Source: an optimization exercise on an open RTL-to-GDS flow (aim: small area and a short achievable clock period). Production flows keep margins and buffers that such runs may drop. Where RTL was checked, it was by simulation tests only, not by an equivalence proof against the original. Not every run is shown, and edits may drop behaviour that the tests do not exercise. The RTL of runs 1, 2 and 11 to 16 was laid out without a check of its function.

==> flow/design.v, too long to show whole: its modules and the start of the top module <==
// module IEEE754_Mult: 1036 lines
// module fa: 4 lines
module IEEE754_Mult
(
	input clock,
	input resetn,
	input [31:0] a,
	input [31:0] b,
	output [31:0] y
);
  // ...
==> flow/flow/run.sh <==
#!/bin/bash
set -euo pipefail
bash standard.sh SETUP_SLACK_MARGIN=7 TNS_END_PERCENT=1 "BUFFER_PORTS_ARGS=-buffer_cell sky130_fd_sc_hd__buf_2"  finish > standard.log 2>&1
==> flow/standard.sh <==
#!/bin/bash
# synth_recipe.tcl (not shown) runs the flow's synth.tcl, then flattens the netlist and writes it again
# the make line also repeats each setting of config.mk as NAME=value (left out here)
make -C /OpenROAD-flow-scripts/flow DESIGN_CONFIG=/design/flow/config.mk WORK_HOME=/design/flow/orfs CLKGATE_MAP_FILE= SYNTH_SCRIPT=/design/flow/synth_recipe.tcl "${@:-finish}"
==> flow/config.mk <==
export PLATFORM = sky130hd
export DESIGN_NAME = IEEE754_Mult
export DESIGN_NICKNAME = IEEE754_Mult
export VERILOG_FILES = /design/flow/design.v
export SDC_FILE = /design/flow/constraint.sdc
export NUM_CORES = 4
export LEC_CHECK = 0
export CAP_MARGIN = 20
export CORE_MARGIN = 2
export CORE_UTILIZATION = 40
export CTS_BUF_LIST = sky130_fd_sc_hd__clkbuf_4 sky130_fd_sc_hd__clkbuf_8
export SETUP_SLACK_MARGIN = 5
export SLEW_MARGIN = 20
export SYNTH_HIERARCHICAL = 1
==> flow/constraint.sdc <==
create_clock -name core_clock -period 11.0 [get_ports {clock}]
set_input_delay 2.2000 -clock core_clock [delete_from_list [all_inputs] [get_ports {clock}]]
set_output_delay 2.2000 -clock core_clock [all_outputs]
set_load 0.01 [all_outputs]
### Path with the least slack, run 1

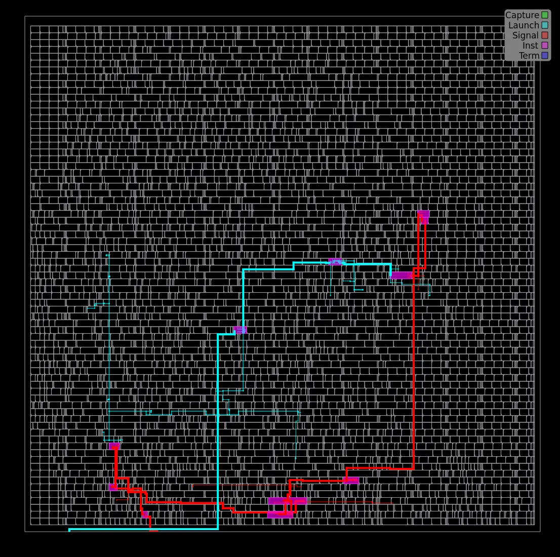
Final Critical Period: 4.739 ns
post-route setup slack: 6.261 ns
post-route non-filler standard cell count: 2151
setup_tns: 0 ns
Util after Layout: 45.45%

### Signal metal coverage by tile, run 1

Scale: 2 px per um. The die is cut into 21 by 21 equal tiles; white is low, dark blue is high, scaled to the fullest tile. Values are wire area over tile area, all layers added.
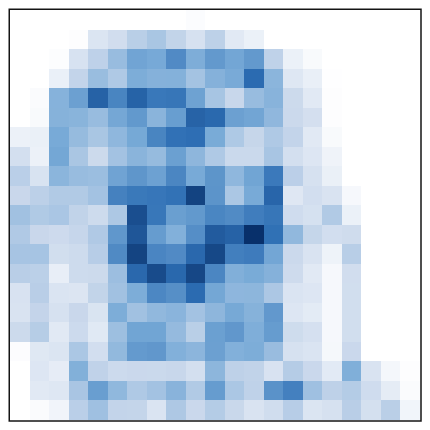
nearly empty tiles = 24%
fullest tile = 0.70
densest ninth of the die = centre
tiles over half the peak = 20%
emptiest ninth of the die = upper right
mean over tiles = 0.20

### A small window of the routed layout, run 1

Window x 144 to 164, y 144 to 164 um. Cells in grey, sequential cells in the stronger grey; small squares are vias.
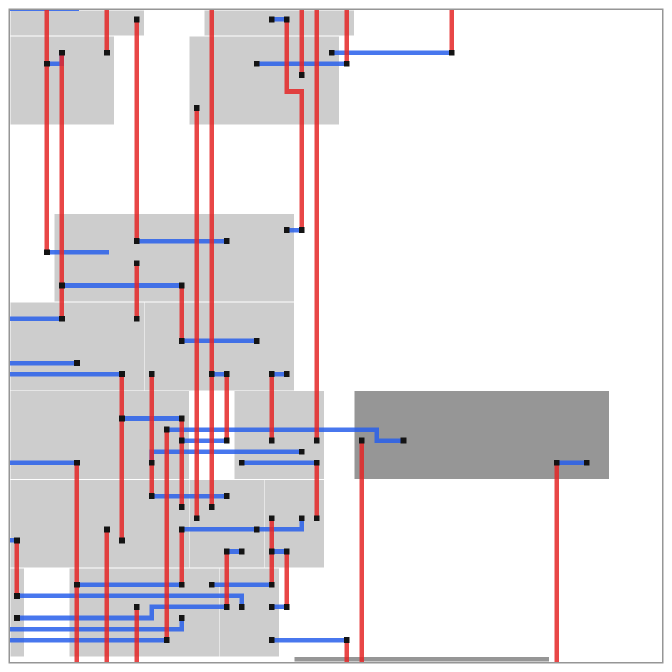
blue -> met1
red -> met2
cells with their middle in the window = 12
sequential cells in the window = 1
most frequent = fa_1 (4), ha_1 (3)

==> impl_metrics.tcl, run 1 <==
set metrics [dict create \
    drv_cap 0 \
    fmax_mhz 211.0 \
    yosysMostFrequentCell "xnor2_1" \
    outcome "complete, no violations" \
    dieArea_mm2 0.04209 \
    post_drt_wl_per_cell_um 23.73 \
    pin_count 98 \
    min_period_over_period_pct 43.08 \
    initial_core_util_pct 40.64 \
    maxSlewHeadroom_pct 59.22 \
    vias_per_cell 5.962 \
    rsz0062_at_grt "true" \
    diodes 0 \
    num_vias 12830 \
    worstPathCellList "a211oi_2 > buf_4 > o21ai_4 > o211ai_4 > xor2_4 > buf_12 > or4_4 > a21oi_2 > buf_2" \
    slowest_delay_ns 0.51 \
    grt_pass1_wl_um 79140 \
    grt_max_degree 41 \
    ys_types 53 \
    yosysSeqAreaShare_pct 14.10 \
    finalSetupViolCount 0 \
    finalNetCount 2036 \
    crit_path_start_kind "flip-flop" \
    h-tree-depth 4 \
    die_h_um 205.2 \
    fin_skew_ns 0.02549 \
    gr-usage-met1_pct 34.18 \
    crit_type "reg -> out" \
    grt-ovfl-total 0 \
    drtIter0Drc 1207 \
    postRouteAntennaNets 0 \
]
## run 1: timing repair
action                     CTS  global route
gates resized for setup     18            21
cloned                       3             1
pin swaps                    6             6
setup endpoints to repair   56            59
setup buffers                5             2
## run 1: placed cells by master, fill, tap and decap left out, types with 10 or more instances in the layout
master / netlist / layout
nand2b_1: 18 / 18
nor4_1: 16 / 16
a21oi_1: 41 / 35
buf_4: 1 / 59
fa_2: 0 / 22
nor3_1: 11 / 10
fa_1: 262 / 240
nand2_1: 35 / 35
buf_2: 1 / 97
nor2_1: 33 / 33
nand3b_1: 10 / 10
dfxtp_1: 114 / 97
a21o_1: 20 / 20
inv_1: 72 / 72
clkbuf_8: 0 / 17
a22oi_1: 263 / 234
nand4_1: 15 / 15
xnor2_1: 299 / 298
xor2_1: 28 / 28
a22oi_2: 0 / 29
o21ai_0: 26 / 25
ha_1: 94 / 94
## run 1: worst max-delay path, delay by kind of cell (launching register included)
kind / cells / cell delay (ns)
simple gates: 1 / 0.51
buf+inv: 3 / 0.48
xor+xnor: 1 / 0.20
flops: 1 / 0.38
compound gates: 4 / 0.52
## run 1: per-layer routing
metal | up-vias | wire, um
li1 | 5508 | -
met1 | 6491 | 21680
met2 | 726 | 23550
met3 | 100 | 4661
met4 | 0 | 1152
met5 | - | 0
## run 1: metrics by stage
| step | area [um2] | instances | worst slack, ns |
|---|---|---|---|
| floorplan | 16820 | 1582 | 6.872 |
| global placement | 17370 | 2109 | 6.252 |
| detailed placement | 17380 | 2109 | 6.205 |
| CTS | 18010 | 2148 | 6.173 |
| global route | 18100 | 2151 | 6.176 |
| finish | 18100 | 2151 | 6.261 |
## run 1: cell type report
| cell class | count | area [um2] |
|---|---|---|
| Fill cell | 3807 | 21720 |
| Multi-Input combinational cell | 1249 | 13400 |
| Sequential cell | 114 | 2323 |
| Timing Repair Buffer | 160 | 1020 |
| Tap cell | 525 | 656.9 |
| Inverter | 72 | 270.3 |
| Clock buffer | 18 | 241.5 |
| Clock inverter | 13 | 185.2 |
## run 1: cell families after synthesis
logic type	synth area share, %
xor+xnor	17.80
flops	14.10
fa+ha+maj	39.67
compound gates	17.08
mux	0.3401
buf+inv	5.342
simple gates	5.666
==> run 2: changes to the inputs <==
--- a/flow/design.v
+++ b/flow/design.v
@@ -949,7 +949,5 @@
 	fa us904 (.a(s814), .b(pp311), .c(c813), .s(s904), .co(c905));
 	wire s906 = ~c815;
-	wire [12:0] l0_s = {1'b0, c833, c831, c829, c827, c825, c823, c821, c819, c817, s816, pp2, bo[0]} + {1'b0, s834, s832, s830, s828, s826, s824, s822, s820, s818, pp27, 1'b0, pp1};
-	wire [11:0] l1_s = {1'b0, c855, c853, c851, c849, c847, c845, c843, c841, c839, c837, c835} + {1'b0, s856, s854, s852, s850, s848, s846, s844, s842, s840, s838, s836};
-	wire l1_ones = &({c855, c853, c851, c849, c847, c845, c843, c841, c839, c837, c835} ^ {s856, s854, s852, s850, s848, s846, s844, s842, s840, s838, s836});
+	wire [23:0] lo_s = {1'b0, c855, c853, c851, c849, c847, c845, c843, c841, c839, c837, c835, c833, c831, c829, c827, c825, c823, c821, c819, c817, s816, pp2, bo[0]} + {1'b0, s856, s854, s852, s850, s848, s846, s844, s842, s840, s838, s836, s834, s832, s830, s828, s826, s824, s822, s820, s818, pp27, 1'b0, pp1};
 	wire [5:0] b0_s = {1'b0, c865, c863, c861, c859, c857} + {1'b0, s866, s864, s862, s860, s858};
 	wire [5:0] b1_s = {1'b0, c875, c873, c871, c869, c867} + {1'b0, s876, s874, s872, s870, s868};
@@ -959,5 +957,5 @@
 	reg        z2, s2;
 	reg [7:0]  e2;
-	reg lg0, lg1, lp1;
+	reg c23;
 	reg [4:0] bs0;
 	reg bg0;
@@ -977,7 +975,5 @@
 		s2 <= s1;
 		e2 <= e1;
-		lg0 <= l0_s[12];
-		lg1 <= l1_s[11];
-		lp1 <= l1_ones;
+		c23 <= lo_s[23];
 		bs0 <= b0_s[4:0];
 		bg0 <= b0_s[5];
@@ -994,5 +990,5 @@
 		bs4 <= b4_s[4:0];
 	end
-	wire cb0 = lg1 | (lp1 & lg0);
+	wire cb0 = c23;
 	wire [4:0] bi0 = bs0 + 5'd1;
 	wire r0_0 = cb0 ? bi0[0] : bs0[0];
### Path with the least slack, run 2

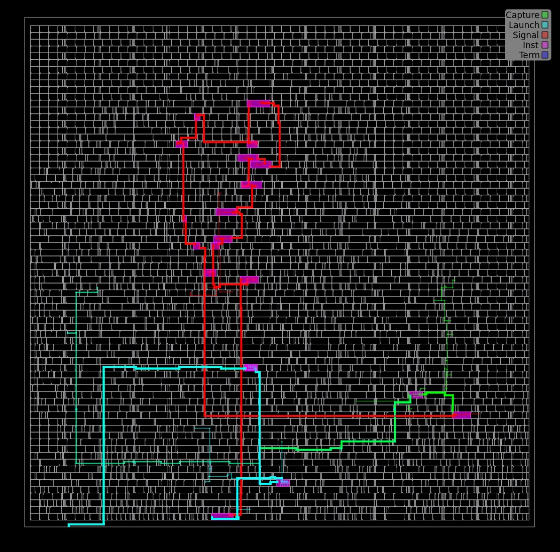
Util after Layout: 46.10%
post-route setup slack: 5.914 ns
Final Critical Period: 5.086 ns

### Clock distribution, run 2

Scale: 2 px per um.
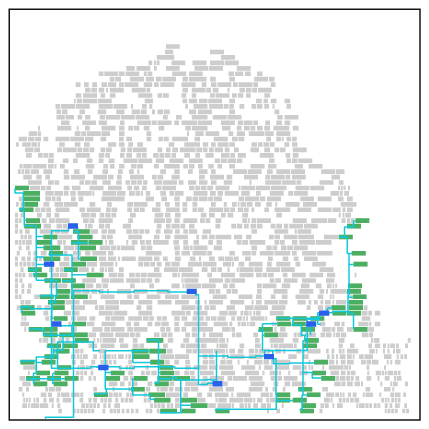
green -> flip-flops  # count 112
blue -> cells driving clock nets  # count 9
cyan -> clock wires  # length 1370 um
routed clock nets = 10

==> impl_metrics.tcl, run 2 <==
set metrics [dict create \
    outcome "complete, no violations" \
    synth-edff-count 0 \
    fin_skew_ns 0.01595 \
    fmax_mhz 196.6 \
    dieArea_mm2 0.04186 \
    hpwlAfterDp_um 33330 \
    die_h_um 204.6 \
    highest_layer "met4" \
    hold_depth 0 \
    met3_length_um 5242 \
    drtIter0Drc 1346 \
    tns_ns 0 \
    cp.buffers_inverters 1 \
    worstPathCellList "buf_12 > a22oi_2 > xnor2_1 > fa_1 > fa_2 > fa_2 > fa_2 > fa_2 > ha_4 > and3_4 > nand4_1 > nor3b_2 > nand2_1 > o211ai_1" \
    grt_usage_pct 24.94 \
    wl_met1_um 21180 \
    dr_wl_met2_um 23430 \
    finalMaxSlewViolations 0 \
    min_period_over_period_pct 46.23 \
    finalSetupViolCount 0 \
    finalNetCount 2053 \
    maxSlewHeadroom_pct 47.48 \
    grt-ovfl-total 0 \
    num_vias 12890 \
    initial_core_util_pct 40.51 \
    dp_slack_ns 5.307 \
    cp_data_required_time_ns 11.24 \
    crit_cells 14 \
    yosysSeqAreaShare_pct 13.93 \
    ff2ff_setup_slack_ns 5.91 \
    ys_types 46 \
    drv_cap 0 \
    post_drt_wl_per_cell_um 23.75 \
    synthFlopType "dfxtp_1" \
    final_common_cell "xnor2_1" \
    design_area_mm2 0.01832 \
    die_w_um 204.6 \
    grt_pass1_wl_um 79540 \
    rsz0062_at_grt "true" \
    slowest_delay_ns 0.64 \
    crit_type "reg -> reg" \
    nFillCells 3733 \
    place_area_mm2 0.01713 \
    vias_per_cell 5.961 \
    crit_path_start_kind "flip-flop" \
    cpLargestDelayFamily "adder cells" \
]
## run 2: changes by cell type after synthesis, moves of 4 or more
cell / before / now
a211oi_2: 5 / 0
nor3_1: 11 / 2
a21oi_1: 41 / 46
xnor2_1: 299 / 294
o21ai_0: 26 / 30
nand2_1: 35 / 47
and3b_1: 0 / 5
buf_2: 1 / 6
nor2_1: 33 / 21
mux2i_1: 1 / 6
## run 2: repair_timing
| item | 4_1_cts | 5_1_grt |
|---|---|---|
| gates cloned | 3 | 1 |
| buffers inserted | 33 | 18 |
| gates resized for setup | 93 | 14 |
| pin swaps | 8 | 8 |
| setup endpoints to repair | 60 | 57 |
## run 2: cell families (layout without fill, tap and decap cells)
kind of cell | count (synthesis) | after routing | synth area share [%]
other | 0 | 1 | 0
buffers and inverters | 225 | 280 | 5.387
adders and majority gates | 356 | 356 | 39.89
xor gates and xnor gates | 323 | 323 | 17.58
muxes | 8 | 8 | 0.5131
AOI/OAI and AO/OA | 389 | 389 | 17.12
DFF | 112 | 112 | 13.93
and+or+nand+nor | 168 | 168 | 5.582
## run 2: layer usage
metal | up-vias | track usage (%)
li1 | 5545 | -
met1 | 6527 | 34.38
met2 | 709 | 38.94
met3 | 106 | 5.520
met4 | 0 | 7.842
met5 | - | 0
## run 2: metrics by stage
step / hold WS [ns] / cells
6_report: 0.3297 / 2162
5_1_grt: 0.3427 / 2161
4_1_cts: 0.3386 / 2142
3_5_place_dp: 0.3121 / 2090
3_3_place_gp: 0.3109 / 2090
2_1_floorplan: 0.3096 / 1581
## run 2: layout make-up
class | count | area, um2 | share of cell area (%)
multi-input combinational | 1244 | 13280 | 72.53
sequential | 112 | 2333 | 12.74
timing repair buffer | 189 | 1548 | 8.451
tap | 525 | 656.9 | 3.587
inverter | 75 | 281.5 | 1.537
clock buffer | 9 | 123.9 | 0.6763
clock inverter | 7 | 85.08 | 0.4645
antenna | 1 | 2.502 | 0.01366
==> run 3: changes to the inputs <==
--- a/flow/design.v
+++ b/flow/design.v
@@ -1027,7 +1027,9 @@
 	wire [24:0] m2 = {r4_4, r4_3, r4_2, r4_1, r4_0, r3_4, r3_3, r3_2, r3_1, r3_0, r2_4, r2_3, r2_2, r2_1, r2_0, r1_4, r1_3, r1_2, r1_1, r1_0, r0_4, r0_3, r0_2, r0_1, r0_0};
 	wire [7:0]  e2p1 = e2 + 8'd1;
-	wire [7:0]  ey = m2[24] ? e2p1 : e2;
-	wire [22:0] my = m2[24] ? m2[23:1] : m2[22:0];
-	assign y = z2 ? 32'h00000000 : {s2, ey, my};
+	wire        sh = m2[24] & ~z2;
+	wire        nsh = ~m2[24] & ~z2;
+	wire [7:0]  ey = ({8{sh}} & e2p1) | ({8{nsh}} & e2);
+	wire [22:0] my = ({23{sh}} & m2[23:1]) | ({23{nsh}} & m2[22:0]);
+	assign y = {s2 & ~z2, ey, my};
 endmodule
 module fa (input a, input b, input c, output s, output co);
--- a/flow/config.mk
+++ b/flow/config.mk
@@ -9,5 +9,4 @@
 export CORE_MARGIN = 2
 export CORE_UTILIZATION = 40
-export CTS_BUF_LIST = sky130_fd_sc_hd__clkbuf_4 sky130_fd_sc_hd__clkbuf_8
 export SETUP_SLACK_MARGIN = 5
 export SLEW_MARGIN = 20
### Path with the least slack, run 3

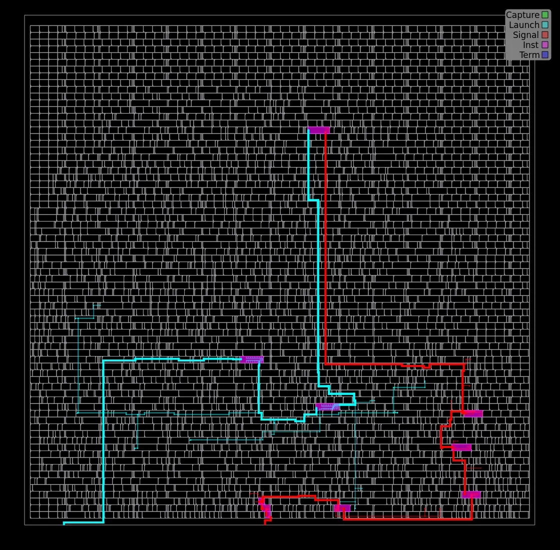
post-route setup slack: 6.378 ns
Final Critical Period: 4.622 ns
Util after Layout: 45.20%
post-route non-filler standard cell count: 2159

### Cell classes on the final placement, run 3

Scale: 2 px per um.
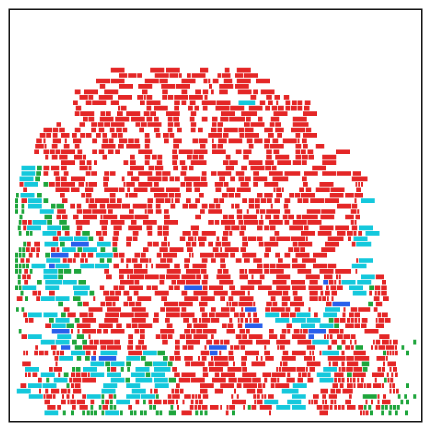
red -> all other logic  # cells 1346
green -> other buffers and delay cells  # cells 160
cyan -> flip-flops  # cells 112
blue -> clock drivers and dummy loads  # cells 16

==> impl_metrics.tcl, run 3 <==
set metrics [dict create \
    pin_count 98 \
    yosysSeqAreaShare_pct 13.81 \
    ff2ff_setup_slack_ns 6.42 \
    min_period_over_period_pct 42.02 \
    drtIter0Drc 1408 \
    post_drt_wl_per_cell_um 23.18 \
    synth-edff-count 0 \
    final_cell_mix "xnor2_1, fa_1, a22oi_1" \
    finalSetupViolCount 0 \
    dp_slack_ns 5.931 \
    fin_skew_ns 0.02375 \
    outcome "complete, no violations" \
    ys_types 53 \
    diodes 0 \
    nFillCells 3806 \
    num_vias 12850 \
    finalNetCount 2051 \
    place_area_mm2 0.01739 \
    die_w_um 205.5 \
    crit_path_start_kind "flip-flop" \
    crit_type "reg -> out" \
    postRouteAntennaNets 0 \
    maxSlewHeadroom_pct 59.92 \
    rsz0062_at_grt "true" \
    final_common_cell "xnor2_1" \
    initial_core_util_pct 40.69 \
    finalMaxSlewViolations 0 \
    die_h_um 205.5 \
    slowest_delay_ns 0.40 \
    tns_ns 0 \
    h-tree-depth 3 \
    grt_pass1_wl_um 77910 \
    fmax_mhz 216.4 \
    vias_per_cell 5.950 \
]
==> run 3: cell count changes in the layout (fill, tap and decap cells not counted), moves of 9 or more <==
cell	before	now
buf_8	10	0
nor3_1	2	14
nor2_1	21	42
fa_1	236	251
xnor2_1	292	301
a22oi_2	31	22
buf_12	10	1
dfxtp_4	23	10
nand2_1	47	32
dfxtp_1	85	99
fa_2	26	11
==> run 3: repair_timing <==
action,in CTS,in global routing
setup endpoints to repair,59,57
hold endpoints to repair,0,0
cloned,2,0
pin swaps,9,9
resized for setup,31,31
setup buffers,7,2
==> run 3: worst max-delay path: cells and delay by family, from the launching register on <==
family | cells | cell delay [ns]
DFF | 1 | 0.40
AOI/OAI and AO/OA | 3 | 0.86
and+or+nand+nor | 2 | 0.47
buffers and inverters | 2 | 0.29
==> run 3: area by class of cell <==
class                      instances  area [um2]  share of cell area, %
sequential                       112        2283                  12.66
timing repair buffer             160        1041                  5.770
inverter                          74       277.8                  1.540
clock inverter                     6       60.06                 0.3329
clock buffer                      10       239.0                  1.325
multi-input combinational       1272       13480                  74.73
tap                              525       656.9                  3.641
==> run 3: metal layers <==
layer,global-route usage [%],wire (um)
met5,0,0
met1,34.05,21840
met4,6.783,1064
met3,4.260,4182
met2,37.95,22960
==> run 3: logic make-up (layout without fill, tap and decap cells) <==
| family | after synthesis | after routing | synth area share (%) |
|---|---|---|---|
| buf+inv | 227 | 250 | 5.377 |
| simple gates | 192 | 192 | 6.240 |
| compound gates | 392 | 394 | 17.16 |
| mux | 7 | 7 | 0.4622 |
| fa+ha+maj | 356 | 356 | 39.54 |
| flops | 112 | 112 | 13.81 |
| xor+xnor | 323 | 323 | 17.42 |
==> run 3: per-stage QoR <==
| step | instances | hold WS [ns] | util [%] |
|---|---|---|---|
| floorplan | 1609 | 0.3096 | - |
| global placement | 2132 | 0.3103 | 43.58 |
| detailed placement | 2132 | 0.3121 | 43.58 |
| CTS | 2157 | 0.3309 | 44.81 |
| global route | 2159 | 0.3329 | 45.20 |
| finish | 2159 | 0.3304 | 45.20 |
==> run 4: changes to the inputs <==
--- a/flow/config.mk
+++ b/flow/config.mk
@@ -9,4 +9,5 @@
 export CORE_MARGIN = 2
 export CORE_UTILIZATION = 40
+export CTS_BUF_LIST = sky130_fd_sc_hd__clkbuf_8 sky130_fd_sc_hd__clkbuf_16
 export SETUP_SLACK_MARGIN = 5
 export SLEW_MARGIN = 20
### Clock distribution, run 4

Scale: 2 px per um.
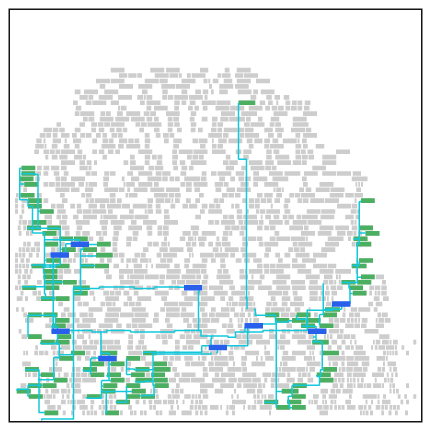
Skew-Pair Late Insertion Delay: 0.38 ns
Final Skew: 0.02375 ns

### A small window of the routed layout, run 4

Window x 144 to 164, y 144 to 164 um. Cells in grey, sequential cells in the stronger grey; small squares are vias.
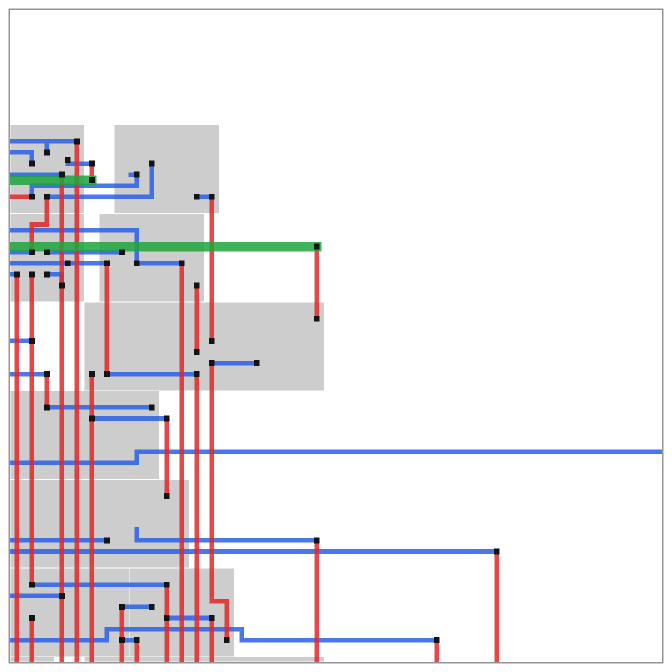
green -> met3
red -> met2
blue -> met1
sequential cells in the window = 0
cells with their middle in the window = 8
most frequent = xnor2_1 (3), a22oi_1 (2), fa_1 (2)

==> impl_metrics.tcl, run 4 <==
set metrics [dict create \
    outcome "complete, no violations" \
    maxSlewHeadroom_pct 59.92 \
    vias_per_cell 5.950 \
    cp_data_required_time_ns 8.80 \
    design_area_mm2 0.01804 \
    yosysMostFrequentCell "xnor2_1" \
    place_area_mm2 0.01739 \
    finalSetupViolCount 0 \
    diodes 0 \
    initial_core_util_pct 40.69 \
    nFillCells 3806 \
    register_area_mm2 0.002283 \
    finalMaxSlewViolations 0 \
    drtIter0Drc 1408 \
    pin_count 98 \
    num_vias 12850 \
    die_h_um 205.5 \
    fin_util_pct 45.20 \
    syn_inst 1609 \
    die_w_um 205.5 \
    post_drt_wl_per_cell_um 23.18 \
    clock_sink_count 112 \
    grt_max_degree 38 \
    min_period_over_period_pct 42.02 \
    final_common_cell "xnor2_1" \
    hpwlAfterDp_um 33640 \
    synthFlopType "dfxtp_1" \
    ys_types 53 \
    hold_depth 0 \
    finalNetCount 2051 \
    worst_slew_pin_slew_ns 0.6012 \
    synth-edff-count 0 \
    yosysSeqAreaShare_pct 13.81 \
    grt-ovfl-total 0 \
    crit_type "reg -> out" \
    cts_root_buf "clkbuf_16" \
    rsz0062_at_grt "true" \
    min_period_ns 4.622 \
    grt_usage_pct 24.12 \
    multi_input_area_mm2 0.01348 \
    fmax_mhz 216.4 \
    antenna_found_initial 0 \
    cts_hold_buffers 0 \
    dieArea_mm2 0.04223 \
    postRouteAntennaNets 0 \
    drv_cap 0 \
]
## run 4: cell counts after synthesis
Identical to the previous run, type by type.
## run 4: critical path, cell delays in order (launching register included)
cell	delay, ns
dfxtp_4	0.40
a211oi_4	0.39
nor4_4	0.14
buf_12	0.15
a211o_4	0.34
or3_1	0.33
a21oi_2	0.13
buf_2	0.14
## run 4: cell type report
| class | count | share of cell area, % |
|---|---|---|
| Inverter | 74 | 1.540 |
| Sequential cell | 112 | 12.66 |
| Timing Repair Buffer | 160 | 5.770 |
| Multi-Input combinational cell | 1272 | 74.73 |
| Clock inverter | 6 | 0.3329 |
| Tap cell | 525 | 3.641 |
| Clock buffer | 10 | 1.325 |
## run 4: kinds of logic (layout without fill, tap and decap cells)
kind of cell / Yosys count / count (layout) / share of synthesized area, %
fa+ha+maj: 356 / 356 / 39.54
xor+xnor: 323 / 323 / 17.42
mux: 7 / 7 / 0.4622
compound gates: 392 / 394 / 17.16
simple gates: 192 / 192 / 6.240
buf+inv: 227 / 250 / 5.377
flops: 112 / 112 / 13.81
## run 4: through the flow
step                worst slack (ns)  instances  hold slack [ns]
detailed placement             5.931       2132           0.3121
finish                         6.378       2159           0.3304
floorplan                      6.830       1609           0.3096
global placement               5.999       2132           0.3103
global route                   6.305       2159           0.3329
CTS                            6.321       2157           0.3309
## run 4: what timing repair did
action                                  CTS  global route
gates cloned                              2             0
resized for setup                        31            31
setup buffers                             7             2
endpoints found under the setup margin   59            57
pin swaps                                 9             9
## run 4: per-layer routing
layer,track usage [%],up-vias,wire (um)
met5,0,-,0
met4,6.783,0,1064
met3,4.260,73,4182
met2,37.95,640,22960
met1,34.05,6539,21840
li1,-,5594,-
==> run 5: changes to the inputs <==
==> flow/flow/run.sh (replaced) <==
#!/bin/bash
set -euo pipefail
bash standard.sh SETUP_SLACK_MARGIN=7 TNS_END_PERCENT=5 "BUFFER_PORTS_ARGS=-buffer_cell sky130_fd_sc_hd__buf_2"  finish > standard.log 2>&1
### A small window of the routed layout, run 5

Window x 144 to 164, y 144 to 164 um. Cells in grey, sequential cells in the stronger grey; small squares are vias.
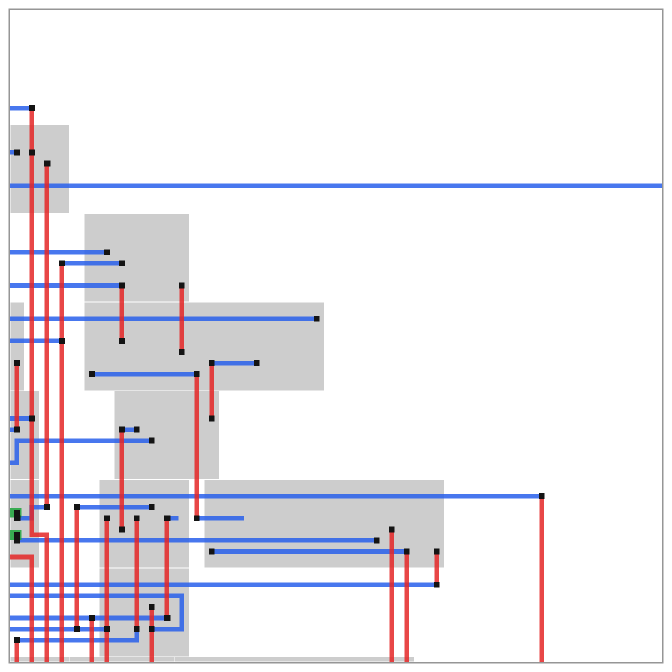
red -> met2
green -> met3
blue -> met1
sequential cells in the window = 0
cells with their middle in the window = 7
most frequent = a22oi_1 (3), xnor2_1 (2), fa_1 (2)

### Cell classes on the final placement, run 5

Scale: 2 px per um.
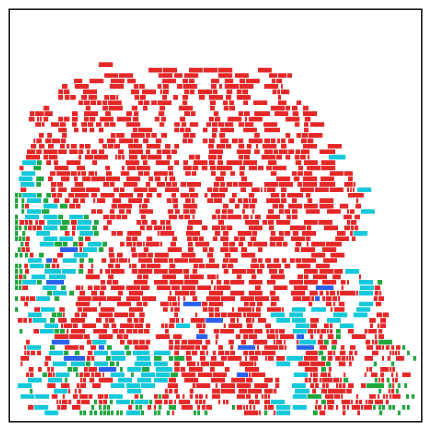
Seq/total area: 12.59%
Util after Layout: 45.34%
core area: 0.03991 mm2
Placement Rows: 73
cell area after layout: 0.01810 mm2

==> impl_metrics.tcl, run 5 <==
set metrics [dict create \
    grt_usage_pct 24.57 \
    initial_core_util_pct 40.69 \
    worst_slew_pin_slew_ns 0.6223 \
    tns_ns 0 \
    synth-edff-count 0 \
    yosysSeqAreaShare_pct 13.81 \
    grt-ovfl-total 0 \
    synth_top_family_by_area "adder cells" \
    grt_pass1_wl_um 78740 \
    crit_type "reg -> out" \
    fin_skew_ns 0.01207 \
    multi_input_area_mm2 0.01346 \
    worstSkewPairLatency_ns 0.37 \
    min_period_over_period_pct 43.04 \
    die_h_um 205.5 \
    register_area_mm2 0.002278 \
    slowest_stage "or3_4" \
    maxSlewHeadroom_pct 58.20 \
    ff2ff_setup_slack_ns 6.40 \
    synth.area.mux_share_pct 0.4622 \
    drv_cap 0 \
    finalNetCount 2057 \
    finalMaxSlewViolations 0 \
    outcome "complete, no violations" \
    rsz0062_at_grt "true" \
    drtIter0Drc 1258 \
    min_period_ns 4.734 \
    worstPathCellList "ha_4 > nand4_1 > or3_4 > a211o_4 > or3_1 > a21oi_1 > buf_2" \
    cts_root_buf "clkbuf_16" \
    hold_depth 0 \
    fmax_mhz 211.2 \
]
-- run 5: cell counts after synthesis --
Identical to the previous run, type by type.
-- run 5: layout make-up --
cell class	instances	share of cell area, %
Sequential cell	112	12.59
Clock buffer	9	1.245
Clock inverter	7	0.5462
Tap cell	525	3.630
Inverter	74	1.535
Timing Repair Buffer	166	6.064
Multi-Input combinational cell	1272	74.39
-- run 5: logic make-up (layout without fill, tap and decap cells) --
kind of cell | after synthesis | count (layout)
AOI/OAI and AO/OA | 392 | 394
xor gates and xnor gates | 323 | 323
adders and majority gates | 356 | 356
buffers and inverters | 227 | 256
DFF | 112 | 112
muxes | 7 | 7
and+or+nand+nor | 192 | 192
-- run 5: worst register-to-register path: stages (launching register included) --
cell      delay, ns
dfxtp_1        0.31
buf_4          0.32
a22oi_1        0.18
xnor2_1        0.24
fa_1           0.50
fa_1           0.48
fa_2           0.35
fa_1           0.51
fa_1           0.42
ha_1           0.30
and3_1         0.18
a221oi_1       0.25
o21ai_1        0.10
a21oi_1        0.18
o21ai_0        0.14
-- run 5: per-layer routing --
layer  wire (um)  share of wire (%)  track usage [%]  up-vias
met1       22180                 43            33.90     6557
met3        5189                 10            7.586       85
met4         933                1.8            6.501        0
met2       22840                 45            37.31      702
li1            -                  -                -     5608
met5           0                  0                0        -
-- run 5: timing repair --
| action | CTS | global route |
|---|---|---|
| gates cloned | 2 | 1 |
| resized for setup | 30 | 20 |
| setup endpoints to repair | 59 | 56 |
| pin swaps | 9 | 3 |
| buffers inserted | 9 | 5 |
-- run 5: through the flow --
step	util, %	instances	hold slack (ns)	worst slack (ns)
finish	45.34	2165	0.3300	6.266
global route	45.34	2165	0.3394	6.210
CTS	44.93	2159	0.3312	6.265
detailed placement	43.59	2132	0.3121	5.834
global placement	43.59	2132	0.3103	5.983
floorplan	-	1609	0.3096	6.830
==> run 6: changes to the inputs <==
==> flow/flow/run.sh (replaced) <==
#!/bin/bash
set -euo pipefail
bash standard.sh SETUP_SLACK_MARGIN=7 TNS_END_PERCENT=1 REMOVE_ABC_BUFFERS=1 "BUFFER_PORTS_ARGS=-buffer_cell sky130_fd_sc_hd__buf_2"  finish > standard.log 2>&1
### Path with the least slack, run 6

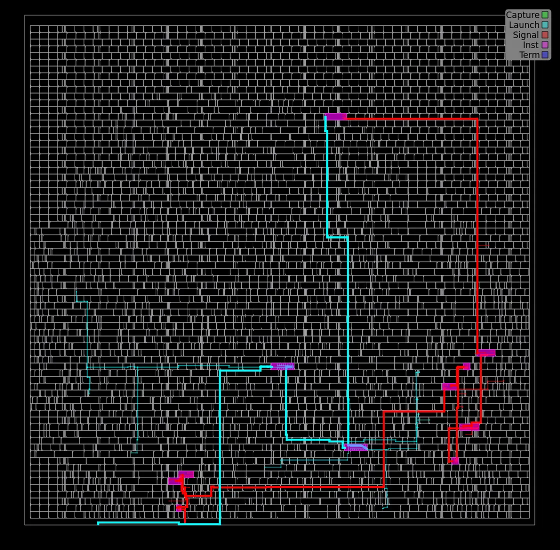
post-route setup slack: 6.258 ns
post-route non-filler standard cell count: 2182

### Signal metal coverage by tile, run 6

Scale: 2 px per um. The die is cut into 21 by 21 equal tiles; white is low, dark blue is high, scaled to the fullest tile. Values are wire area over tile area, all layers added.
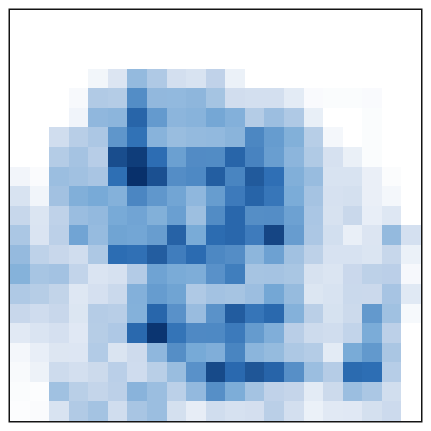
emptiest ninth of the die = upper right
fullest tile = 0.69
mean over tiles = 0.20
densest ninth of the die = centre

==> impl_metrics.tcl, run 6 <==
set metrics [dict create \
    outcome "complete, no violations" \
    core_area_mm2 0.03991 \
    drv_cap 0 \
    crit_top_cell "buf_4" \
    syn_inst 1609 \
    grt_pass1_wl_um 79110 \
    cp.buffers_inverters 3 \
    slowest_delay_ns 0.39 \
    finalSetupViolCount 0 \
    die_w_um 205.5 \
    ys_types 53 \
    finalMaxSlewViolations 0 \
    vias_per_cell 5.989 \
    hpwlAfterDp_um 32870 \
    dieArea_mm2 0.04223 \
    grt_max_degree 38 \
    crit_type "reg -> out" \
    pin_count 98 \
    post-place-cells 2136 \
    worstPathCellList "a211oi_4 > nor4_4 > buf_4 > buf_4 > a211o_4 > nor3_4 > mux2_4 > buf_2" \
    postRouteAntennaNets 0 \
    cp_data_required_time_ns 8.80 \
    min_period_over_period_pct 43.11 \
    cpLargestDelayFamily "compound AO/OA/AOI/OAI gates" \
    grt-ovfl-total 0 \
    hold_depth 0 \
    min_period_ns 4.742 \
    crit_cells 8 \
    worstSkewPairLatency_ns 0.38 \
    fmax_mhz 210.9 \
]
[run 6: cell counts after synthesis]
Identical to the previous run, type by type.
[run 6: logic make-up after synthesis]
group	after synthesis	share of synthesized area, %
adders and majority gates	356	39.54
xor gates and xnor gates	323	17.42
buffers and inverters	227	5.377
AOI/OAI and AO/OA	392	17.16
muxes	7	0.4622
DFF	112	13.81
and+or+nand+nor	192	6.240
[run 6: timing repair]
| item | 4_1_cts | 5_1_grt |
|---|---|---|
| setup endpoints to repair | 59 | 58 |
| cloned | 3 | 1 |
| buffers inserted | 17 | 9 |
| resized for setup | 31 | 20 |
| pin swaps | 10 | 11 |
| hold endpoints to repair | 0 | 0 |
[run 6: cell type report]
class                      count  area [um2]
tap                          525       656.9
timing repair buffer         181        1202
clock inverter                 7       107.6
fill                        3717       21860
inverter                      74       277.8
clock buffer                   9       225.2
sequential                   112        2265
multi-input combinational   1274       13320
[run 6: per-stage QoR]
stage	area [um2]	worst slack (ns)	hold slack [ns]	util (%)
floorplan	15650	6.288	0.3096	-
global route	18060	6.187	0.3370	45.24
detailed placement	17230	5.752	0.3121	43.17
CTS	17900	6.272	0.3296	44.84
finish	18060	6.258	0.3284	45.24
global placement	17230	5.852	0.3112	43.17
[run 6: metal layers]
layer	share of wire, %	vias up	track usage (%)
li1	-	5643	-
met1	42	6549	33.79
met2	45	755	37.24
met3	9.9	120	5.448
met4	3.1	0	9.661
met5	0	-	0
==> run 7: changes to the inputs <==
--- a/flow/design.v
+++ b/flow/design.v
@@ -949,5 +949,82 @@
 	fa us904 (.a(s814), .b(pp311), .c(c813), .s(s904), .co(c905));
 	wire s906 = ~c815;
-	wire [23:0] lo_s = {1'b0, c855, c853, c851, c849, c847, c845, c843, c841, c839, c837, c835, c833, c831, c829, c827, c825, c823, c821, c819, c817, s816, pp2, bo[0]} + {1'b0, s856, s854, s852, s850, s848, s846, s844, s842, s840, s838, s836, s834, s832, s830, s828, s826, s824, s822, s820, s818, pp27, 1'b0, pp1};
+	wire [22:0] lo_x = {c855, c853, c851, c849, c847, c845, c843, c841, c839, c837, c835, c833, c831, c829, c827, c825, c823, c821, c819, c817, s816, pp2, bo[0]};
+	wire [22:0] lo_y = {s856, s854, s852, s850, s848, s846, s844, s842, s840, s838, s836, s834, s832, s830, s828, s826, s824, s822, s820, s818, pp27, 1'b0, pp1};
+	wire [22:0] lo_g = lo_x & lo_y;
+	wire [22:0] lo_t = lo_x | lo_y;
+	wire lG908 = lo_g[1] | (lo_t[1] & lo_g[0]);
+	wire lG909 = lo_g[3] | (lo_t[3] & lo_g[2]);
+	wire lT910 = lo_t[3] & lo_t[2];
+	wire lG911 = lo_g[5] | (lo_t[5] & lo_g[4]);
+	wire lT912 = lo_t[5] & lo_t[4];
+	wire lG913 = lo_g[7] | (lo_t[7] & lo_g[6]);
+	wire lT914 = lo_t[7] & lo_t[6];
+	wire lG915 = lo_g[9] | (lo_t[9] & lo_g[8]);
+	wire lT916 = lo_t[9] & lo_t[8];
+	wire lG917 = lo_g[11] | (lo_t[11] & lo_g[10]);
+	wire lT918 = lo_t[11] & lo_t[10];
+	wire lG919 = lo_g[13] | (lo_t[13] & lo_g[12]);
+	wire lT920 = lo_t[13] & lo_t[12];
+	wire lG921 = lo_g[15] | (lo_t[15] & lo_g[14]);
+	wire lT922 = lo_t[15] & lo_t[14];
+	wire lG923 = lo_g[17] | (lo_t[17] & lo_g[16]);
+	wire lT924 = lo_t[17] & lo_t[16];
+	wire lG925 = lo_g[19] | (lo_t[19] & lo_g[18]);
+	wire lT926 = lo_t[19] & lo_t[18];
+	wire lG927 = lo_g[21] | (lo_t[21] & lo_g[20]);
+	wire lT928 = lo_t[21] & lo_t[20];
+	wire lG929 = lo_g[2] | (lo_t[2] & lG908);
+	wire lG930 = lG909 | (lT910 & lG908);
+	wire lG931 = lo_g[6] | (lo_t[6] & lG911);
+	wire lT932 = lo_t[6] & lT912;
+	wire lG933 = lG913 | (lT914 & lG911);
+	wire lT934 = lT914 & lT912;
+	wire lG935 = lo_g[10] | (lo_t[10] & lG915);
+	wire lT936 = lo_t[10] & lT916;
+	wire lG937 = lG917 | (lT918 & lG915);
+	wire lT938 = lT918 & lT916;
+	wire lG939 = lo_g[14] | (lo_t[14] & lG919);
+	wire lT940 = lo_t[14] & lT920;
+	wire lG941 = lG921 | (lT922 & lG919);
+	wire lT942 = lT922 & lT920;
+	wire lG943 = lo_g[18] | (lo_t[18] & lG923);
+	wire lT944 = lo_t[18] & lT924;
+	wire lG945 = lG925 | (lT926 & lG923);
+	wire lT946 = lT926 & lT924;
+	wire lG947 = lo_g[22] | (lo_t[22] & lG927);
+	wire lT948 = lo_t[22] & lT928;
+	wire lG949 = lo_g[4] | (lo_t[4] & lG930);
+	wire lG950 = lG911 | (lT912 & lG930);
+	wire lG951 = lG931 | (lT932 & lG930);
+	wire lG952 = lG933 | (lT934 & lG930);
+	wire lG953 = lo_g[12] | (lo_t[12] & lG937);
+	wire lT954 = lo_t[12] & lT938;
+	wire lG955 = lG919 | (lT920 & lG937);
+	wire lT956 = lT920 & lT938;
+	wire lG957 = lG939 | (lT940 & lG937);
+	wire lT958 = lT940 & lT938;
+	wire lG959 = lG941 | (lT942 & lG937);
+	wire lT960 = lT942 & lT938;
+	wire lG961 = lo_g[20] | (lo_t[20] & lG945);
+	wire lT962 = lo_t[20] & lT946;
+	wire lG963 = lG927 | (lT928 & lG945);
+	wire lT964 = lT928 & lT946;
+	wire lG965 = lG947 | (lT948 & lG945);
+	wire lT966 = lT948 & lT946;
+	wire lG967 = lo_g[8] | (lo_t[8] & lG952);
+	wire lG968 = lG915 | (lT916 & lG952);
+	wire lG969 = lG935 | (lT936 & lG952);
+	wire lG970 = lG937 | (lT938 & lG952);
+	wire lG971 = lG953 | (lT954 & lG952);
+	wire lG972 = lG955 | (lT956 & lG952);
+	wire lG973 = lG957 | (lT958 & lG952);
+	wire lG974 = lG959 | (lT960 & lG952);
+	wire lG975 = lo_g[16] | (lo_t[16] & lG974);
+	wire lG976 = lG923 | (lT924 & lG974);
+	wire lG977 = lG943 | (lT944 & lG974);
+	wire lG978 = lG945 | (lT946 & lG974);
+	wire lG979 = lG961 | (lT962 & lG974);
+	wire lG980 = lG963 | (lT964 & lG974);
+	wire lG981 = lG965 | (lT966 & lG974);
 	wire [5:0] b0_s = {1'b0, c865, c863, c861, c859, c857} + {1'b0, s866, s864, s862, s860, s858};
 	wire [5:0] b1_s = {1'b0, c875, c873, c871, c869, c867} + {1'b0, s876, s874, s872, s870, s868};
@@ -975,5 +1052,5 @@
 		s2 <= s1;
 		e2 <= e1;
-		c23 <= lo_s[23];
+		c23 <= lG981;
 		bs0 <= b0_s[4:0];
 		bg0 <= b0_s[5];
==> flow/flow/run.sh (replaced) <==
#!/bin/bash
set -euo pipefail
bash standard.sh SETUP_SLACK_MARGIN=7 TNS_END_PERCENT=1 "BUFFER_PORTS_ARGS=-buffer_cell sky130_fd_sc_hd__buf_2"  finish > standard.log 2>&1
### Clock distribution, run 7

Scale: 2 px per um.
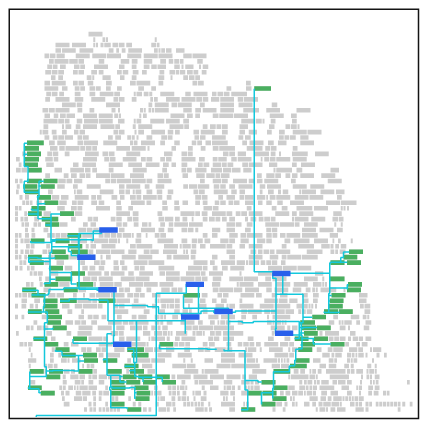
green -> flip-flops  # count 112
cyan -> clock wires  # length 1620 um
blue -> cells driving clock nets  # count 9
routed clock nets = 10

### Cell density map, run 7

Scale: 2 px per um. The die is cut into 20 by 20 equal tiles; white is low, dark blue is high, 0 to 100% covered.
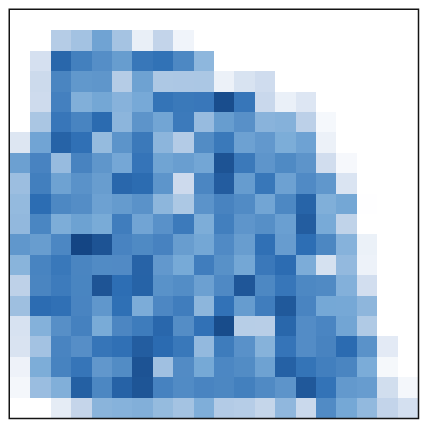
nearly empty tiles = 23%
mean over tiles = 42%
fullest tile = 92%
tiles over 75% full = 8.5%
emptiest ninth of the die = upper right

==> impl_metrics.tcl, run 7 <==
set metrics [dict create \
    outcome "complete, no violations" \
    grt-ovfl-total 0 \
    post-route-worst-setup-slack_ns 6.433 \
    syn_inst 1584 \
    maxSlewHeadroom_pct 50.27 \
    vias_per_cell 5.947 \
    crit_path_start_kind "flip-flop" \
    crit_type "reg -> out" \
    finalMaxSlewViolations 0 \
    final_cell_mix "xnor2_1, fa_1, a22oi_1" \
    place_area_mm2 0.01716 \
    yosysSeqAreaShare_pct 14.04 \
    dp_slack_ns 5.992 \
    ys_types 55 \
    core_area_mm2 0.03955 \
    finalNetCount 2010 \
    rsz0062_at_grt "true" \
    num_vias 12720 \
    final_common_cell "xnor2_1" \
    finalSetupViolCount 0 \
    grt_busiest_layer "met2" \
    tns_ns 0 \
    min_period_ns 4.567 \
    hpwlAfterDp_um 33690 \
    h-tree-depth 3 \
    drtIter0Drc 1175 \
    post-place-cells 2106 \
    cts_hold_buffers 0 \
]
-- run 7: changes by cell type in the layout (fill, tap and decap cells not counted), sizes merged, moves of 6 or more --
| cell | before | now |
|---|---|---|
| and2 | 0 | 6 |
| buf | 181 | 165 |
| ha | 94 | 73 |
| nand2 | 32 | 39 |
| nor3 | 17 | 9 |
| o22ai | 1 | 8 |
-- run 7: layer usage --
metal | wire length, um | vias up
met4 | 1156 | 0
met5 | 0 | -
met3 | 4375 | 102
met2 | 23390 | 712
met1 | 21040 | 6412
li1 | - | 5495
-- run 7: what timing repair did --
| action | in CTS | in global routing |
|---|---|---|
| setup endpoints to repair | 56 | 55 |
| gates cloned | 3 | 0 |
| pin swaps | 10 | 4 |
| buffers inserted | 7 | 7 |
| gates resized for setup | 36 | 57 |
-- run 7: per-stage QoR --
stage	hold WS [ns]	utilization [%]
floorplan	0.3096	-
global placement	0.3117	43.37
detailed placement	0.3128	43.38
CTS	0.3259	44.63
global route	0.3399	45.41
finish	0.3290	45.41
-- run 7: area by class of cell --
cell class | instances | share of cell area (%)
multi-input cells | 1250 | 73.79
clock inverters | 7 | 0.4459
well taps | 525 | 3.658
repair buffers | 165 | 6.584
inverters | 71 | 1.484
clock buffers | 9 | 1.254
flip-flops and latches | 112 | 12.78
-- run 7: cells by family after synthesis --
| logic type | synth area share [%] |
|---|---|
| adder cells (fa/ha/maj) | 38.62 |
| AO/OA/AOI/OAI | 17.52 |
| buffers and inverters | 5.303 |
| flip-flops | 14.04 |
| XOR/XNOR | 18.02 |
| AND/OR/NAND/NOR | 6.094 |
| multiplexers | 0.4073 |
-- run 7: worst max-delay path, delay by kind of cell (launching register included) --
kind,cells,cell delay (ns)
simple gates,4,0.85
buf+inv,2,0.31
compound gates,1,0.13
fa+ha+maj,1,0.16
flops,1,0.38
xor+xnor,1,0.17
==> run 8: changes to the inputs <==
--- a/flow/config.mk
+++ b/flow/config.mk
@@ -8,6 +8,7 @@
 export CAP_MARGIN = 20
 export CORE_MARGIN = 2
-export CORE_UTILIZATION = 40
+export CORE_UTILIZATION = 55
 export CTS_BUF_LIST = sky130_fd_sc_hd__clkbuf_8 sky130_fd_sc_hd__clkbuf_16
+export PLACE_DENSITY = 0.7
 export SETUP_SLACK_MARGIN = 5
 export SLEW_MARGIN = 20
### Clock distribution, run 8

Scale: 3 px per um.
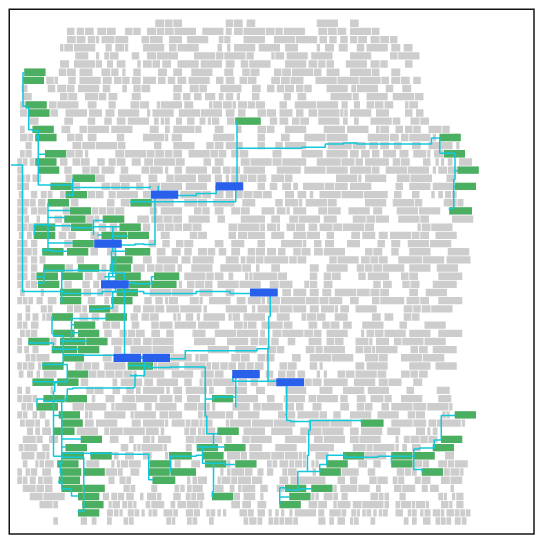
cyan -> clock wires  # length 1450 um
blue -> cells driving clock nets  # count 9
green -> flip-flops  # count 112
routed clock nets = 10

### Path with the least slack, run 8

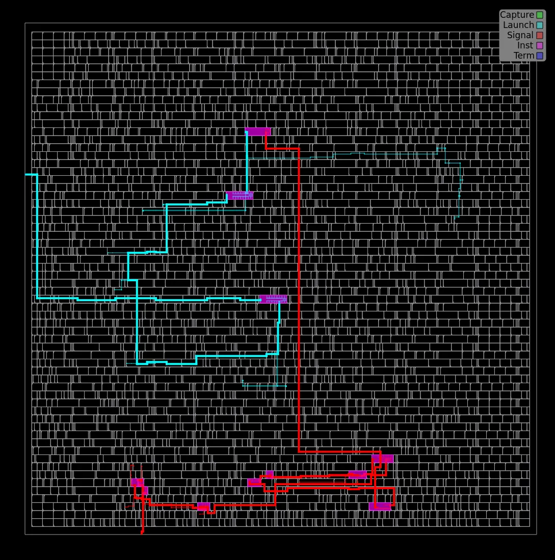
post-route non-filler standard cell count: 1988
Util after Layout: 61.11%
Final Critical Period: 4.581 ns

==> impl_metrics.tcl, run 8 <==
set metrics [dict create \
    outcome "complete, no violations" \
    postRouteAntennaNets 0 \
    die_h_um 174.4 \
    yosysSeqAreaShare_pct 14.04 \
    cp_data_required_time_ns 8.80 \
    grt_max_degree 37 \
    min_period_over_period_pct 41.65 \
    finalNetCount 2000 \
    grt_pass1_wl_um 73690 \
    vias_per_cell 6.536 \
    finalMaxSlewViolations 0 \
    drv_cap 0 \
    ys_types 55 \
    rsz0062_at_grt "true" \
    pin_count 98 \
    finalSetupViolCount 0 \
    nFillCells 2330 \
    maxSlewHeadroom_pct 56.89 \
    synthFlopType "dfxtp_1" \
    worstPathCellList "a211oi_4 > nor4_2 > nor2_2 > xor2_2 > buf_12 > buf_6 > or3_1 > a21oi_1 > buf_2" \
    worstSkewPairLatency_ns 0.37 \
    syn_inst 1584 \
    cts_hold_buffers 0 \
    post_drt_wl_per_cell_um 23.51 \
    final_common_cell "xnor2_1" \
    fin_skew_ns 0.01646 \
    fmax_mhz 218.3 \
    slowest_stage "dfxtp_4" \
    num_vias 12990 \
    antenna_found_initial 0 \
    core.rowCount 62 \
    yosysMostFrequentCell "xnor2_1" \
    diodes 0 \
    hold_depth 0 \
    initial_core_util_pct 55.80 \
    crit_path_start_kind "flip-flop" \
    register_area_mm2 0.002287 \
    clock_sink_count 112 \
    h-tree-depth 3 \
    final_cell_mix "xnor2_1, fa_1, a22oi_1" \
    grt-ovfl-total 0 \
    place_area_mm2 0.01698 \
    worst_slew_pin_slew_ns 0.6467 \
    die_w_um 174.4 \
    cts_root_buf "clkbuf_16" \
]
## run 8: cell counts after synthesis
No cell type changed its count.
## run 8: worst max-delay path, delay by kind of cell (launching register included)
family	cells	cell delay [ns]
AND/OR/NAND/NOR	3	0.61
buffers and inverters	3	0.44
AO/OA/AOI/OAI	2	0.42
flip-flops	1	0.39
XOR/XNOR	1	0.14
## run 8: logic make-up (layout without fill, tap and decap cells)
| kind of cell | count (synthesis) | count (layout) | synth area share, % |
|---|---|---|---|
| flops | 112 | 112 | 14.04 |
| mux | 6 | 6 | 0.4073 |
| compound gates | 396 | 396 | 17.52 |
| buf+inv | 222 | 242 | 5.303 |
| xor+xnor | 327 | 327 | 18.02 |
| fa+ha+maj | 336 | 336 | 38.62 |
| simple gates | 185 | 185 | 6.094 |
## run 8: timing repair
| action | 4_1_cts | 5_1_grt |
|---|---|---|
| pin swaps | 10 | 0 |
| resized for setup | 29 | 12 |
| cloned | 2 | 0 |
| setup endpoints to repair | 55 | 55 |
| hold endpoints to repair | 0 | 0 |
| setup buffers | 5 | 0 |
## run 8: layer usage
| layer | global-route usage [%] | up-vias | routed length [um] |
|---|---|---|---|
| met5 | 0 | - | 0 |
| met4 | 11.52 | 0 | 1836 |
| met3 | 6.693 | 150 | 4932 |
| met2 | 50.17 | 850 | 21670 |
| met1 | 40.90 | 6513 | 18300 |
| li1 | - | 5481 | - |
## run 8: through the flow
step / hold WS [ns] / cells / utilization (%) / setup slack, ns
floorplan: 0.3096 / 1584 / - / 6.868
global placement: 0.3126 / 1965 / 59.31 / 6.131
detailed placement: 0.3182 / 1965 / 59.31 / 6.075
CTS: 0.3384 / 1988 / 60.96 / 6.418
global route: 0.3375 / 1988 / 61.11 / 6.316
finish: 0.3344 / 1988 / 61.11 / 6.419
## run 8: cell type report
type                    count  share of cell area (%)
clock buffers               9                   1.287
well taps                 384                   2.747
inverters                  71                   1.524
flip-flops and latches    112                   13.07
repair buffers            155                   5.672
clock inverters             7                  0.4506
multi-input cells        1250                   75.24
==> run 9: changes to the inputs <==
==> flow/flow/run.sh (replaced) <==
#!/bin/bash
set -euo pipefail
bash standard.sh SETUP_SLACK_MARGIN=6.6 TNS_END_PERCENT=2 "BUFFER_PORTS_ARGS=-buffer_cell sky130_fd_sc_hd__buf_2"  finish > standard.log 2>&1
### Cell classes on the final placement, run 9

Scale: 2 px per um.
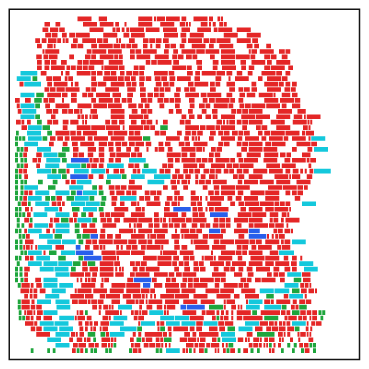
cell area after layout: 0.01748 mm2
Seq/total area: 13.09%
Placement Rows: 62
Util after Layout: 61.08%
core area: 0.02863 mm2

### Clock distribution, run 9

Scale: 3 px per um.
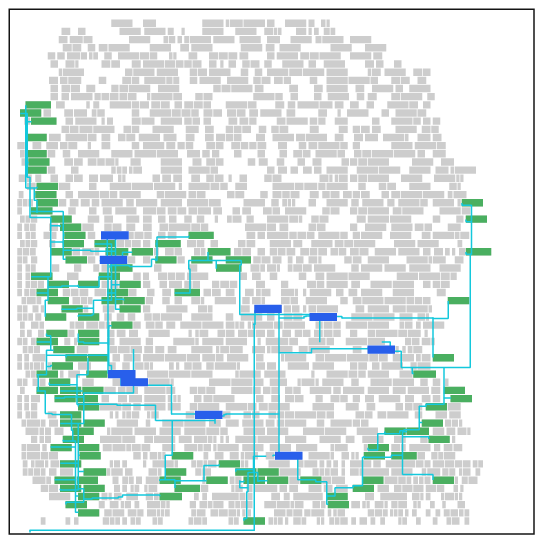
Final Skew: 0.009700 ns

==> impl_metrics.tcl, run 9 <==
set metrics [dict create \
    instances_no_fill 2000 \
    worstPathCellList "a211oi_4 > buf_6 > nor4_4 > nor2_4 > xor2_4 > or4_4 > a21oi_2 > buf_2" \
    cts_hold_buffers 0 \
    syn_inst 1584 \
    drtIter0Drc 1324 \
    final_cell_mix "xnor2_1, a22oi_1, fa_1" \
    diodes 0 \
    rsz0062_at_grt "true" \
    vias_per_cell 6.416 \
    worst_slew_pin_slew_ns 0.8641 \
    post_drt_wl_per_cell_um 23.05 \
    cp.buffers_inverters 2 \
    nFillCells 2359 \
    ff2ff_setup_slack_ns 6.40 \
    finalNetCount 2012 \
    synth_area_mm2 0.01597 \
    ys_types 55 \
    initial_core_util_pct 55.80 \
    hpwlAfterDp_um 31000 \
    postRouteAntennaNets 0 \
    drv_cap 0 \
    min_period_over_period_pct 42.77 \
    final_common_cell "xnor2_1" \
    maxSlewHeadroom_pct 42.32 \
    crit_type "reg -> out" \
    post-place-cells 1965 \
    slowest_stage "or4_4" \
    cpLargestDelayFamily "simple AND/OR/NAND/NOR gates" \
    h-tree-depth 3 \
    yosysMostFrequentCell "xnor2_1" \
    hold_depth 0 \
    die_h_um 174.4 \
    grt_max_degree 37 \
    num_vias 12830 \
    worstSkewPairLatency_ns 0.37 \
    finalMaxSlewViolations 0 \
    dieArea_mm2 0.03042 \
    synth-edff-count 0 \
    min_period_ns 4.704 \
    grt_usage_pct 31.20 \
    crit_path_start_kind "flip-flop" \
    synthFlopType "dfxtp_1" \
    hold_ws_ns 0.3272 \
    crit_cells 8 \
    finalSetupViolCount 0 \
    outcome "complete, no violations" \
    die_w_um 174.4 \
    grt_pass1_wl_um 73650 \
    grt-ovfl-total 0 \
    cts_root_buf "clkbuf_16" \
]
-- run 9: cell count changes in the layout (fill, tap and decap cells not counted), sizes merged --
cell,change
buf,+12
inv,-2
bufbuf,-1
clkinv,+1
clkinvlp,+1
xor2,+1
-- run 9: per-layer routing --
layer / vias up / routed length [um] / GRT usage, %
li1: 5506 / - / -
met1: 6463 / 18190 / 41.32
met2: 759 / 21890 / 49.57
met3: 103 / 4762 / 7.918
met4: 0 / 1256 / 11.69
met5: - / 0 / 0
-- run 9: final cells by class --
type,instances,area (um2),area share [%]
clock buffers,9,225.2,1.288
multi-input cells,1251,13000,74.35
flip-flops and latches,112,2288,13.09
repair buffers,166,1144,6.541
clock inverters,7,80.08,0.4580
well taps,384,480.5,2.748
inverters,71,266.5,1.524
-- run 9: metrics by stage --
step / cell area, um2 / worst slack, ns / utilization (%)
2_1_floorplan: 16010 / 6.578 / -
3_3_place_gp: 16740 / 5.853 / 58.48
3_5_place_dp: 16750 / 5.962 / 58.52
4_1_cts: 17270 / 6.359 / 60.34
5_1_grt: 17480 / 6.225 / 61.08
6_report: 17480 / 6.296 / 61.08
-- run 9: cell families after synthesis --
kind of cell / Yosys count / share of synthesized area [%]
multiplexers: 6 / 0.4073
AO/OA/AOI/OAI: 396 / 17.52
adder cells (fa/ha/maj): 336 / 38.62
XOR/XNOR: 327 / 18.02
flip-flops: 112 / 14.04
buffers and inverters: 222 / 5.303
AND/OR/NAND/NOR: 185 / 6.094
-- run 9: worst reg2reg max path, delay by kind of cell (launching register included) --
family,cells,cell delay [ns]
buffers and inverters,3,0.45
adder cells (fa/ha/maj),7,2.94
XOR/XNOR,2,0.46
flip-flops,1,0.31
AO/OA/AOI/OAI,3,0.33
-- run 9: what timing repair did --
item,4_1_cts,5_1_grt
buffers inserted,11,6
endpoints found under the setup margin,49,47
pin swaps,7,8
cloned,1,1
gates resized for setup,38,33
==> run 10: changes to the inputs <==
--- a/flow/config.mk
+++ b/flow/config.mk
@@ -8,7 +8,6 @@
 export CAP_MARGIN = 20
 export CORE_MARGIN = 2
-export CORE_UTILIZATION = 55
+export CORE_UTILIZATION = 40
 export CTS_BUF_LIST = sky130_fd_sc_hd__clkbuf_8 sky130_fd_sc_hd__clkbuf_16
-export PLACE_DENSITY = 0.7
 export SETUP_SLACK_MARGIN = 5
 export SLEW_MARGIN = 20
### Cell classes on the final placement, run 10

Scale: 2 px per um.
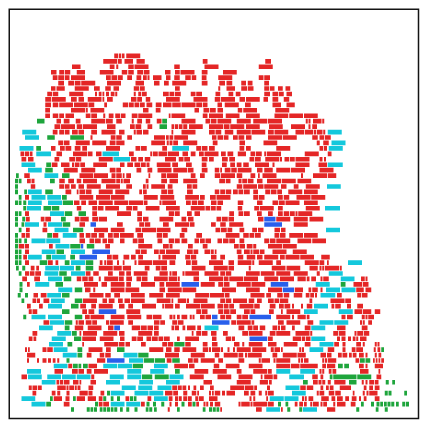
red -> all other logic  # cells 1321
blue -> clock drivers and dummy loads  # cells 16
cyan -> flip-flops  # cells 112
green -> other buffers and delay cells  # cells 167

### Path with the least slack, run 10

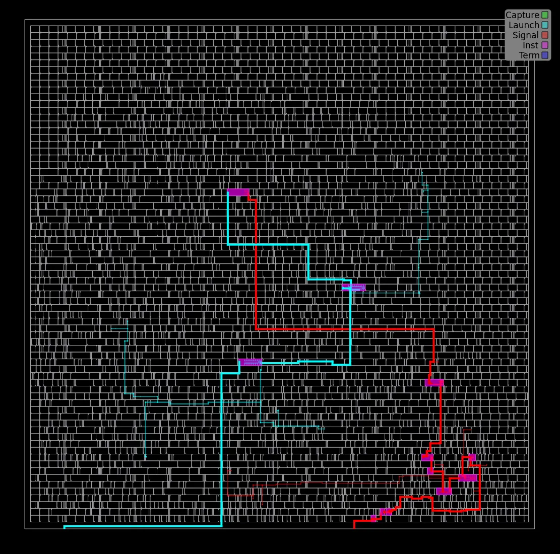
Final Critical Period: 4.563 ns
post-route setup slack: 6.437 ns
post-route non-filler standard cell count: 2141

==> impl_metrics.tcl, run 10 <==
set metrics [dict create \
    outcome "complete, no violations" \
    hold_depth 0 \
    core_area_mm2 0.03955 \
    postRouteAntennaNets 0 \
    final_cell_mix "xnor2_1, a22oi_1, fa_1" \
    h-tree-depth 3 \
    synth-edff-count 0 \
    fin_skew_ns 0.01752 \
    dp_slack_ns 6.164 \
    cp_data_required_time_ns 8.80 \
    final_common_cell "xnor2_1" \
    num_vias 12690 \
    finalMaxSlewViolations 0 \
    syn_inst 1584 \
    crit_type "reg -> out" \
    ys_types 55 \
    die_h_um 203.8 \
    yosysMostFrequentCell "xnor2_1" \
    ff2ff_setup_slack_ns 6.48 \
    grt_pass1_wl_um 78450 \
    slowest_delay_ns 0.41 \
    crit_cells 9 \
    worstPathCellList "a211oi_4 > nor4_2 > nor2_2 > xor2_2 > buf_12 > buf_4 > or2_2 > a21oi_1 > buf_2" \
    fmax_mhz 219.2 \
    min_period_over_period_pct 41.48 \
    grt_usage_pct 24.61 \
    drv_cap 0 \
    dieArea_mm2 0.04155 \
    die_w_um 203.8 \
    synthFlopType "dfxtp_1" \
    drtIter0Drc 1243 \
    cp.buffers_inverters 3 \
    yosysSeqAreaShare_pct 14.04 \
    rsz0062_at_grt "true" \
    gp_congestion 0.9072 \
    reg2reg_depth 14 \
    tns_ns 0 \
    hpwlAfterDp_um 33980 \
    cts_hold_buffers 0 \
    clock_sink_count 112 \
    vias_per_cell 5.926 \
    finalSetupViolCount 0 \
    grt_max_degree 37 \
    core.rowCount 73 \
    portBuffers 97 \
    worstSkewPairLatency_ns 0.38 \
    post-place-cells 2116 \
    pin_count 98 \
    finalNetCount 2012 \
    antenna_found_initial 1 \
    diodes 0 \
    initial_core_util_pct 40.39 \
]
-- run 10: cell types whose count changed in the layout (fill, tap and decap cells not counted), sizes merged --
cell	change
xor2	-1
bufbuf	+1
clkinvlp	-1
bufinv	+1
buf	+1
inv	-2
clkinv	+2
clkbuf	-1
-- run 10: final cells by class --
class | count | area [um2]
Fill cell | 3719 | 21820
Multi-Input combinational cell | 1250 | 12980
Sequential cell | 112 | 2261
Timing Repair Buffer | 167 | 1251
Tap cell | 525 | 656.9
Inverter | 71 | 266.5
Clock buffer | 9 | 225.2
Clock inverter | 7 | 92.59
-- run 10: layer usage --
metal | track usage (%) | vias up | routed length [um]
li1 | - | 5512 | -
met1 | 33.10 | 6478 | 21400
met2 | 39.44 | 610 | 23620
met3 | 5.548 | 87 | 4463
met4 | 7.482 | 0 | 1097
met5 | 1.071 | - | 0
-- run 10: stage by stage --
step	util (%)	instance area (um2)
after global routing	44.83	17730
final	44.83	17730
after global placement	42.97	16990
after detailed placement	42.97	16990
after CTS	44.32	17530
after floorplan	-	16010
-- run 10: logic make-up (layout without fill, tap and decap cells) --
group	after synthesis	in the layout	synth area share [%]
AO/OA/AOI/OAI	396	396	17.52
XOR/XNOR	327	327	18.02
adder cells (fa/ha/maj)	336	336	38.62
buffers and inverters	222	254	5.303
flip-flops	112	112	14.04
multiplexers	6	6	0.4073
AND/OR/NAND/NOR	185	185	6.094
-- run 10: what timing repair did --
action,4_1_cts,5_1_grt
setup endpoints to repair,43,49
setup buffers,7,0
gates cloned,2,0
pin swaps,5,1
hold endpoints to repair,0,0
gates resized for setup,33,53
==> run 11: changes to the inputs <==
--- a/flow/design.v
+++ b/flow/design.v
@@ -1068,38 +1068,33 @@
 	end
 	wire cb0 = c23;
-	wire [4:0] bi0 = bs0 + 5'd1;
-	wire r0_0 = cb0 ? bi0[0] : bs0[0];
-	wire r0_1 = cb0 ? bi0[1] : bs0[1];
-	wire r0_2 = cb0 ? bi0[2] : bs0[2];
-	wire r0_3 = cb0 ? bi0[3] : bs0[3];
-	wire r0_4 = cb0 ? bi0[4] : bs0[4];
+	wire r0_0 = bs0[0] ^ cb0;
+	wire r0_1 = bs0[1] ^ (cb0 & (&bs0[0:0]));
+	wire r0_2 = bs0[2] ^ (cb0 & (&bs0[1:0]));
+	wire r0_3 = bs0[3] ^ (cb0 & (&bs0[2:0]));
+	wire r0_4 = bs0[4] ^ (cb0 & (&bs0[3:0]));
 	wire cb1 = bg0 | (cb0 & bp0);
-	wire [4:0] bi1 = bs1 + 5'd1;
-	wire r1_0 = cb1 ? bi1[0] : bs1[0];
-	wire r1_1 = cb1 ? bi1[1] : bs1[1];
-	wire r1_2 = cb1 ? bi1[2] : bs1[2];
-	wire r1_3 = cb1 ? bi1[3] : bs1[3];
-	wire r1_4 = cb1 ? bi1[4] : bs1[4];
+	wire r1_0 = bs1[0] ^ cb1;
+	wire r1_1 = bs1[1] ^ (cb1 & (&bs1[0:0]));
+	wire r1_2 = bs1[2] ^ (cb1 & (&bs1[1:0]));
+	wire r1_3 = bs1[3] ^ (cb1 & (&bs1[2:0]));
+	wire r1_4 = bs1[4] ^ (cb1 & (&bs1[3:0]));
 	wire cb2 = bg1 | (cb1 & bp1);
-	wire [4:0] bi2 = bs2 + 5'd1;
-	wire r2_0 = cb2 ? bi2[0] : bs2[0];
-	wire r2_1 = cb2 ? bi2[1] : bs2[1];
-	wire r2_2 = cb2 ? bi2[2] : bs2[2];
-	wire r2_3 = cb2 ? bi2[3] : bs2[3];
-	wire r2_4 = cb2 ? bi2[4] : bs2[4];
+	wire r2_0 = bs2[0] ^ cb2;
+	wire r2_1 = bs2[1] ^ (cb2 & (&bs2[0:0]));
+	wire r2_2 = bs2[2] ^ (cb2 & (&bs2[1:0]));
+	wire r2_3 = bs2[3] ^ (cb2 & (&bs2[2:0]));
+	wire r2_4 = bs2[4] ^ (cb2 & (&bs2[3:0]));
 	wire cb3 = bg2 | (cb2 & bp2);
-	wire [4:0] bi3 = bs3 + 5'd1;
-	wire r3_0 = cb3 ? bi3[0] : bs3[0];
-	wire r3_1 = cb3 ? bi3[1] : bs3[1];
-	wire r3_2 = cb3 ? bi3[2] : bs3[2];
-	wire r3_3 = cb3 ? bi3[3] : bs3[3];
-	wire r3_4 = cb3 ? bi3[4] : bs3[4];
+	wire r3_0 = bs3[0] ^ cb3;
+	wire r3_1 = bs3[1] ^ (cb3 & (&bs3[0:0]));
+	wire r3_2 = bs3[2] ^ (cb3 & (&bs3[1:0]));
+	wire r3_3 = bs3[3] ^ (cb3 & (&bs3[2:0]));
+	wire r3_4 = bs3[4] ^ (cb3 & (&bs3[3:0]));
 	wire cb4 = bg3 | (cb3 & bp3);
-	wire [4:0] bi4 = bs4 + 5'd1;
-	wire r4_0 = cb4 ? bi4[0] : bs4[0];
-	wire r4_1 = cb4 ? bi4[1] : bs4[1];
-	wire r4_2 = cb4 ? bi4[2] : bs4[2];
-	wire r4_3 = cb4 ? bi4[3] : bs4[3];
-	wire r4_4 = cb4 ? bi4[4] : bs4[4];
+	wire r4_0 = bs4[0] ^ cb4;
+	wire r4_1 = bs4[1] ^ (cb4 & (&bs4[0:0]));
+	wire r4_2 = bs4[2] ^ (cb4 & (&bs4[1:0]));
+	wire r4_3 = bs4[3] ^ (cb4 & (&bs4[2:0]));
+	wire r4_4 = bs4[4] ^ (cb4 & (&bs4[3:0]));
 	wire [24:0] m2 = {r4_4, r4_3, r4_2, r4_1, r4_0, r3_4, r3_3, r3_2, r3_1, r3_0, r2_4, r2_3, r2_2, r2_1, r2_0, r1_4, r1_3, r1_2, r1_1, r1_0, r0_4, r0_3, r0_2, r0_1, r0_0};
 	wire [7:0]  e2p1 = e2 + 8'd1;
==> flow/flow/run.sh (replaced) <==
#!/bin/bash
set -euo pipefail
bash standard.sh SETUP_SLACK_MARGIN=7 TNS_END_PERCENT=1 "BUFFER_PORTS_ARGS=-buffer_cell sky130_fd_sc_hd__buf_2"  finish > standard.log 2>&1
### Cell classes on the final placement, run 11

Scale: 2 px per um.
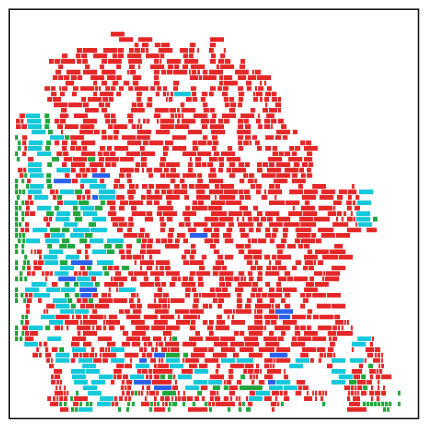
blue -> clock drivers and dummy loads  # cells 16
green -> other buffers and delay cells  # cells 166
cyan -> flip-flops  # cells 112
red -> all other logic  # cells 1322

### Path with the least slack, run 11

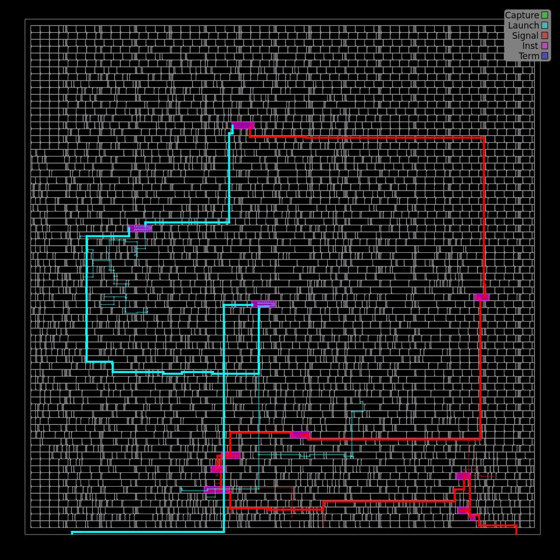
Util after Layout: 45.34%
Final Critical Period: 4.655 ns
post-route setup slack: 6.345 ns

==> impl_metrics.tcl, run 11 <==
set metrics [dict create \
    tns_ns 0 \
    final_common_cell "xnor2_1" \
    core_area_mm2 0.03955 \
    gr-usage-met1_pct 33.21 \
    h-tree-depth 3 \
    synthFlopType "dfxtp_1" \
    synth_area_mm2 0.01597 \
    diodes 0 \
    fin_skew_ns 0.01293 \
    syn_inst 1583 \
    post_drt_wl_per_cell_um 23.23 \
    core.rowCount 73 \
    cts_root_buf "clkbuf_16" \
    antenna_found_initial 1 \
    grt_use_met2_pct 38.28 \
    outcome "complete, no violations" \
    gp_congestion 0.8772 \
    hpwlAfterDp_um 32610 \
    num_vias 12760 \
    reg2reg_depth 15 \
    hold_depth 0 \
    dieArea_mm2 0.04154 \
    ys_types 57 \
    worst_slew_pin_slew_ns 0.7451 \
    min_period_over_period_pct 42.32 \
    crit_type "reg -> out" \
    postRouteAntennaNets 0 \
    vias_per_cell 5.957 \
    ff2ff_setup_slack_ns 6.45 \
    synth-edff-count 0 \
    clock_sink_count 112 \
    yosysMostFrequentCell "xnor2_1" \
    finalSetupViolCount 0 \
    final_cell_mix "xnor2_1, fa_1, a22oi_1" \
    crit_path_start_kind "flip-flop" \
    fmax_mhz 214.8 \
    die_w_um 203.8 \
    maxSlewHeadroom_pct 50.26 \
    initial_core_util_pct 40.38 \
]
[run 11: cell type report]
type / instances / area [um2]
Timing Repair Buffer: 166 / 1147
Sequential cell: 112 / 2290
Clock buffer: 9 / 225.2
Tap cell: 525 / 656.9
Inverter: 78 / 292.8
Clock inverter: 7 / 110.1
Multi-Input combinational cell: 1244 / 13210
Fill cell: 3775 / 21620
[run 11: timing repair]
action,CTS,global route
setup buffers,12,5
pin swaps,10,8
hold endpoints to repair,0,0
endpoints found under the setup margin,58,58
gates cloned,3,0
resized for setup,24,40
hold buffers,0,0
[run 11: per-stage QoR]
step / worst slack (ns) / hold WS (ns) / cell area (um2)
CTS: 6.303 / 0.3336 / 17730
global placement: 6.108 / 0.3099 / 17140
global route: 6.240 / 0.3374 / 17930
finish: 6.345 / 0.3313 / 17930
detailed placement: 6.068 / 0.3143 / 17140
floorplan: 6.872 / 0.3096 / 16630
[run 11: cell families (layout without fill, tap and decap cells)]
logic type | after synthesis | after routing | synth area share (%)
multiplexers | 5 | 5 | 0.3369
buffers and inverters | 229 | 260 | 5.492
flip-flops | 112 | 112 | 14.04
adder cells (fa/ha/maj) | 337 | 337 | 38.69
AO/OA/AOI/OAI | 397 | 397 | 17.81
XOR/XNOR | 324 | 326 | 17.93
AND/OR/NAND/NOR | 179 | 179 | 5.704
[run 11: worst max-delay path, cell delays in order, from the launching register on]
cell,delay (ns)
dfxtp_4,0.38
a21o_4,0.25
nand4_4,0.12
a21oi_4,0.10
buf_12,0.15
xnor2_4,0.33
mux2_4,0.34
o221a_2,0.24
buf_2,0.14
[run 11: per-layer routing]
layer	share of wire (%)	vias to the layer above
li1	-	5496
met1	41	6510
met2	46	640
met3	9.7	107
met4	2.6	2
met5	0.026	-
==> run 12: changes to the inputs <==
--- a/flow/design.v
+++ b/flow/design.v
@@ -1027,25 +1027,25 @@
 	wire lG980 = lG963 | (lT964 & lG974);
 	wire lG981 = lG965 | (lT966 & lG974);
-	wire [5:0] b0_s = {1'b0, c865, c863, c861, c859, c857} + {1'b0, s866, s864, s862, s860, s858};
-	wire [5:0] b1_s = {1'b0, c875, c873, c871, c869, c867} + {1'b0, s876, s874, s872, s870, s868};
-	wire [5:0] b2_s = {1'b0, c885, c883, c881, c879, c877} + {1'b0, s886, s884, s882, s880, s878};
-	wire [5:0] b3_s = {1'b0, c895, c893, c891, c889, c887} + {1'b0, s896, s894, s892, s890, s888};
-	wire [5:0] b4_s = {1'b0, c905, c903, c901, c899, c897} + {1'b0, s906, s904, s902, s900, s898};
+	wire [6:0] b0_s = {1'b0, c867, c865, c863, c861, c859, c857} + {1'b0, s868, s866, s864, s862, s860, s858};
+	wire [6:0] b1_s = {1'b0, c879, c877, c875, c873, c871, c869} + {1'b0, s880, s878, s876, s874, s872, s870};
+	wire [6:0] b2_s = {1'b0, c891, c889, c887, c885, c883, c881} + {1'b0, s892, s890, s888, s886, s884, s882};
+	wire [6:0] b3_s = {1'b0, c903, c901, c899, c897, c895, c893} + {1'b0, s904, s902, s900, s898, s896, s894};
+	wire [1:0] b4_s = {1'b0, c905} + {1'b0, s906};
 	reg        z2, s2;
 	reg [7:0]  e2;
 	reg c23;
-	reg [4:0] bs0;
+	reg [5:0] bs0;
 	reg bg0;
 	reg bp0;
-	reg [4:0] bs1;
+	reg [5:0] bs1;
 	reg bg1;
 	reg bp1;
-	reg [4:0] bs2;
+	reg [5:0] bs2;
 	reg bg2;
 	reg bp2;
-	reg [4:0] bs3;
+	reg [5:0] bs3;
 	reg bg3;
 	reg bp3;
-	reg [4:0] bs4;
+	reg [0:0] bs4;
 	always @(posedge clock) begin
 		z2 <= !resetn || z1;
@@ -1053,49 +1053,54 @@
 		e2 <= e1;
 		c23 <= lG981;
-		bs0 <= b0_s[4:0];
-		bg0 <= b0_s[5];
-		bp0 <= &({c865, c863, c861, c859, c857} ^ {s866, s864, s862, s860, s858});
-		bs1 <= b1_s[4:0];
-		bg1 <= b1_s[5];
-		bp1 <= &({c875, c873, c871, c869, c867} ^ {s876, s874, s872, s870, s868});
-		bs2 <= b2_s[4:0];
-		bg2 <= b2_s[5];
-		bp2 <= &({c885, c883, c881, c879, c877} ^ {s886, s884, s882, s880, s878});
-		bs3 <= b3_s[4:0];
-		bg3 <= b3_s[5];
-		bp3 <= &({c895, c893, c891, c889, c887} ^ {s896, s894, s892, s890, s888});
-		bs4 <= b4_s[4:0];
+		bs0 <= b0_s[5:0];
+		bg0 <= b0_s[6];
+		bp0 <= &({c867, c865, c863, c861, c859, c857} ^ {s868, s866, s864, s862, s860, s858});
+		bs1 <= b1_s[5:0];
+		bg1 <= b1_s[6];
+		bp1 <= &({c879, c877, c875, c873, c871, c869} ^ {s880, s878, s876, s874, s872, s870});
+		bs2 <= b2_s[5:0];
+		bg2 <= b2_s[6];
+		bp2 <= &({c891, c889, c887, c885, c883, c881} ^ {s892, s890, s888, s886, s884, s882});
+		bs3 <= b3_s[5:0];
+		bg3 <= b3_s[6];
+		bp3 <= &({c903, c901, c899, c897, c895, c893} ^ {s904, s902, s900, s898, s896, s894});
+		bs4 <= b4_s[0:0];
 	end
 	wire cb0 = c23;
-	wire r0_0 = bs0[0] ^ cb0;
-	wire r0_1 = bs0[1] ^ (cb0 & (&bs0[0:0]));
-	wire r0_2 = bs0[2] ^ (cb0 & (&bs0[1:0]));
-	wire r0_3 = bs0[3] ^ (cb0 & (&bs0[2:0]));
-	wire r0_4 = bs0[4] ^ (cb0 & (&bs0[3:0]));
+	wire [5:0] bi0 = bs0 + 6'd1;
+	wire r0_0 = cb0 ? bi0[0] : bs0[0];
+	wire r0_1 = cb0 ? bi0[1] : bs0[1];
+	wire r0_2 = cb0 ? bi0[2] : bs0[2];
+	wire r0_3 = cb0 ? bi0[3] : bs0[3];
+	wire r0_4 = cb0 ? bi0[4] : bs0[4];
+	wire r0_5 = cb0 ? bi0[5] : bs0[5];
 	wire cb1 = bg0 | (cb0 & bp0);
-	wire r1_0 = bs1[0] ^ cb1;
-	wire r1_1 = bs1[1] ^ (cb1 & (&bs1[0:0]));
-	wire r1_2 = bs1[2] ^ (cb1 & (&bs1[1:0]));
-	wire r1_3 = bs1[3] ^ (cb1 & (&bs1[2:0]));
-	wire r1_4 = bs1[4] ^ (cb1 & (&bs1[3:0]));
+	wire [5:0] bi1 = bs1 + 6'd1;
+	wire r1_0 = cb1 ? bi1[0] : bs1[0];
+	wire r1_1 = cb1 ? bi1[1] : bs1[1];
+	wire r1_2 = cb1 ? bi1[2] : bs1[2];
+	wire r1_3 = cb1 ? bi1[3] : bs1[3];
+	wire r1_4 = cb1 ? bi1[4] : bs1[4];
+	wire r1_5 = cb1 ? bi1[5] : bs1[5];
 	wire cb2 = bg1 | (cb1 & bp1);
-	wire r2_0 = bs2[0] ^ cb2;
-	wire r2_1 = bs2[1] ^ (cb2 & (&bs2[0:0]));
-	wire r2_2 = bs2[2] ^ (cb2 & (&bs2[1:0]));
-	wire r2_3 = bs2[3] ^ (cb2 & (&bs2[2:0]));
-	wire r2_4 = bs2[4] ^ (cb2 & (&bs2[3:0]));
+	wire [5:0] bi2 = bs2 + 6'd1;
+	wire r2_0 = cb2 ? bi2[0] : bs2[0];
+	wire r2_1 = cb2 ? bi2[1] : bs2[1];
+	wire r2_2 = cb2 ? bi2[2] : bs2[2];
+	wire r2_3 = cb2 ? bi2[3] : bs2[3];
+	wire r2_4 = cb2 ? bi2[4] : bs2[4];
+	wire r2_5 = cb2 ? bi2[5] : bs2[5];
 	wire cb3 = bg2 | (cb2 & bp2);
-	wire r3_0 = bs3[0] ^ cb3;
-	wire r3_1 = bs3[1] ^ (cb3 & (&bs3[0:0]));
-	wire r3_2 = bs3[2] ^ (cb3 & (&bs3[1:0]));
-	wire r3_3 = bs3[3] ^ (cb3 & (&bs3[2:0]));
-	wire r3_4 = bs3[4] ^ (cb3 & (&bs3[3:0]));
+	wire [5:0] bi3 = bs3 + 6'd1;
+	wire r3_0 = cb3 ? bi3[0] : bs3[0];
+	wire r3_1 = cb3 ? bi3[1] : bs3[1];
+	wire r3_2 = cb3 ? bi3[2] : bs3[2];
+	wire r3_3 = cb3 ? bi3[3] : bs3[3];
+	wire r3_4 = cb3 ? bi3[4] : bs3[4];
+	wire r3_5 = cb3 ? bi3[5] : bs3[5];
 	wire cb4 = bg3 | (cb3 & bp3);
-	wire r4_0 = bs4[0] ^ cb4;
-	wire r4_1 = bs4[1] ^ (cb4 & (&bs4[0:0]));
-	wire r4_2 = bs4[2] ^ (cb4 & (&bs4[1:0]));
-	wire r4_3 = bs4[3] ^ (cb4 & (&bs4[2:0]));
-	wire r4_4 = bs4[4] ^ (cb4 & (&bs4[3:0]));
-	wire [24:0] m2 = {r4_4, r4_3, r4_2, r4_1, r4_0, r3_4, r3_3, r3_2, r3_1, r3_0, r2_4, r2_3, r2_2, r2_1, r2_0, r1_4, r1_3, r1_2, r1_1, r1_0, r0_4, r0_3, r0_2, r0_1, r0_0};
+	wire [0:0] bi4 = bs4 + 1'd1;
+	wire r4_0 = cb4 ? bi4[0] : bs4[0];
+	wire [24:0] m2 = {r4_0, r3_5, r3_4, r3_3, r3_2, r3_1, r3_0, r2_5, r2_4, r2_3, r2_2, r2_1, r2_0, r1_5, r1_4, r1_3, r1_2, r1_1, r1_0, r0_5, r0_4, r0_3, r0_2, r0_1, r0_0};
 	wire [7:0]  e2p1 = e2 + 8'd1;
 	wire        sh = m2[24] & ~z2;
### Cell classes on the final placement, run 12

Scale: 2 px per um.
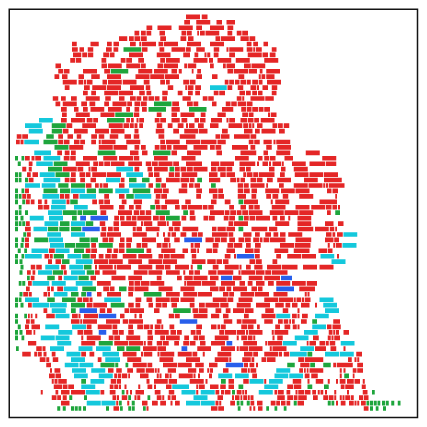
red -> all other logic  # cells 1302
blue -> clock drivers and dummy loads  # cells 16
cyan -> flip-flops  # cells 112
green -> other buffers and delay cells  # cells 189

### Path with the least slack, run 12

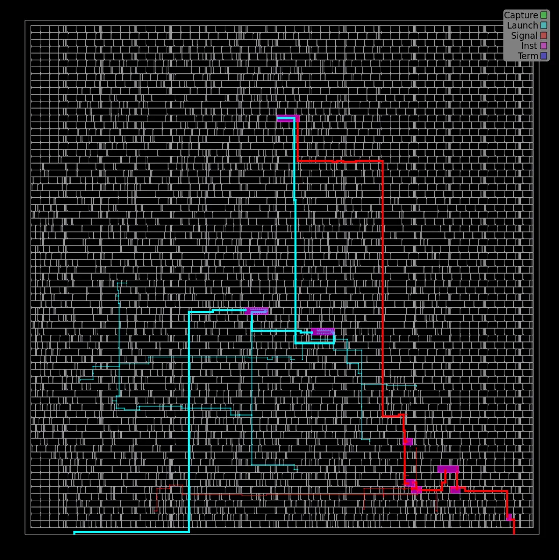
Util after Layout: 47.22%
post-route setup slack: 6.541 ns

==> impl_metrics.tcl, run 12 <==
set metrics [dict create \
    finalMaxSlewViolations 0 \
    postRouteAntennaNets 0 \
    synthFlopType "dfxtp_1" \
    final_cell_mix "xnor2_1, fa_1, a22oi_1" \
    grt_usage_pct 24.22 \
    hold_ws_ns 0.3228 \
    ys_types 54 \
    vias_per_cell 6.010 \
    core.rowCount 73 \
    finalNetCount 2013 \
    portBuffers 97 \
    fin_skew_ns 0.03161 \
    drtIter0Drc 1396 \
    yosysSeqAreaShare_pct 14.11 \
    cp_data_required_time_ns 8.80 \
    synth_area_mm2 0.01590 \
    drv_cap 0 \
    post_drt_wl_per_cell_um 24.49 \
    initial_core_util_pct 40.28 \
    gp_congestion 0.8774 \
    core_area_mm2 0.03946 \
    grt-ovfl-total 0 \
    multi_input_area_mm2 0.01320 \
    antenna_found_initial 0 \
    h-tree-depth 3 \
    ff2ff_setup_slack_ns 6.56 \
    yosysMostFrequentCell "xnor2_1" \
    syn_inst 1561 \
    pin_count 98 \
    outcome "complete, no violations" \
    die_w_um 203.3 \
    crit_path_start_kind "flip-flop" \
]
## run 12: cell count changes after synthesis, moves of 7 or more
cell	change
a211oi_1	+7
nand3_1	-7
nand4_1	+9
nor2_1	-11
nor3_1	-14
o21ai_0	-10
o21bai_1	+8
## run 12: layout make-up
cell class / instances / share of cell area (%)
Clock buffer: 9 / 1.209
Tap cell: 525 / 3.525
Inverter: 74 / 1.491
Sequential cell: 112 / 12.54
Multi-Input combinational cell: 1228 / 70.83
Timing Repair Buffer: 189 / 9.992
Clock inverter: 7 / 0.4163
## run 12: cell families after synthesis
logic type                 share of synthesized area (%)
muxes                                             0.3306
DFF                                                14.11
buffers and inverters                              5.392
xor gates and xnor gates                           18.40
and+or+nand+nor                                    5.250
adders and majority gates                          38.85
AOI/OAI and AO/OA                                  17.66
## run 12: timing repair
item	4_1_cts	5_1_grt
buffers inserted	12	19
setup endpoints to repair	61	56
cloned	3	13
pin swaps	2	15
hold endpoints to repair	0	0
resized for setup	72	104
## run 12: worst max-delay path: stages, from the launching register on
cell and delay, ns:
dfxtp_4 0.41, nand3_2 0.14, and4_2 0.30, or3_4 0.42, mux4_2 0.31, o311a_1 0.15
buf_2 0.15
## run 12: layer usage
layer / vias to the layer above / part of all wire, % / track usage (%) / routed length [um]
met1: 6568 / 42 / 34.01 / 22080
met3: 97 / 9.0 / 4.314 / 4733
met5: - / 0 / 0 / 0
met4: 0 / 2.3 / 6.726 / 1209
met2: 720 / 47 / 38.44 / 24480
li1: 5500 / - / - / -
## run 12: metrics by stage
stage | setup WS [ns] | instances | cell area, um2 | util (%)
3_3_place_gp | 5.943 | 2081 | 17050 | 43.20
2_1_floorplan | 6.785 | 1561 | 16580 | -
6_report | 6.541 | 2144 | 18630 | 47.22
3_5_place_dp | 5.882 | 2081 | 17050 | 43.20
4_1_cts | 6.510 | 2112 | 17730 | 44.93
5_1_grt | 6.438 | 2144 | 18630 | 47.22
==> run 13: changes to the inputs <==
--- a/flow/design.v
+++ b/flow/design.v
@@ -1027,25 +1027,33 @@
 	wire lG980 = lG963 | (lT964 & lG974);
 	wire lG981 = lG965 | (lT966 & lG974);
-	wire [6:0] b0_s = {1'b0, c867, c865, c863, c861, c859, c857} + {1'b0, s868, s866, s864, s862, s860, s858};
-	wire [6:0] b1_s = {1'b0, c879, c877, c875, c873, c871, c869} + {1'b0, s880, s878, s876, s874, s872, s870};
-	wire [6:0] b2_s = {1'b0, c891, c889, c887, c885, c883, c881} + {1'b0, s892, s890, s888, s886, s884, s882};
-	wire [6:0] b3_s = {1'b0, c903, c901, c899, c897, c895, c893} + {1'b0, s904, s902, s900, s898, s896, s894};
-	wire [1:0] b4_s = {1'b0, c905} + {1'b0, s906};
+	wire [4:0] b0_s = {1'b0, c863, c861, c859, c857} + {1'b0, s864, s862, s860, s858};
+	wire [4:0] b1_s = {1'b0, c871, c869, c867, c865} + {1'b0, s872, s870, s868, s866};
+	wire [4:0] b2_s = {1'b0, c879, c877, c875, c873} + {1'b0, s880, s878, s876, s874};
+	wire [4:0] b3_s = {1'b0, c887, c885, c883, c881} + {1'b0, s888, s886, s884, s882};
+	wire [4:0] b4_s = {1'b0, c895, c893, c891, c889} + {1'b0, s896, s894, s892, s890};
+	wire [4:0] b5_s = {1'b0, c903, c901, c899, c897} + {1'b0, s904, s902, s900, s898};
+	wire [1:0] b6_s = {1'b0, c905} + {1'b0, s906};
 	reg        z2, s2;
 	reg [7:0]  e2;
 	reg c23;
-	reg [5:0] bs0;
+	reg [3:0] bs0;
 	reg bg0;
 	reg bp0;
-	reg [5:0] bs1;
+	reg [3:0] bs1;
 	reg bg1;
 	reg bp1;
-	reg [5:0] bs2;
+	reg [3:0] bs2;
 	reg bg2;
 	reg bp2;
-	reg [5:0] bs3;
+	reg [3:0] bs3;
 	reg bg3;
 	reg bp3;
-	reg [0:0] bs4;
+	reg [3:0] bs4;
+	reg bg4;
+	reg bp4;
+	reg [3:0] bs5;
+	reg bg5;
+	reg bp5;
+	reg [0:0] bs6;
 	always @(posedge clock) begin
 		z2 <= !resetn || z1;
@@ -1053,54 +1061,64 @@
 		e2 <= e1;
 		c23 <= lG981;
-		bs0 <= b0_s[5:0];
-		bg0 <= b0_s[6];
-		bp0 <= &({c867, c865, c863, c861, c859, c857} ^ {s868, s866, s864, s862, s860, s858});
-		bs1 <= b1_s[5:0];
-		bg1 <= b1_s[6];
-		bp1 <= &({c879, c877, c875, c873, c871, c869} ^ {s880, s878, s876, s874, s872, s870});
-		bs2 <= b2_s[5:0];
-		bg2 <= b2_s[6];
-		bp2 <= &({c891, c889, c887, c885, c883, c881} ^ {s892, s890, s888, s886, s884, s882});
-		bs3 <= b3_s[5:0];
-		bg3 <= b3_s[6];
-		bp3 <= &({c903, c901, c899, c897, c895, c893} ^ {s904, s902, s900, s898, s896, s894});
-		bs4 <= b4_s[0:0];
+		bs0 <= b0_s[3:0];
+		bg0 <= b0_s[4];
+		bp0 <= &({c863, c861, c859, c857} ^ {s864, s862, s860, s858});
+		bs1 <= b1_s[3:0];
+		bg1 <= b1_s[4];
+		bp1 <= &({c871, c869, c867, c865} ^ {s872, s870, s868, s866});
+		bs2 <= b2_s[3:0];
+		bg2 <= b2_s[4];
+		bp2 <= &({c879, c877, c875, c873} ^ {s880, s878, s876, s874});
+		bs3 <= b3_s[3:0];
+		bg3 <= b3_s[4];
+		bp3 <= &({c887, c885, c883, c881} ^ {s888, s886, s884, s882});
+		bs4 <= b4_s[3:0];
+		bg4 <= b4_s[4];
+		bp4 <= &({c895, c893, c891, c889} ^ {s896, s894, s892, s890});
+		bs5 <= b5_s[3:0];
+		bg5 <= b5_s[4];
+		bp5 <= &({c903, c901, c899, c897} ^ {s904, s902, s900, s898});
+		bs6 <= b6_s[0:0];
 	end
 	wire cb0 = c23;
-	wire [5:0] bi0 = bs0 + 6'd1;
+	wire [3:0] bi0 = bs0 + 4'd1;
 	wire r0_0 = cb0 ? bi0[0] : bs0[0];
 	wire r0_1 = cb0 ? bi0[1] : bs0[1];
 	wire r0_2 = cb0 ? bi0[2] : bs0[2];
 	wire r0_3 = cb0 ? bi0[3] : bs0[3];
-	wire r0_4 = cb0 ? bi0[4] : bs0[4];
-	wire r0_5 = cb0 ? bi0[5] : bs0[5];
 	wire cb1 = bg0 | (cb0 & bp0);
-	wire [5:0] bi1 = bs1 + 6'd1;
+	wire [3:0] bi1 = bs1 + 4'd1;
 	wire r1_0 = cb1 ? bi1[0] : bs1[0];
 	wire r1_1 = cb1 ? bi1[1] : bs1[1];
 	wire r1_2 = cb1 ? bi1[2] : bs1[2];
 	wire r1_3 = cb1 ? bi1[3] : bs1[3];
-	wire r1_4 = cb1 ? bi1[4] : bs1[4];
-	wire r1_5 = cb1 ? bi1[5] : bs1[5];
 	wire cb2 = bg1 | (cb1 & bp1);
-	wire [5:0] bi2 = bs2 + 6'd1;
+	wire [3:0] bi2 = bs2 + 4'd1;
 	wire r2_0 = cb2 ? bi2[0] : bs2[0];
 	wire r2_1 = cb2 ? bi2[1] : bs2[1];
 	wire r2_2 = cb2 ? bi2[2] : bs2[2];
 	wire r2_3 = cb2 ? bi2[3] : bs2[3];
-	wire r2_4 = cb2 ? bi2[4] : bs2[4];
-	wire r2_5 = cb2 ? bi2[5] : bs2[5];
 	wire cb3 = bg2 | (cb2 & bp2);
-	wire [5:0] bi3 = bs3 + 6'd1;
+	wire [3:0] bi3 = bs3 + 4'd1;
 	wire r3_0 = cb3 ? bi3[0] : bs3[0];
 	wire r3_1 = cb3 ? bi3[1] : bs3[1];
 	wire r3_2 = cb3 ? bi3[2] : bs3[2];
 	wire r3_3 = cb3 ? bi3[3] : bs3[3];
-	wire r3_4 = cb3 ? bi3[4] : bs3[4];
-	wire r3_5 = cb3 ? bi3[5] : bs3[5];
 	wire cb4 = bg3 | (cb3 & bp3);
-	wire [0:0] bi4 = bs4 + 1'd1;
+	wire [3:0] bi4 = bs4 + 4'd1;
 	wire r4_0 = cb4 ? bi4[0] : bs4[0];
-	wire [24:0] m2 = {r4_0, r3_5, r3_4, r3_3, r3_2, r3_1, r3_0, r2_5, r2_4, r2_3, r2_2, r2_1, r2_0, r1_5, r1_4, r1_3, r1_2, r1_1, r1_0, r0_5, r0_4, r0_3, r0_2, r0_1, r0_0};
+	wire r4_1 = cb4 ? bi4[1] : bs4[1];
+	wire r4_2 = cb4 ? bi4[2] : bs4[2];
+	wire r4_3 = cb4 ? bi4[3] : bs4[3];
+	wire cb5 = bg4 | (cb4 & bp4);
+	wire [3:0] bi5 = bs5 + 4'd1;
+	wire r5_0 = cb5 ? bi5[0] : bs5[0];
+	wire r5_1 = cb5 ? bi5[1] : bs5[1];
+	wire r5_2 = cb5 ? bi5[2] : bs5[2];
+	wire r5_3 = cb5 ? bi5[3] : bs5[3];
+	wire cb6 = bg5 | (cb5 & bp5);
+	wire [0:0] bi6 = bs6 + 1'd1;
+	wire r6_0 = cb6 ? bi6[0] : bs6[0];
+	wire [24:0] m2 = {r6_0, r5_3, r5_2, r5_1, r5_0, r4_3, r4_2, r4_1, r4_0, r3_3, r3_2, r3_1, r3_0, r2_3, r2_2, r2_1, r2_0, r1_3, r1_2, r1_1, r1_0, r0_3, r0_2, r0_1, r0_0};
 	wire [7:0]  e2p1 = e2 + 8'd1;
 	wire        sh = m2[24] & ~z2;
### Path with the least slack, run 13

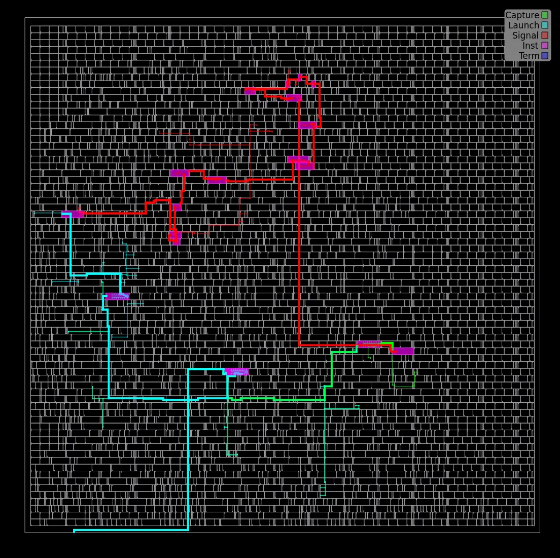
Util after Layout: 47.08%
post-route non-filler standard cell count: 2168
Final Critical Period: 4.471 ns
post-route setup slack: 6.529 ns

### Signal metal coverage by tile, run 13

Scale: 2 px per um. The die is cut into 20 by 20 equal tiles; white is low, dark blue is high, scaled to the fullest tile. Values are wire area over tile area, all layers added.
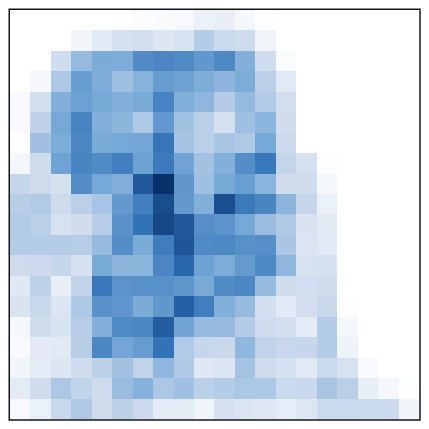
via count: 12940
wire length per cell: 23.57 um
GR Util All Layers: 24.54%
drt total wl: 51100 um

==> impl_metrics.tcl, run 13 <==
set metrics [dict create \
    antenna_found_initial 1 \
    grt_pass1_wl_um 78720 \
    finalMaxSlewViolations 0 \
    postRouteAntennaNets 0 \
    min_period_over_period_pct 40.65 \
    hpwlAfterDp_um 33410 \
    end_kind "flip-flop" \
    worst_slew_pin_slew_ns 0.6158 \
    reg2reg_depth 13 \
    cts_root_buf "clkbuf_16" \
    hold_ws_ns 0.3264 \
    initial_core_util_pct 40.52 \
    synth-edff-count 0 \
    syn_inst 1573 \
    core.rowCount 73 \
    ys_seq_elements 116 \
    core_area_mm2 0.03973 \
    outcome "complete, no violations" \
    fmax_mhz 223.6 \
    synth.avg_cell_area_um2 10.23 \
    layout-drive-gt1-share_pct 19.18 \
    ys_types 47 \
    dieArea_mm2 0.04187 \
    synth_top_cell_area_share_pct 32.70 \
    synthTopCellsByCount "xnor2_1, a22oi_1, fa_1, clkbuf_1, dfxtp_1" \
    crit_type "reg -> reg" \
    final_cell_mix "xnor2_1, fa_1, a22oi_1" \
    finalNetCount 2032 \
    synthFlopType "dfxtp_1" \
    synth_area_mm2 0.01610 \
    portBuffers 97 \
    drtIter0Drc 1358 \
    gp_congestion 0.8683 \
    hp-class "reg -> reg" \
    worstSkewPairLatency_ns 0.43 \
    tns_ns 0 \
    numCtsBuffers 17 \
    vias_per_cell 5.970 \
    yosysMostFrequentCell "xnor2_1" \
    crit_path_start_kind "flip-flop" \
    fin_skew_ns 0.01686 \
    final_common_cell "xnor2_1" \
    finalSetupViolCount 0 \
    cp_data_required_time_ns 11.31 \
    grt-ovfl-total 0 \
    maxSlewHeadroom_pct 58.95 \
    die_w_um 204.6 \
    die_h_um 204.6 \
    yosysSeqAreaShare_pct 14.42 \
    rsz0062_at_grt "true" \
    h-tree-depth 4 \
    hold_depth 0 \
    drv_cap 0 \
    pin_count 98 \
    grt_max_degree 37 \
    ff2ff_setup_slack_ns 6.53 \
    clock_sink_count 116 \
]
run 13: kinds of logic (layout without fill, tap and decap cells):
logic type	count (synthesis)	count (layout)	synth area share (%)
xor gates and xnor gates	322	322	17.52
muxes	6	6	0.4196
and+or+nand+nor	175	179	5.844
other	0	1	0
AOI/OAI and AO/OA	391	391	17.62
adders and majority gates	341	341	38.70
DFF	116	116	14.42
buffers and inverters	222	287	5.471
run 13: worst max-delay path: stages, from the launching register on:
cell,delay (ns)
dfxtp_4,0.42
buf_4,0.16
a22oi_2,0.16
xnor2_1,0.16
fa_1,0.48
fa_1,0.51
fa_2,0.39
fa_1,0.47
fa_1,0.54
nor2_1,0.08
nor2_1,0.15
nand3_1,0.14
or4_4,0.45
o21ai_4,0.24
run 13: area by class of cell:
class,instances,area [um2]
fillers,3685,21030
multi-input cells,1239,13190
flip-flops and latches,116,2396
repair buffers,183,1583
well taps,525,656.9
clock buffers,17,425.4
inverters,72,270.3
clock inverters,15,181.4
diodes,1,2.502
run 13: through the flow:
stage	std cells	utilization (%)	cell area [um2]	setup WS (ns)
floorplan	1573	-	16430	6.897
global placement	2091	42.89	17040	5.504
detailed placement	2091	42.89	17040	5.356
CTS	2147	45.95	18260	6.526
global route	2167	47.07	18700	6.478
finish	2168	47.08	18710	6.529
run 13: repair_timing:
| item | 4_1_cts | 5_1_grt |
|---|---|---|
| buffers inserted | 18 | 16 |
| gates cloned | 6 | 4 |
| pin swaps | 26 | 19 |
| gates resized for setup | 89 | 57 |
| hold buffers | 0 | 0 |
| setup endpoints to repair | 59 | 57 |
run 13: layer usage:
| metal | up-vias | global-route usage [%] | wire, um |
|---|---|---|---|
| li1 | 5543 | - | - |
| met1 | 6571 | 34.01 | 21330 |
| met5 | - | 0 | 0 |
| met3 | 81 | 6.061 | 5254 |
| met4 | 0 | 6.936 | 1162 |
| met2 | 747 | 37.99 | 23350 |
==> run 14: changes to the inputs <==
--- a/flow/design.v
+++ b/flow/design.v
@@ -1027,4 +1027,18 @@
 	wire lG980 = lG963 | (lT964 & lG974);
 	wire lG981 = lG965 | (lT966 & lG974);
+	wire lG982 = lo_g[16] | (lo_t[16] & lG941);
+	wire lT983 = lo_t[16] & lT942;
+	wire lG984 = lG923 | (lT924 & lG941);
+	wire lT985 = lT924 & lT942;
+	wire lG986 = lG943 | (lT944 & lG941);
+	wire lT987 = lT944 & lT942;
+	wire lG988 = lG945 | (lT946 & lG941);
+	wire lT989 = lT946 & lT942;
+	wire lG990 = lo_g[20] | (lo_t[20] & lG988);
+	wire lT991 = lo_t[20] & lT989;
+	wire lG992 = lG927 | (lT928 & lG988);
+	wire lT993 = lT928 & lT989;
+	wire lG994 = lG947 | (lT948 & lG988);
+	wire lT995 = lT948 & lT989;
 	wire [4:0] b0_s = {1'b0, c863, c861, c859, c857} + {1'b0, s864, s862, s860, s858};
 	wire [4:0] b1_s = {1'b0, c871, c869, c867, c865} + {1'b0, s872, s870, s868, s866};
@@ -1036,5 +1050,5 @@
 	reg        z2, s2;
 	reg [7:0]  e2;
-	reg c23;
+	reg lg0, lg1, lp1;
 	reg [3:0] bs0;
 	reg bg0;
@@ -1060,5 +1074,7 @@
 		s2 <= s1;
 		e2 <= e1;
-		c23 <= lG981;
+		lg0 <= lG970;
+		lg1 <= lG994;
+		lp1 <= lT995;
 		bs0 <= b0_s[3:0];
 		bg0 <= b0_s[4];
@@ -1081,5 +1097,5 @@
 		bs6 <= b6_s[0:0];
 	end
-	wire cb0 = c23;
+	wire cb0 = lg1 | (lp1 & lg0);
 	wire [3:0] bi0 = bs0 + 4'd1;
 	wire r0_0 = cb0 ? bi0[0] : bs0[0];
### Cell classes on the final placement, run 14

Scale: 2 px per um.
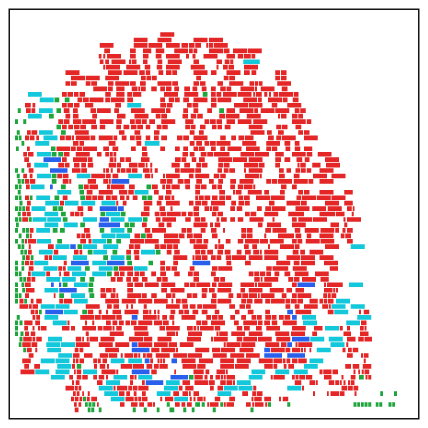
Seq/total area: 13.32%
core area: 0.03964 mm2
Placement Rows: 73
Util after Layout: 44.86%

### A small window of the routed layout, run 14

Window x 143 to 163, y 143 to 163 um. Cells in grey, sequential cells in the stronger grey; small squares are vias.
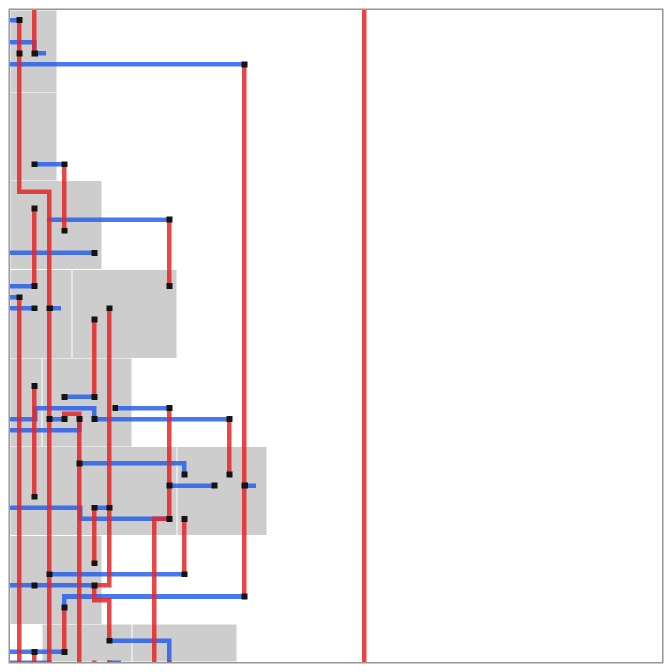

==> impl_metrics.tcl, run 14 <==
set metrics [dict create \
    end_kind "output port" \
    worst_slew_pin_slew_ns 0.7116 \
    synth_area_mm2 0.01600 \
    drv_cap 0 \
    num_vias 12290 \
    fmax_mhz 207.4 \
    yosysMostFrequentCell "xnor2_1" \
    synthTopCellsByCount "xnor2_1, a22oi_1, fa_1, clkbuf_1, dfxtp_1" \
    synth-edff-count 0 \
    synth.avg_cell_area_um2 10.25 \
    initial_core_util_pct 40.37 \
    postRouteAntennaNets 0 \
    synth_top_cell_area_share_pct 32.90 \
    hp-class "reg -> reg" \
    final_common_cell "xnor2_1" \
    met3_length_um 3424 \
    wl_met1_um 20410 \
    cp_data_required_time_ns 8.80 \
    post-route-worst-setup-slack_ns 6.179 \
    ff2ff_setup_slack_ns 6.30 \
    dp_slack_ns 5.998 \
    dr_wl_met2_um 21780 \
    grt_pass1_wl_um 73420 \
    drtIter0Drc 1323 \
    finalNetCount 1999 \
    grt_max_degree 35 \
    reg2reg_depth 13 \
    ys_types 49 \
    wl_um 46450 \
    outcome "complete, no violations" \
    place_area_mm2 0.01710 \
    finalMaxSlewViolations 0 \
    nFillCells 3809 \
    die_w_um 204.0 \
    cts_root_buf "clkbuf_16" \
    maxSlewHeadroom_pct 52.55 \
    worstSkewPairLatency_ns 0.45 \
    hold_depth 0 \
    h-tree-depth 4 \
    antenna_found_initial 0 \
    grt-ovfl-total 0 \
    yosysSeqAreaShare_pct 14.76 \
    hold_ws_ns 0.3259 \
    layout-drive-gt1-share_pct 14.85 \
    final_cell_mix "xnor2_1, a22oi_1, fa_1" \
    min_period_ns 4.821 \
    vias_per_cell 5.757 \
    finalSetupViolCount 0 \
]
-- run 14: cell count changes in the layout (fill, tap and decap cells not counted), sizes merged, moves of 5 or more --
cell | before | now
buf | 177 | 160
and2 | 10 | 2
inv | 83 | 76
a21o | 9 | 14
a31oi | 8 | 3
clkinv | 0 | 5
-- run 14: layer usage --
layer	global-route usage, %	vias up
met5	0	-
met4	6.082	0
met3	4.943	74
met2	36.86	513
met1	31.48	6251
li1	-	5453
-- run 14: area by class of cell --
| type | instances | area, um2 | share of cell area [%] |
|---|---|---|---|
| flip-flops and latches | 118 | 2369 | 13.32 |
| multi-input cells | 1228 | 12960 | 72.90 |
| clock buffers | 18 | 439.2 | 2.469 |
| inverters | 71 | 266.5 | 1.499 |
| repair buffers | 160 | 958.4 | 5.389 |
| diodes | 1 | 2.502 | 0.01407 |
| well taps | 525 | 656.9 | 3.694 |
| clock inverters | 14 | 127.6 | 0.7176 |
-- run 14: cell families after synthesis --
family,Yosys count,share of synthesized area (%)
adders and majority gates,342,39.00
AOI/OAI and AO/OA,390,17.29
buffers and inverters,219,5.191
DFF,118,14.76
muxes,10,0.6801
xor gates and xnor gates,322,17.62
and+or+nand+nor,161,5.457
-- run 14: worst max-delay path: stages (launching register included) --
cell	delay [ns]
dfxtp_1	0.38
o21ai_1	0.12
o21a_2	0.25
nor3_4	0.34
a21oi_4	0.16
o21a_4	0.18
or4_1	0.48
a21oi_2	0.14
buf_2	0.14
-- run 14: what timing repair did --
action,in CTS,in global routing
gates cloned,2,1
hold endpoints to repair,0,0
pin swaps,2,2
gates resized for setup,10,1
hold buffers,0,0
setup endpoints to repair,58,60
buffers inserted,5,0
-- run 14: through the flow --
| step | instances |
|---|---|
| floorplan | 1562 |
| global placement | 2094 |
| detailed placement | 2094 |
| CTS | 2133 |
| global route | 2134 |
| finish | 2135 |
==> run 15: too many edits to list; what changed since run 14 <==
flow/design.v: 1149 -> 1035 lines; modules unchanged: 1
  IEEE754_Mult: edited, 1145 -> 1031 lines
==> flow/flow/run.sh (replaced) <==
#!/bin/bash
set -euo pipefail
bash standard.sh SETUP_SLACK_MARGIN=7 TNS_END_PERCENT=1 "BUFFER_PORTS_ARGS=-buffer_cell sky130_fd_sc_hd__buf_2" finish > standard.log 2>&1
--- a/flow/config.mk
+++ b/flow/config.mk
@@ -9,5 +9,5 @@
 export CORE_MARGIN = 2
 export CORE_UTILIZATION = 40
-export CTS_BUF_LIST = sky130_fd_sc_hd__clkbuf_8 sky130_fd_sc_hd__clkbuf_16
+export CTS_BUF_LIST = sky130_fd_sc_hd__clkbuf_4 sky130_fd_sc_hd__clkbuf_8
 export SETUP_SLACK_MARGIN = 5
 export SLEW_MARGIN = 20
### Path with the least slack, run 15

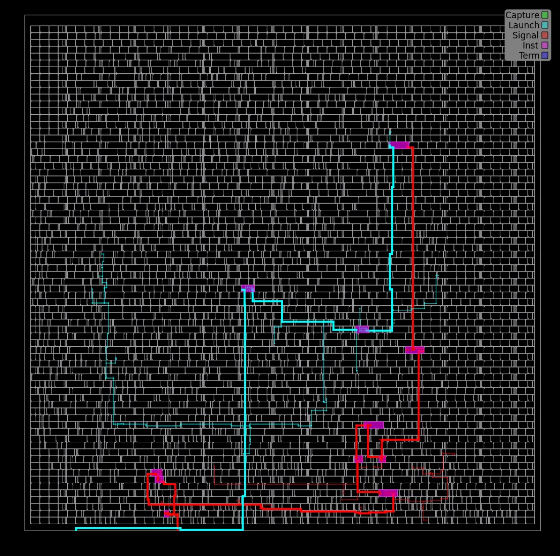
Final Critical Period: 4.876 ns
Util after Layout: 44.95%
post-route setup slack: 6.124 ns

### Signal metal coverage by tile, run 15

Scale: 2 px per um. The die is cut into 21 by 21 equal tiles; white is low, dark blue is high, scaled to the fullest tile. Values are wire area over tile area, all layers added.
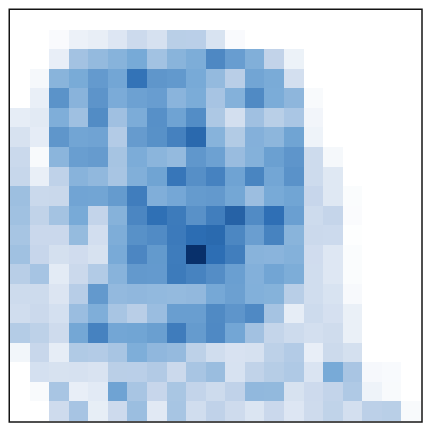
wire length per cell: 22.83 um
GR Util All Layers: 23.78%
via count: 12740

==> impl_metrics.tcl, run 15 <==
set metrics [dict create \
    outcome "complete, no violations" \
    cp.buffers_inverters 2 \
    final_cell_mix "xnor2_1, fa_1, a22oi_1" \
    hpwlAfterDp_um 33590 \
    hp-class "reg -> reg" \
    worstSkewPairLatency_ns 0.46 \
    grt_max_degree 33 \
    synth-edff-count 0 \
    synth_area_mm2 0.01626 \
    initial_core_util_pct 40.74 \
    antenna_found_initial 1 \
    drv_cap 0 \
    synth.avg_cell_area_um2 10.22 \
    crit_path_start_kind "flip-flop" \
    ys_seq_elements 114 \
    min_period_over_period_pct 44.32 \
    finalSetupViolCount 0 \
    ff2ff_setup_slack_ns 6.21 \
    grt-ovfl-total 0 \
    synth-simple-area-share_pct 5.079 \
    wl_um 49390 \
    rsz0062_at_grt "true" \
    cp_data_required_time_ns 8.80 \
    portBuffers 97 \
    synth_adder_area_share_pct 39.22 \
    synthTopCellsByCount "xnor2_1, a22oi_1, fa_1, clkbuf_1, dfxtp_1" \
    finalNetCount 2044 \
    die_h_um 205.6 \
    design_area_mm2 0.01794 \
    clock_sink_count 114 \
    dp_slack_ns 5.685 \
    pin_count 98 \
    end_kind "output port" \
    synthXorXnorAreaFrac_pct 17.29 \
    synth_compound_area_share_pct 18.48 \
]
[run 15: layer usage]
layer,up-vias,wire length [um],track usage [%]
li1,5566,-,-
met1,6549,21960,33.20
met2,562,23190,38.42
met3,59,3496,4.007
met4,2,741,5.678
met5,-,9,0
[run 15: through the flow]
stage,instances,utilization [%]
3_3_place_gp,2121,43.54
6_report,2163,44.95
4_1_cts,2162,44.86
5_1_grt,2163,44.95
3_5_place_dp,2121,43.54
2_1_floorplan,1591,-
[run 15: timing repair]
item | in CTS | in global routing
endpoints found under the setup margin | 58 | 61
buffers inserted | 8 | 1
gates resized for setup | 21 | 6
gates cloned | 1 | 0
pin swaps | 9 | 2
[run 15: area by class of cell]
class,instances,share of cell area [%]
clock inverters,14,0.5788
flip-flops and latches,114,12.82
multi-input cells,1253,74.18
clock buffers,18,1.381
inverters,75,1.569
repair buffers,164,5.809
well taps,525,3.661
[run 15: worst reg2reg max path, cell delays in order (launching register included)]
cell and delay (ns):
dfxtp_2 0.76, a22oi_1 0.23, xnor2_1 0.20, fa_1 0.47, fa_1 0.52, fa_2 0.58
fa_2 0.43, fa_1 0.39, ha_2 0.20, inv_1 0.06, fa_2 0.21, inv_1 0.05
a21o_1 0.18, a21oi_2 0.16, o21bai_1 0.08, a21o_1 0.17
[run 15: kinds of logic after synthesis]
logic type / Yosys count
DFF: 114
xor gates and xnor gates: 321
and+or+nand+nor: 163
buffers and inverters: 224
muxes: 7
adders and majority gates: 353
AOI/OAI and AO/OA: 409
## Run 16: large edit since run 15, in outline
flow/design.v: 1035 -> 1052 lines; modules unchanged: 1
  IEEE754_Mult: edited, 1031 -> 1036 lines
  fax: new, 6 lines
  x2: new, 3 lines
  ao22: new, 3 lines
==> module ao22 as of run 16 <==
module ao22 (input a, input b, input c, input d, output y);
	assign y = (a & b) | (c & d);
endmodule
==> module x2 as of run 16 <==
module x2 (input a, input b, output y);
	assign y = a ^ b;
endmodule
==> module fax as of run 16 <==
module fax (input a, input b, input c, output s, output co);
	wire t;
	x2 u0 (.a(a), .b(b), .y(t));
	x2 u1 (.a(t), .b(c), .y(s));
	ao22 u2 (.a(a), .b(b), .c(t), .d(c), .y(co));
endmodule
==> flow/flow/run.sh (replaced) <==
#!/bin/bash
set -euo pipefail
bash standard.sh SETUP_SLACK_MARGIN=7 TNS_END_PERCENT=1 "BUFFER_PORTS_ARGS=-buffer_cell sky130_fd_sc_hd__buf_2"  finish > standard.log 2>&1
### Cell classes on the final placement, run 16

Scale: 2 px per um.
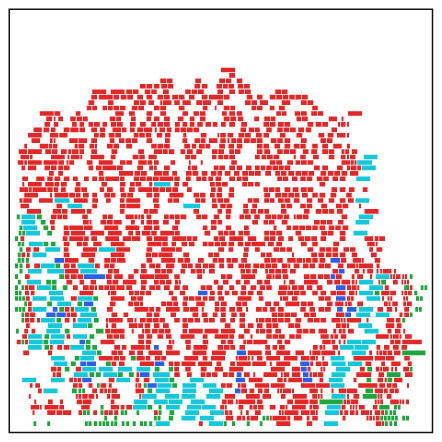
red -> all other logic  # cells 1618
blue -> clock drivers and dummy loads  # cells 31
cyan -> flip-flops  # cells 114
green -> other buffers and delay cells  # cells 157

### Path with the least slack, run 16

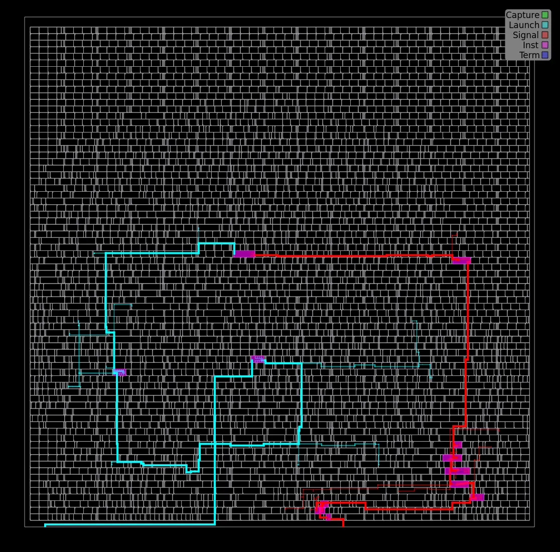
post-route setup slack: 6.294 ns
Final Critical Period: 4.706 ns

==> impl_metrics.tcl, run 16 <==
set metrics [dict create \
    outcome "complete, no violations" \
    ys_seq_elements 114 \
    pin_count 98 \
    yosysMostFrequentCell "xor2_1" \
    portBuffers 97 \
    synthFlopType "dfxtp_1" \
    h-tree-depth 4 \
    gp_congestion 0.9029 \
    postRouteAntennaNets 0 \
    drtIter0Drc 1433 \
    crit_path_start_kind "flip-flop" \
    grt_pass1_wl_um 82920 \
    synth_top_cell_area_share_pct 16.68 \
    hold_ws_ns 0.3230 \
    antenna_found_initial 0 \
    die_w_um 210.9 \
    vias_per_cell 5.940 \
    rsz0062_at_grt "true" \
    synth.avg_cell_area_um2 9.105 \
    drv_cap 0 \
    synth_adder_area_share_pct 20.09 \
    wl_um 53050 \
    grt-ovfl-total 0 \
    synth-edff-count 0 \
    yosysSeqAreaShare_pct 13.33 \
    ys_types 54 \
    hold_depth 0 \
    post_drt_wl_per_cell_um 21.56 \
    clock_sink_count 114 \
    worst_slew_pin_slew_ns 0.7292 \
    finalMaxSlewViolations 0 \
    die_h_um 210.9 \
    layout-drive-gt1-share_pct 12.08 \
    grt_max_degree 41 \
    design_area_mm2 0.01879 \
    end_kind "output port" \
    multi_input_area_mm2 0.01412 \
    worstSkewPairLatency_ns 0.47 \
    core_area_mm2 0.04213 \
    place_area_mm2 0.01806 \
    register_area_mm2 0.002320 \
]
==> run 16: cell types whose count changed after synthesis, moves of 5 or more <==
cell / before / now
nor2_1: 43 / 33
xor2_1: 26 / 326
o21ai_0: 21 / 26
a2111oi_2: 7 / 0
a22o_1: 0 / 149
fa_1: 261 / 113
o21bai_1: 14 / 1
nand2b_1: 12 / 18
a21oi_1: 48 / 41
==> run 16: cell families (layout without fill, tap and decap cells) <==
family	Yosys count	in the layout
XOR/XNOR	626	627
AO/OA/AOI/OAI	534	534
buffers and inverters	221	260
adder cells (fa/ha/maj)	207	207
AND/OR/NAND/NOR	173	173
flip-flops	114	114
multiplexers	5	5
other	0	1
==> run 16: through the flow <==
step	instances	setup slack, ns
2_1_floorplan	1880	6.879
3_3_place_gp	2416	6.095
3_5_place_dp	2416	6.098
4_1_cts	2459	6.251
5_1_grt	2459	6.159
6_report	2460	6.294
==> run 16: what timing repair did <==
item / CTS / global route
gates cloned: 3 / 0
endpoints found under the setup margin: 59 / 59
pin swaps: 14 / 3
setup buffers: 9 / 0
gates resized for setup: 29 / 18
==> run 16: cell type report <==
type | instances | share of cell area (%)
Multi-Input combinational cell | 1546 | 75.14
Sequential cell | 114 | 12.35
Timing Repair Buffer | 157 | 5.461
Tap cell | 539 | 3.590
Inverter | 72 | 1.438
Clock buffer | 18 | 1.319
Clock inverter | 13 | 0.6926
Antenna cell | 1 | 0.01332
==> run 16: per-layer routing <==
metal	up-vias	track usage, %	wire [um]
li1	6716	-	-
met1	7120	33.23	23490
met2	672	37.43	23410
met3	105	4.371	4688
met4	0	8.742	1458
met5	-	0	0
==> run 16: worst max-delay path, cell delays in order, from the launching register on <==
cell,delay [ns]
dfxtp_4,0.38
a211oi_4,0.30
o21ai_2,0.14
o211ai_4,0.13
xor2_4,0.15
buf_12,0.19
buf_8,0.12
or3_4,0.36
a21oi_2,0.12
buf_2,0.14

afterwards: timing with drivers on the ports:
Ports are ideal in the flow. The routed layouts listed here were re-timed in OpenROAD.
Step 1 (the two cells are an assumption about what drives the block):
set clk [get_ports {clock}]
set_driving_cell -lib_cell sky130_fd_sc_hd__clkbuf_16 $clk
set_driving_cell -lib_cell sky130_fd_sc_hd__buf_2 [delete_from_list [all_inputs] $clk]
Step 2 times the ports against the registers' clock, not the clock port: input delays grow and output delays shrink by t, the midpoint of the rising clock arrivals with the driver on.
Slacks: no drivers / after step 1 / after step 2; pairs: no drivers / after step 1.
run	t, ns	setup slack, ns	hold WS [ns]
run 1	0.500	6.261 / 6.219 / 6.324	0.319 / 0.319 / 0.319
run 2	0.452	5.914 / 5.914 / 5.914	0.330 / 0.330 / 0.330
run 3	0.413	6.378 / 6.331 / 6.419	0.330 / 0.330 / 0.330
run 4	0.413	6.378 / 6.331 / 6.419	0.330 / 0.330 / 0.330
run 5	0.405	6.266 / 6.221 / 6.399	0.330 / 0.330 / 0.330
run 6	0.414	6.258 / 6.213 / 6.411	0.328 / 0.328 / 0.328
run 7	0.406	6.433 / 6.387 / 6.509	0.329 / 0.329 / 0.329
run 8	0.405	6.419 / 6.373 / 6.430	0.334 / 0.334 / 0.334
run 9	0.409	6.296 / 6.250 / 6.400	0.327 / 0.327 / 0.327
run 10	0.412	6.437 / 6.394 / 6.475	0.318 / 0.318 / 0.318
run 11	0.426	6.345 / 6.297 / 6.451	0.331 / 0.331 / 0.331
run 12	0.428	6.541 / 6.489 / 6.559	0.323 / 0.323 / 0.323
run 13	0.465	6.529 / 6.506 / 6.529	0.326 / 0.326 / 0.326
run 14	0.489	6.179 / 6.125 / 6.298	0.326 / 0.326 / 0.326
run 15	0.493	6.124 / 6.078 / 6.213	0.331 / 0.331 / 0.331
run 16	0.500	6.294 / 6.249 / 6.533	0.323 / 0.323 / 0.323
After both steps setup and hold are still met in every run listed.
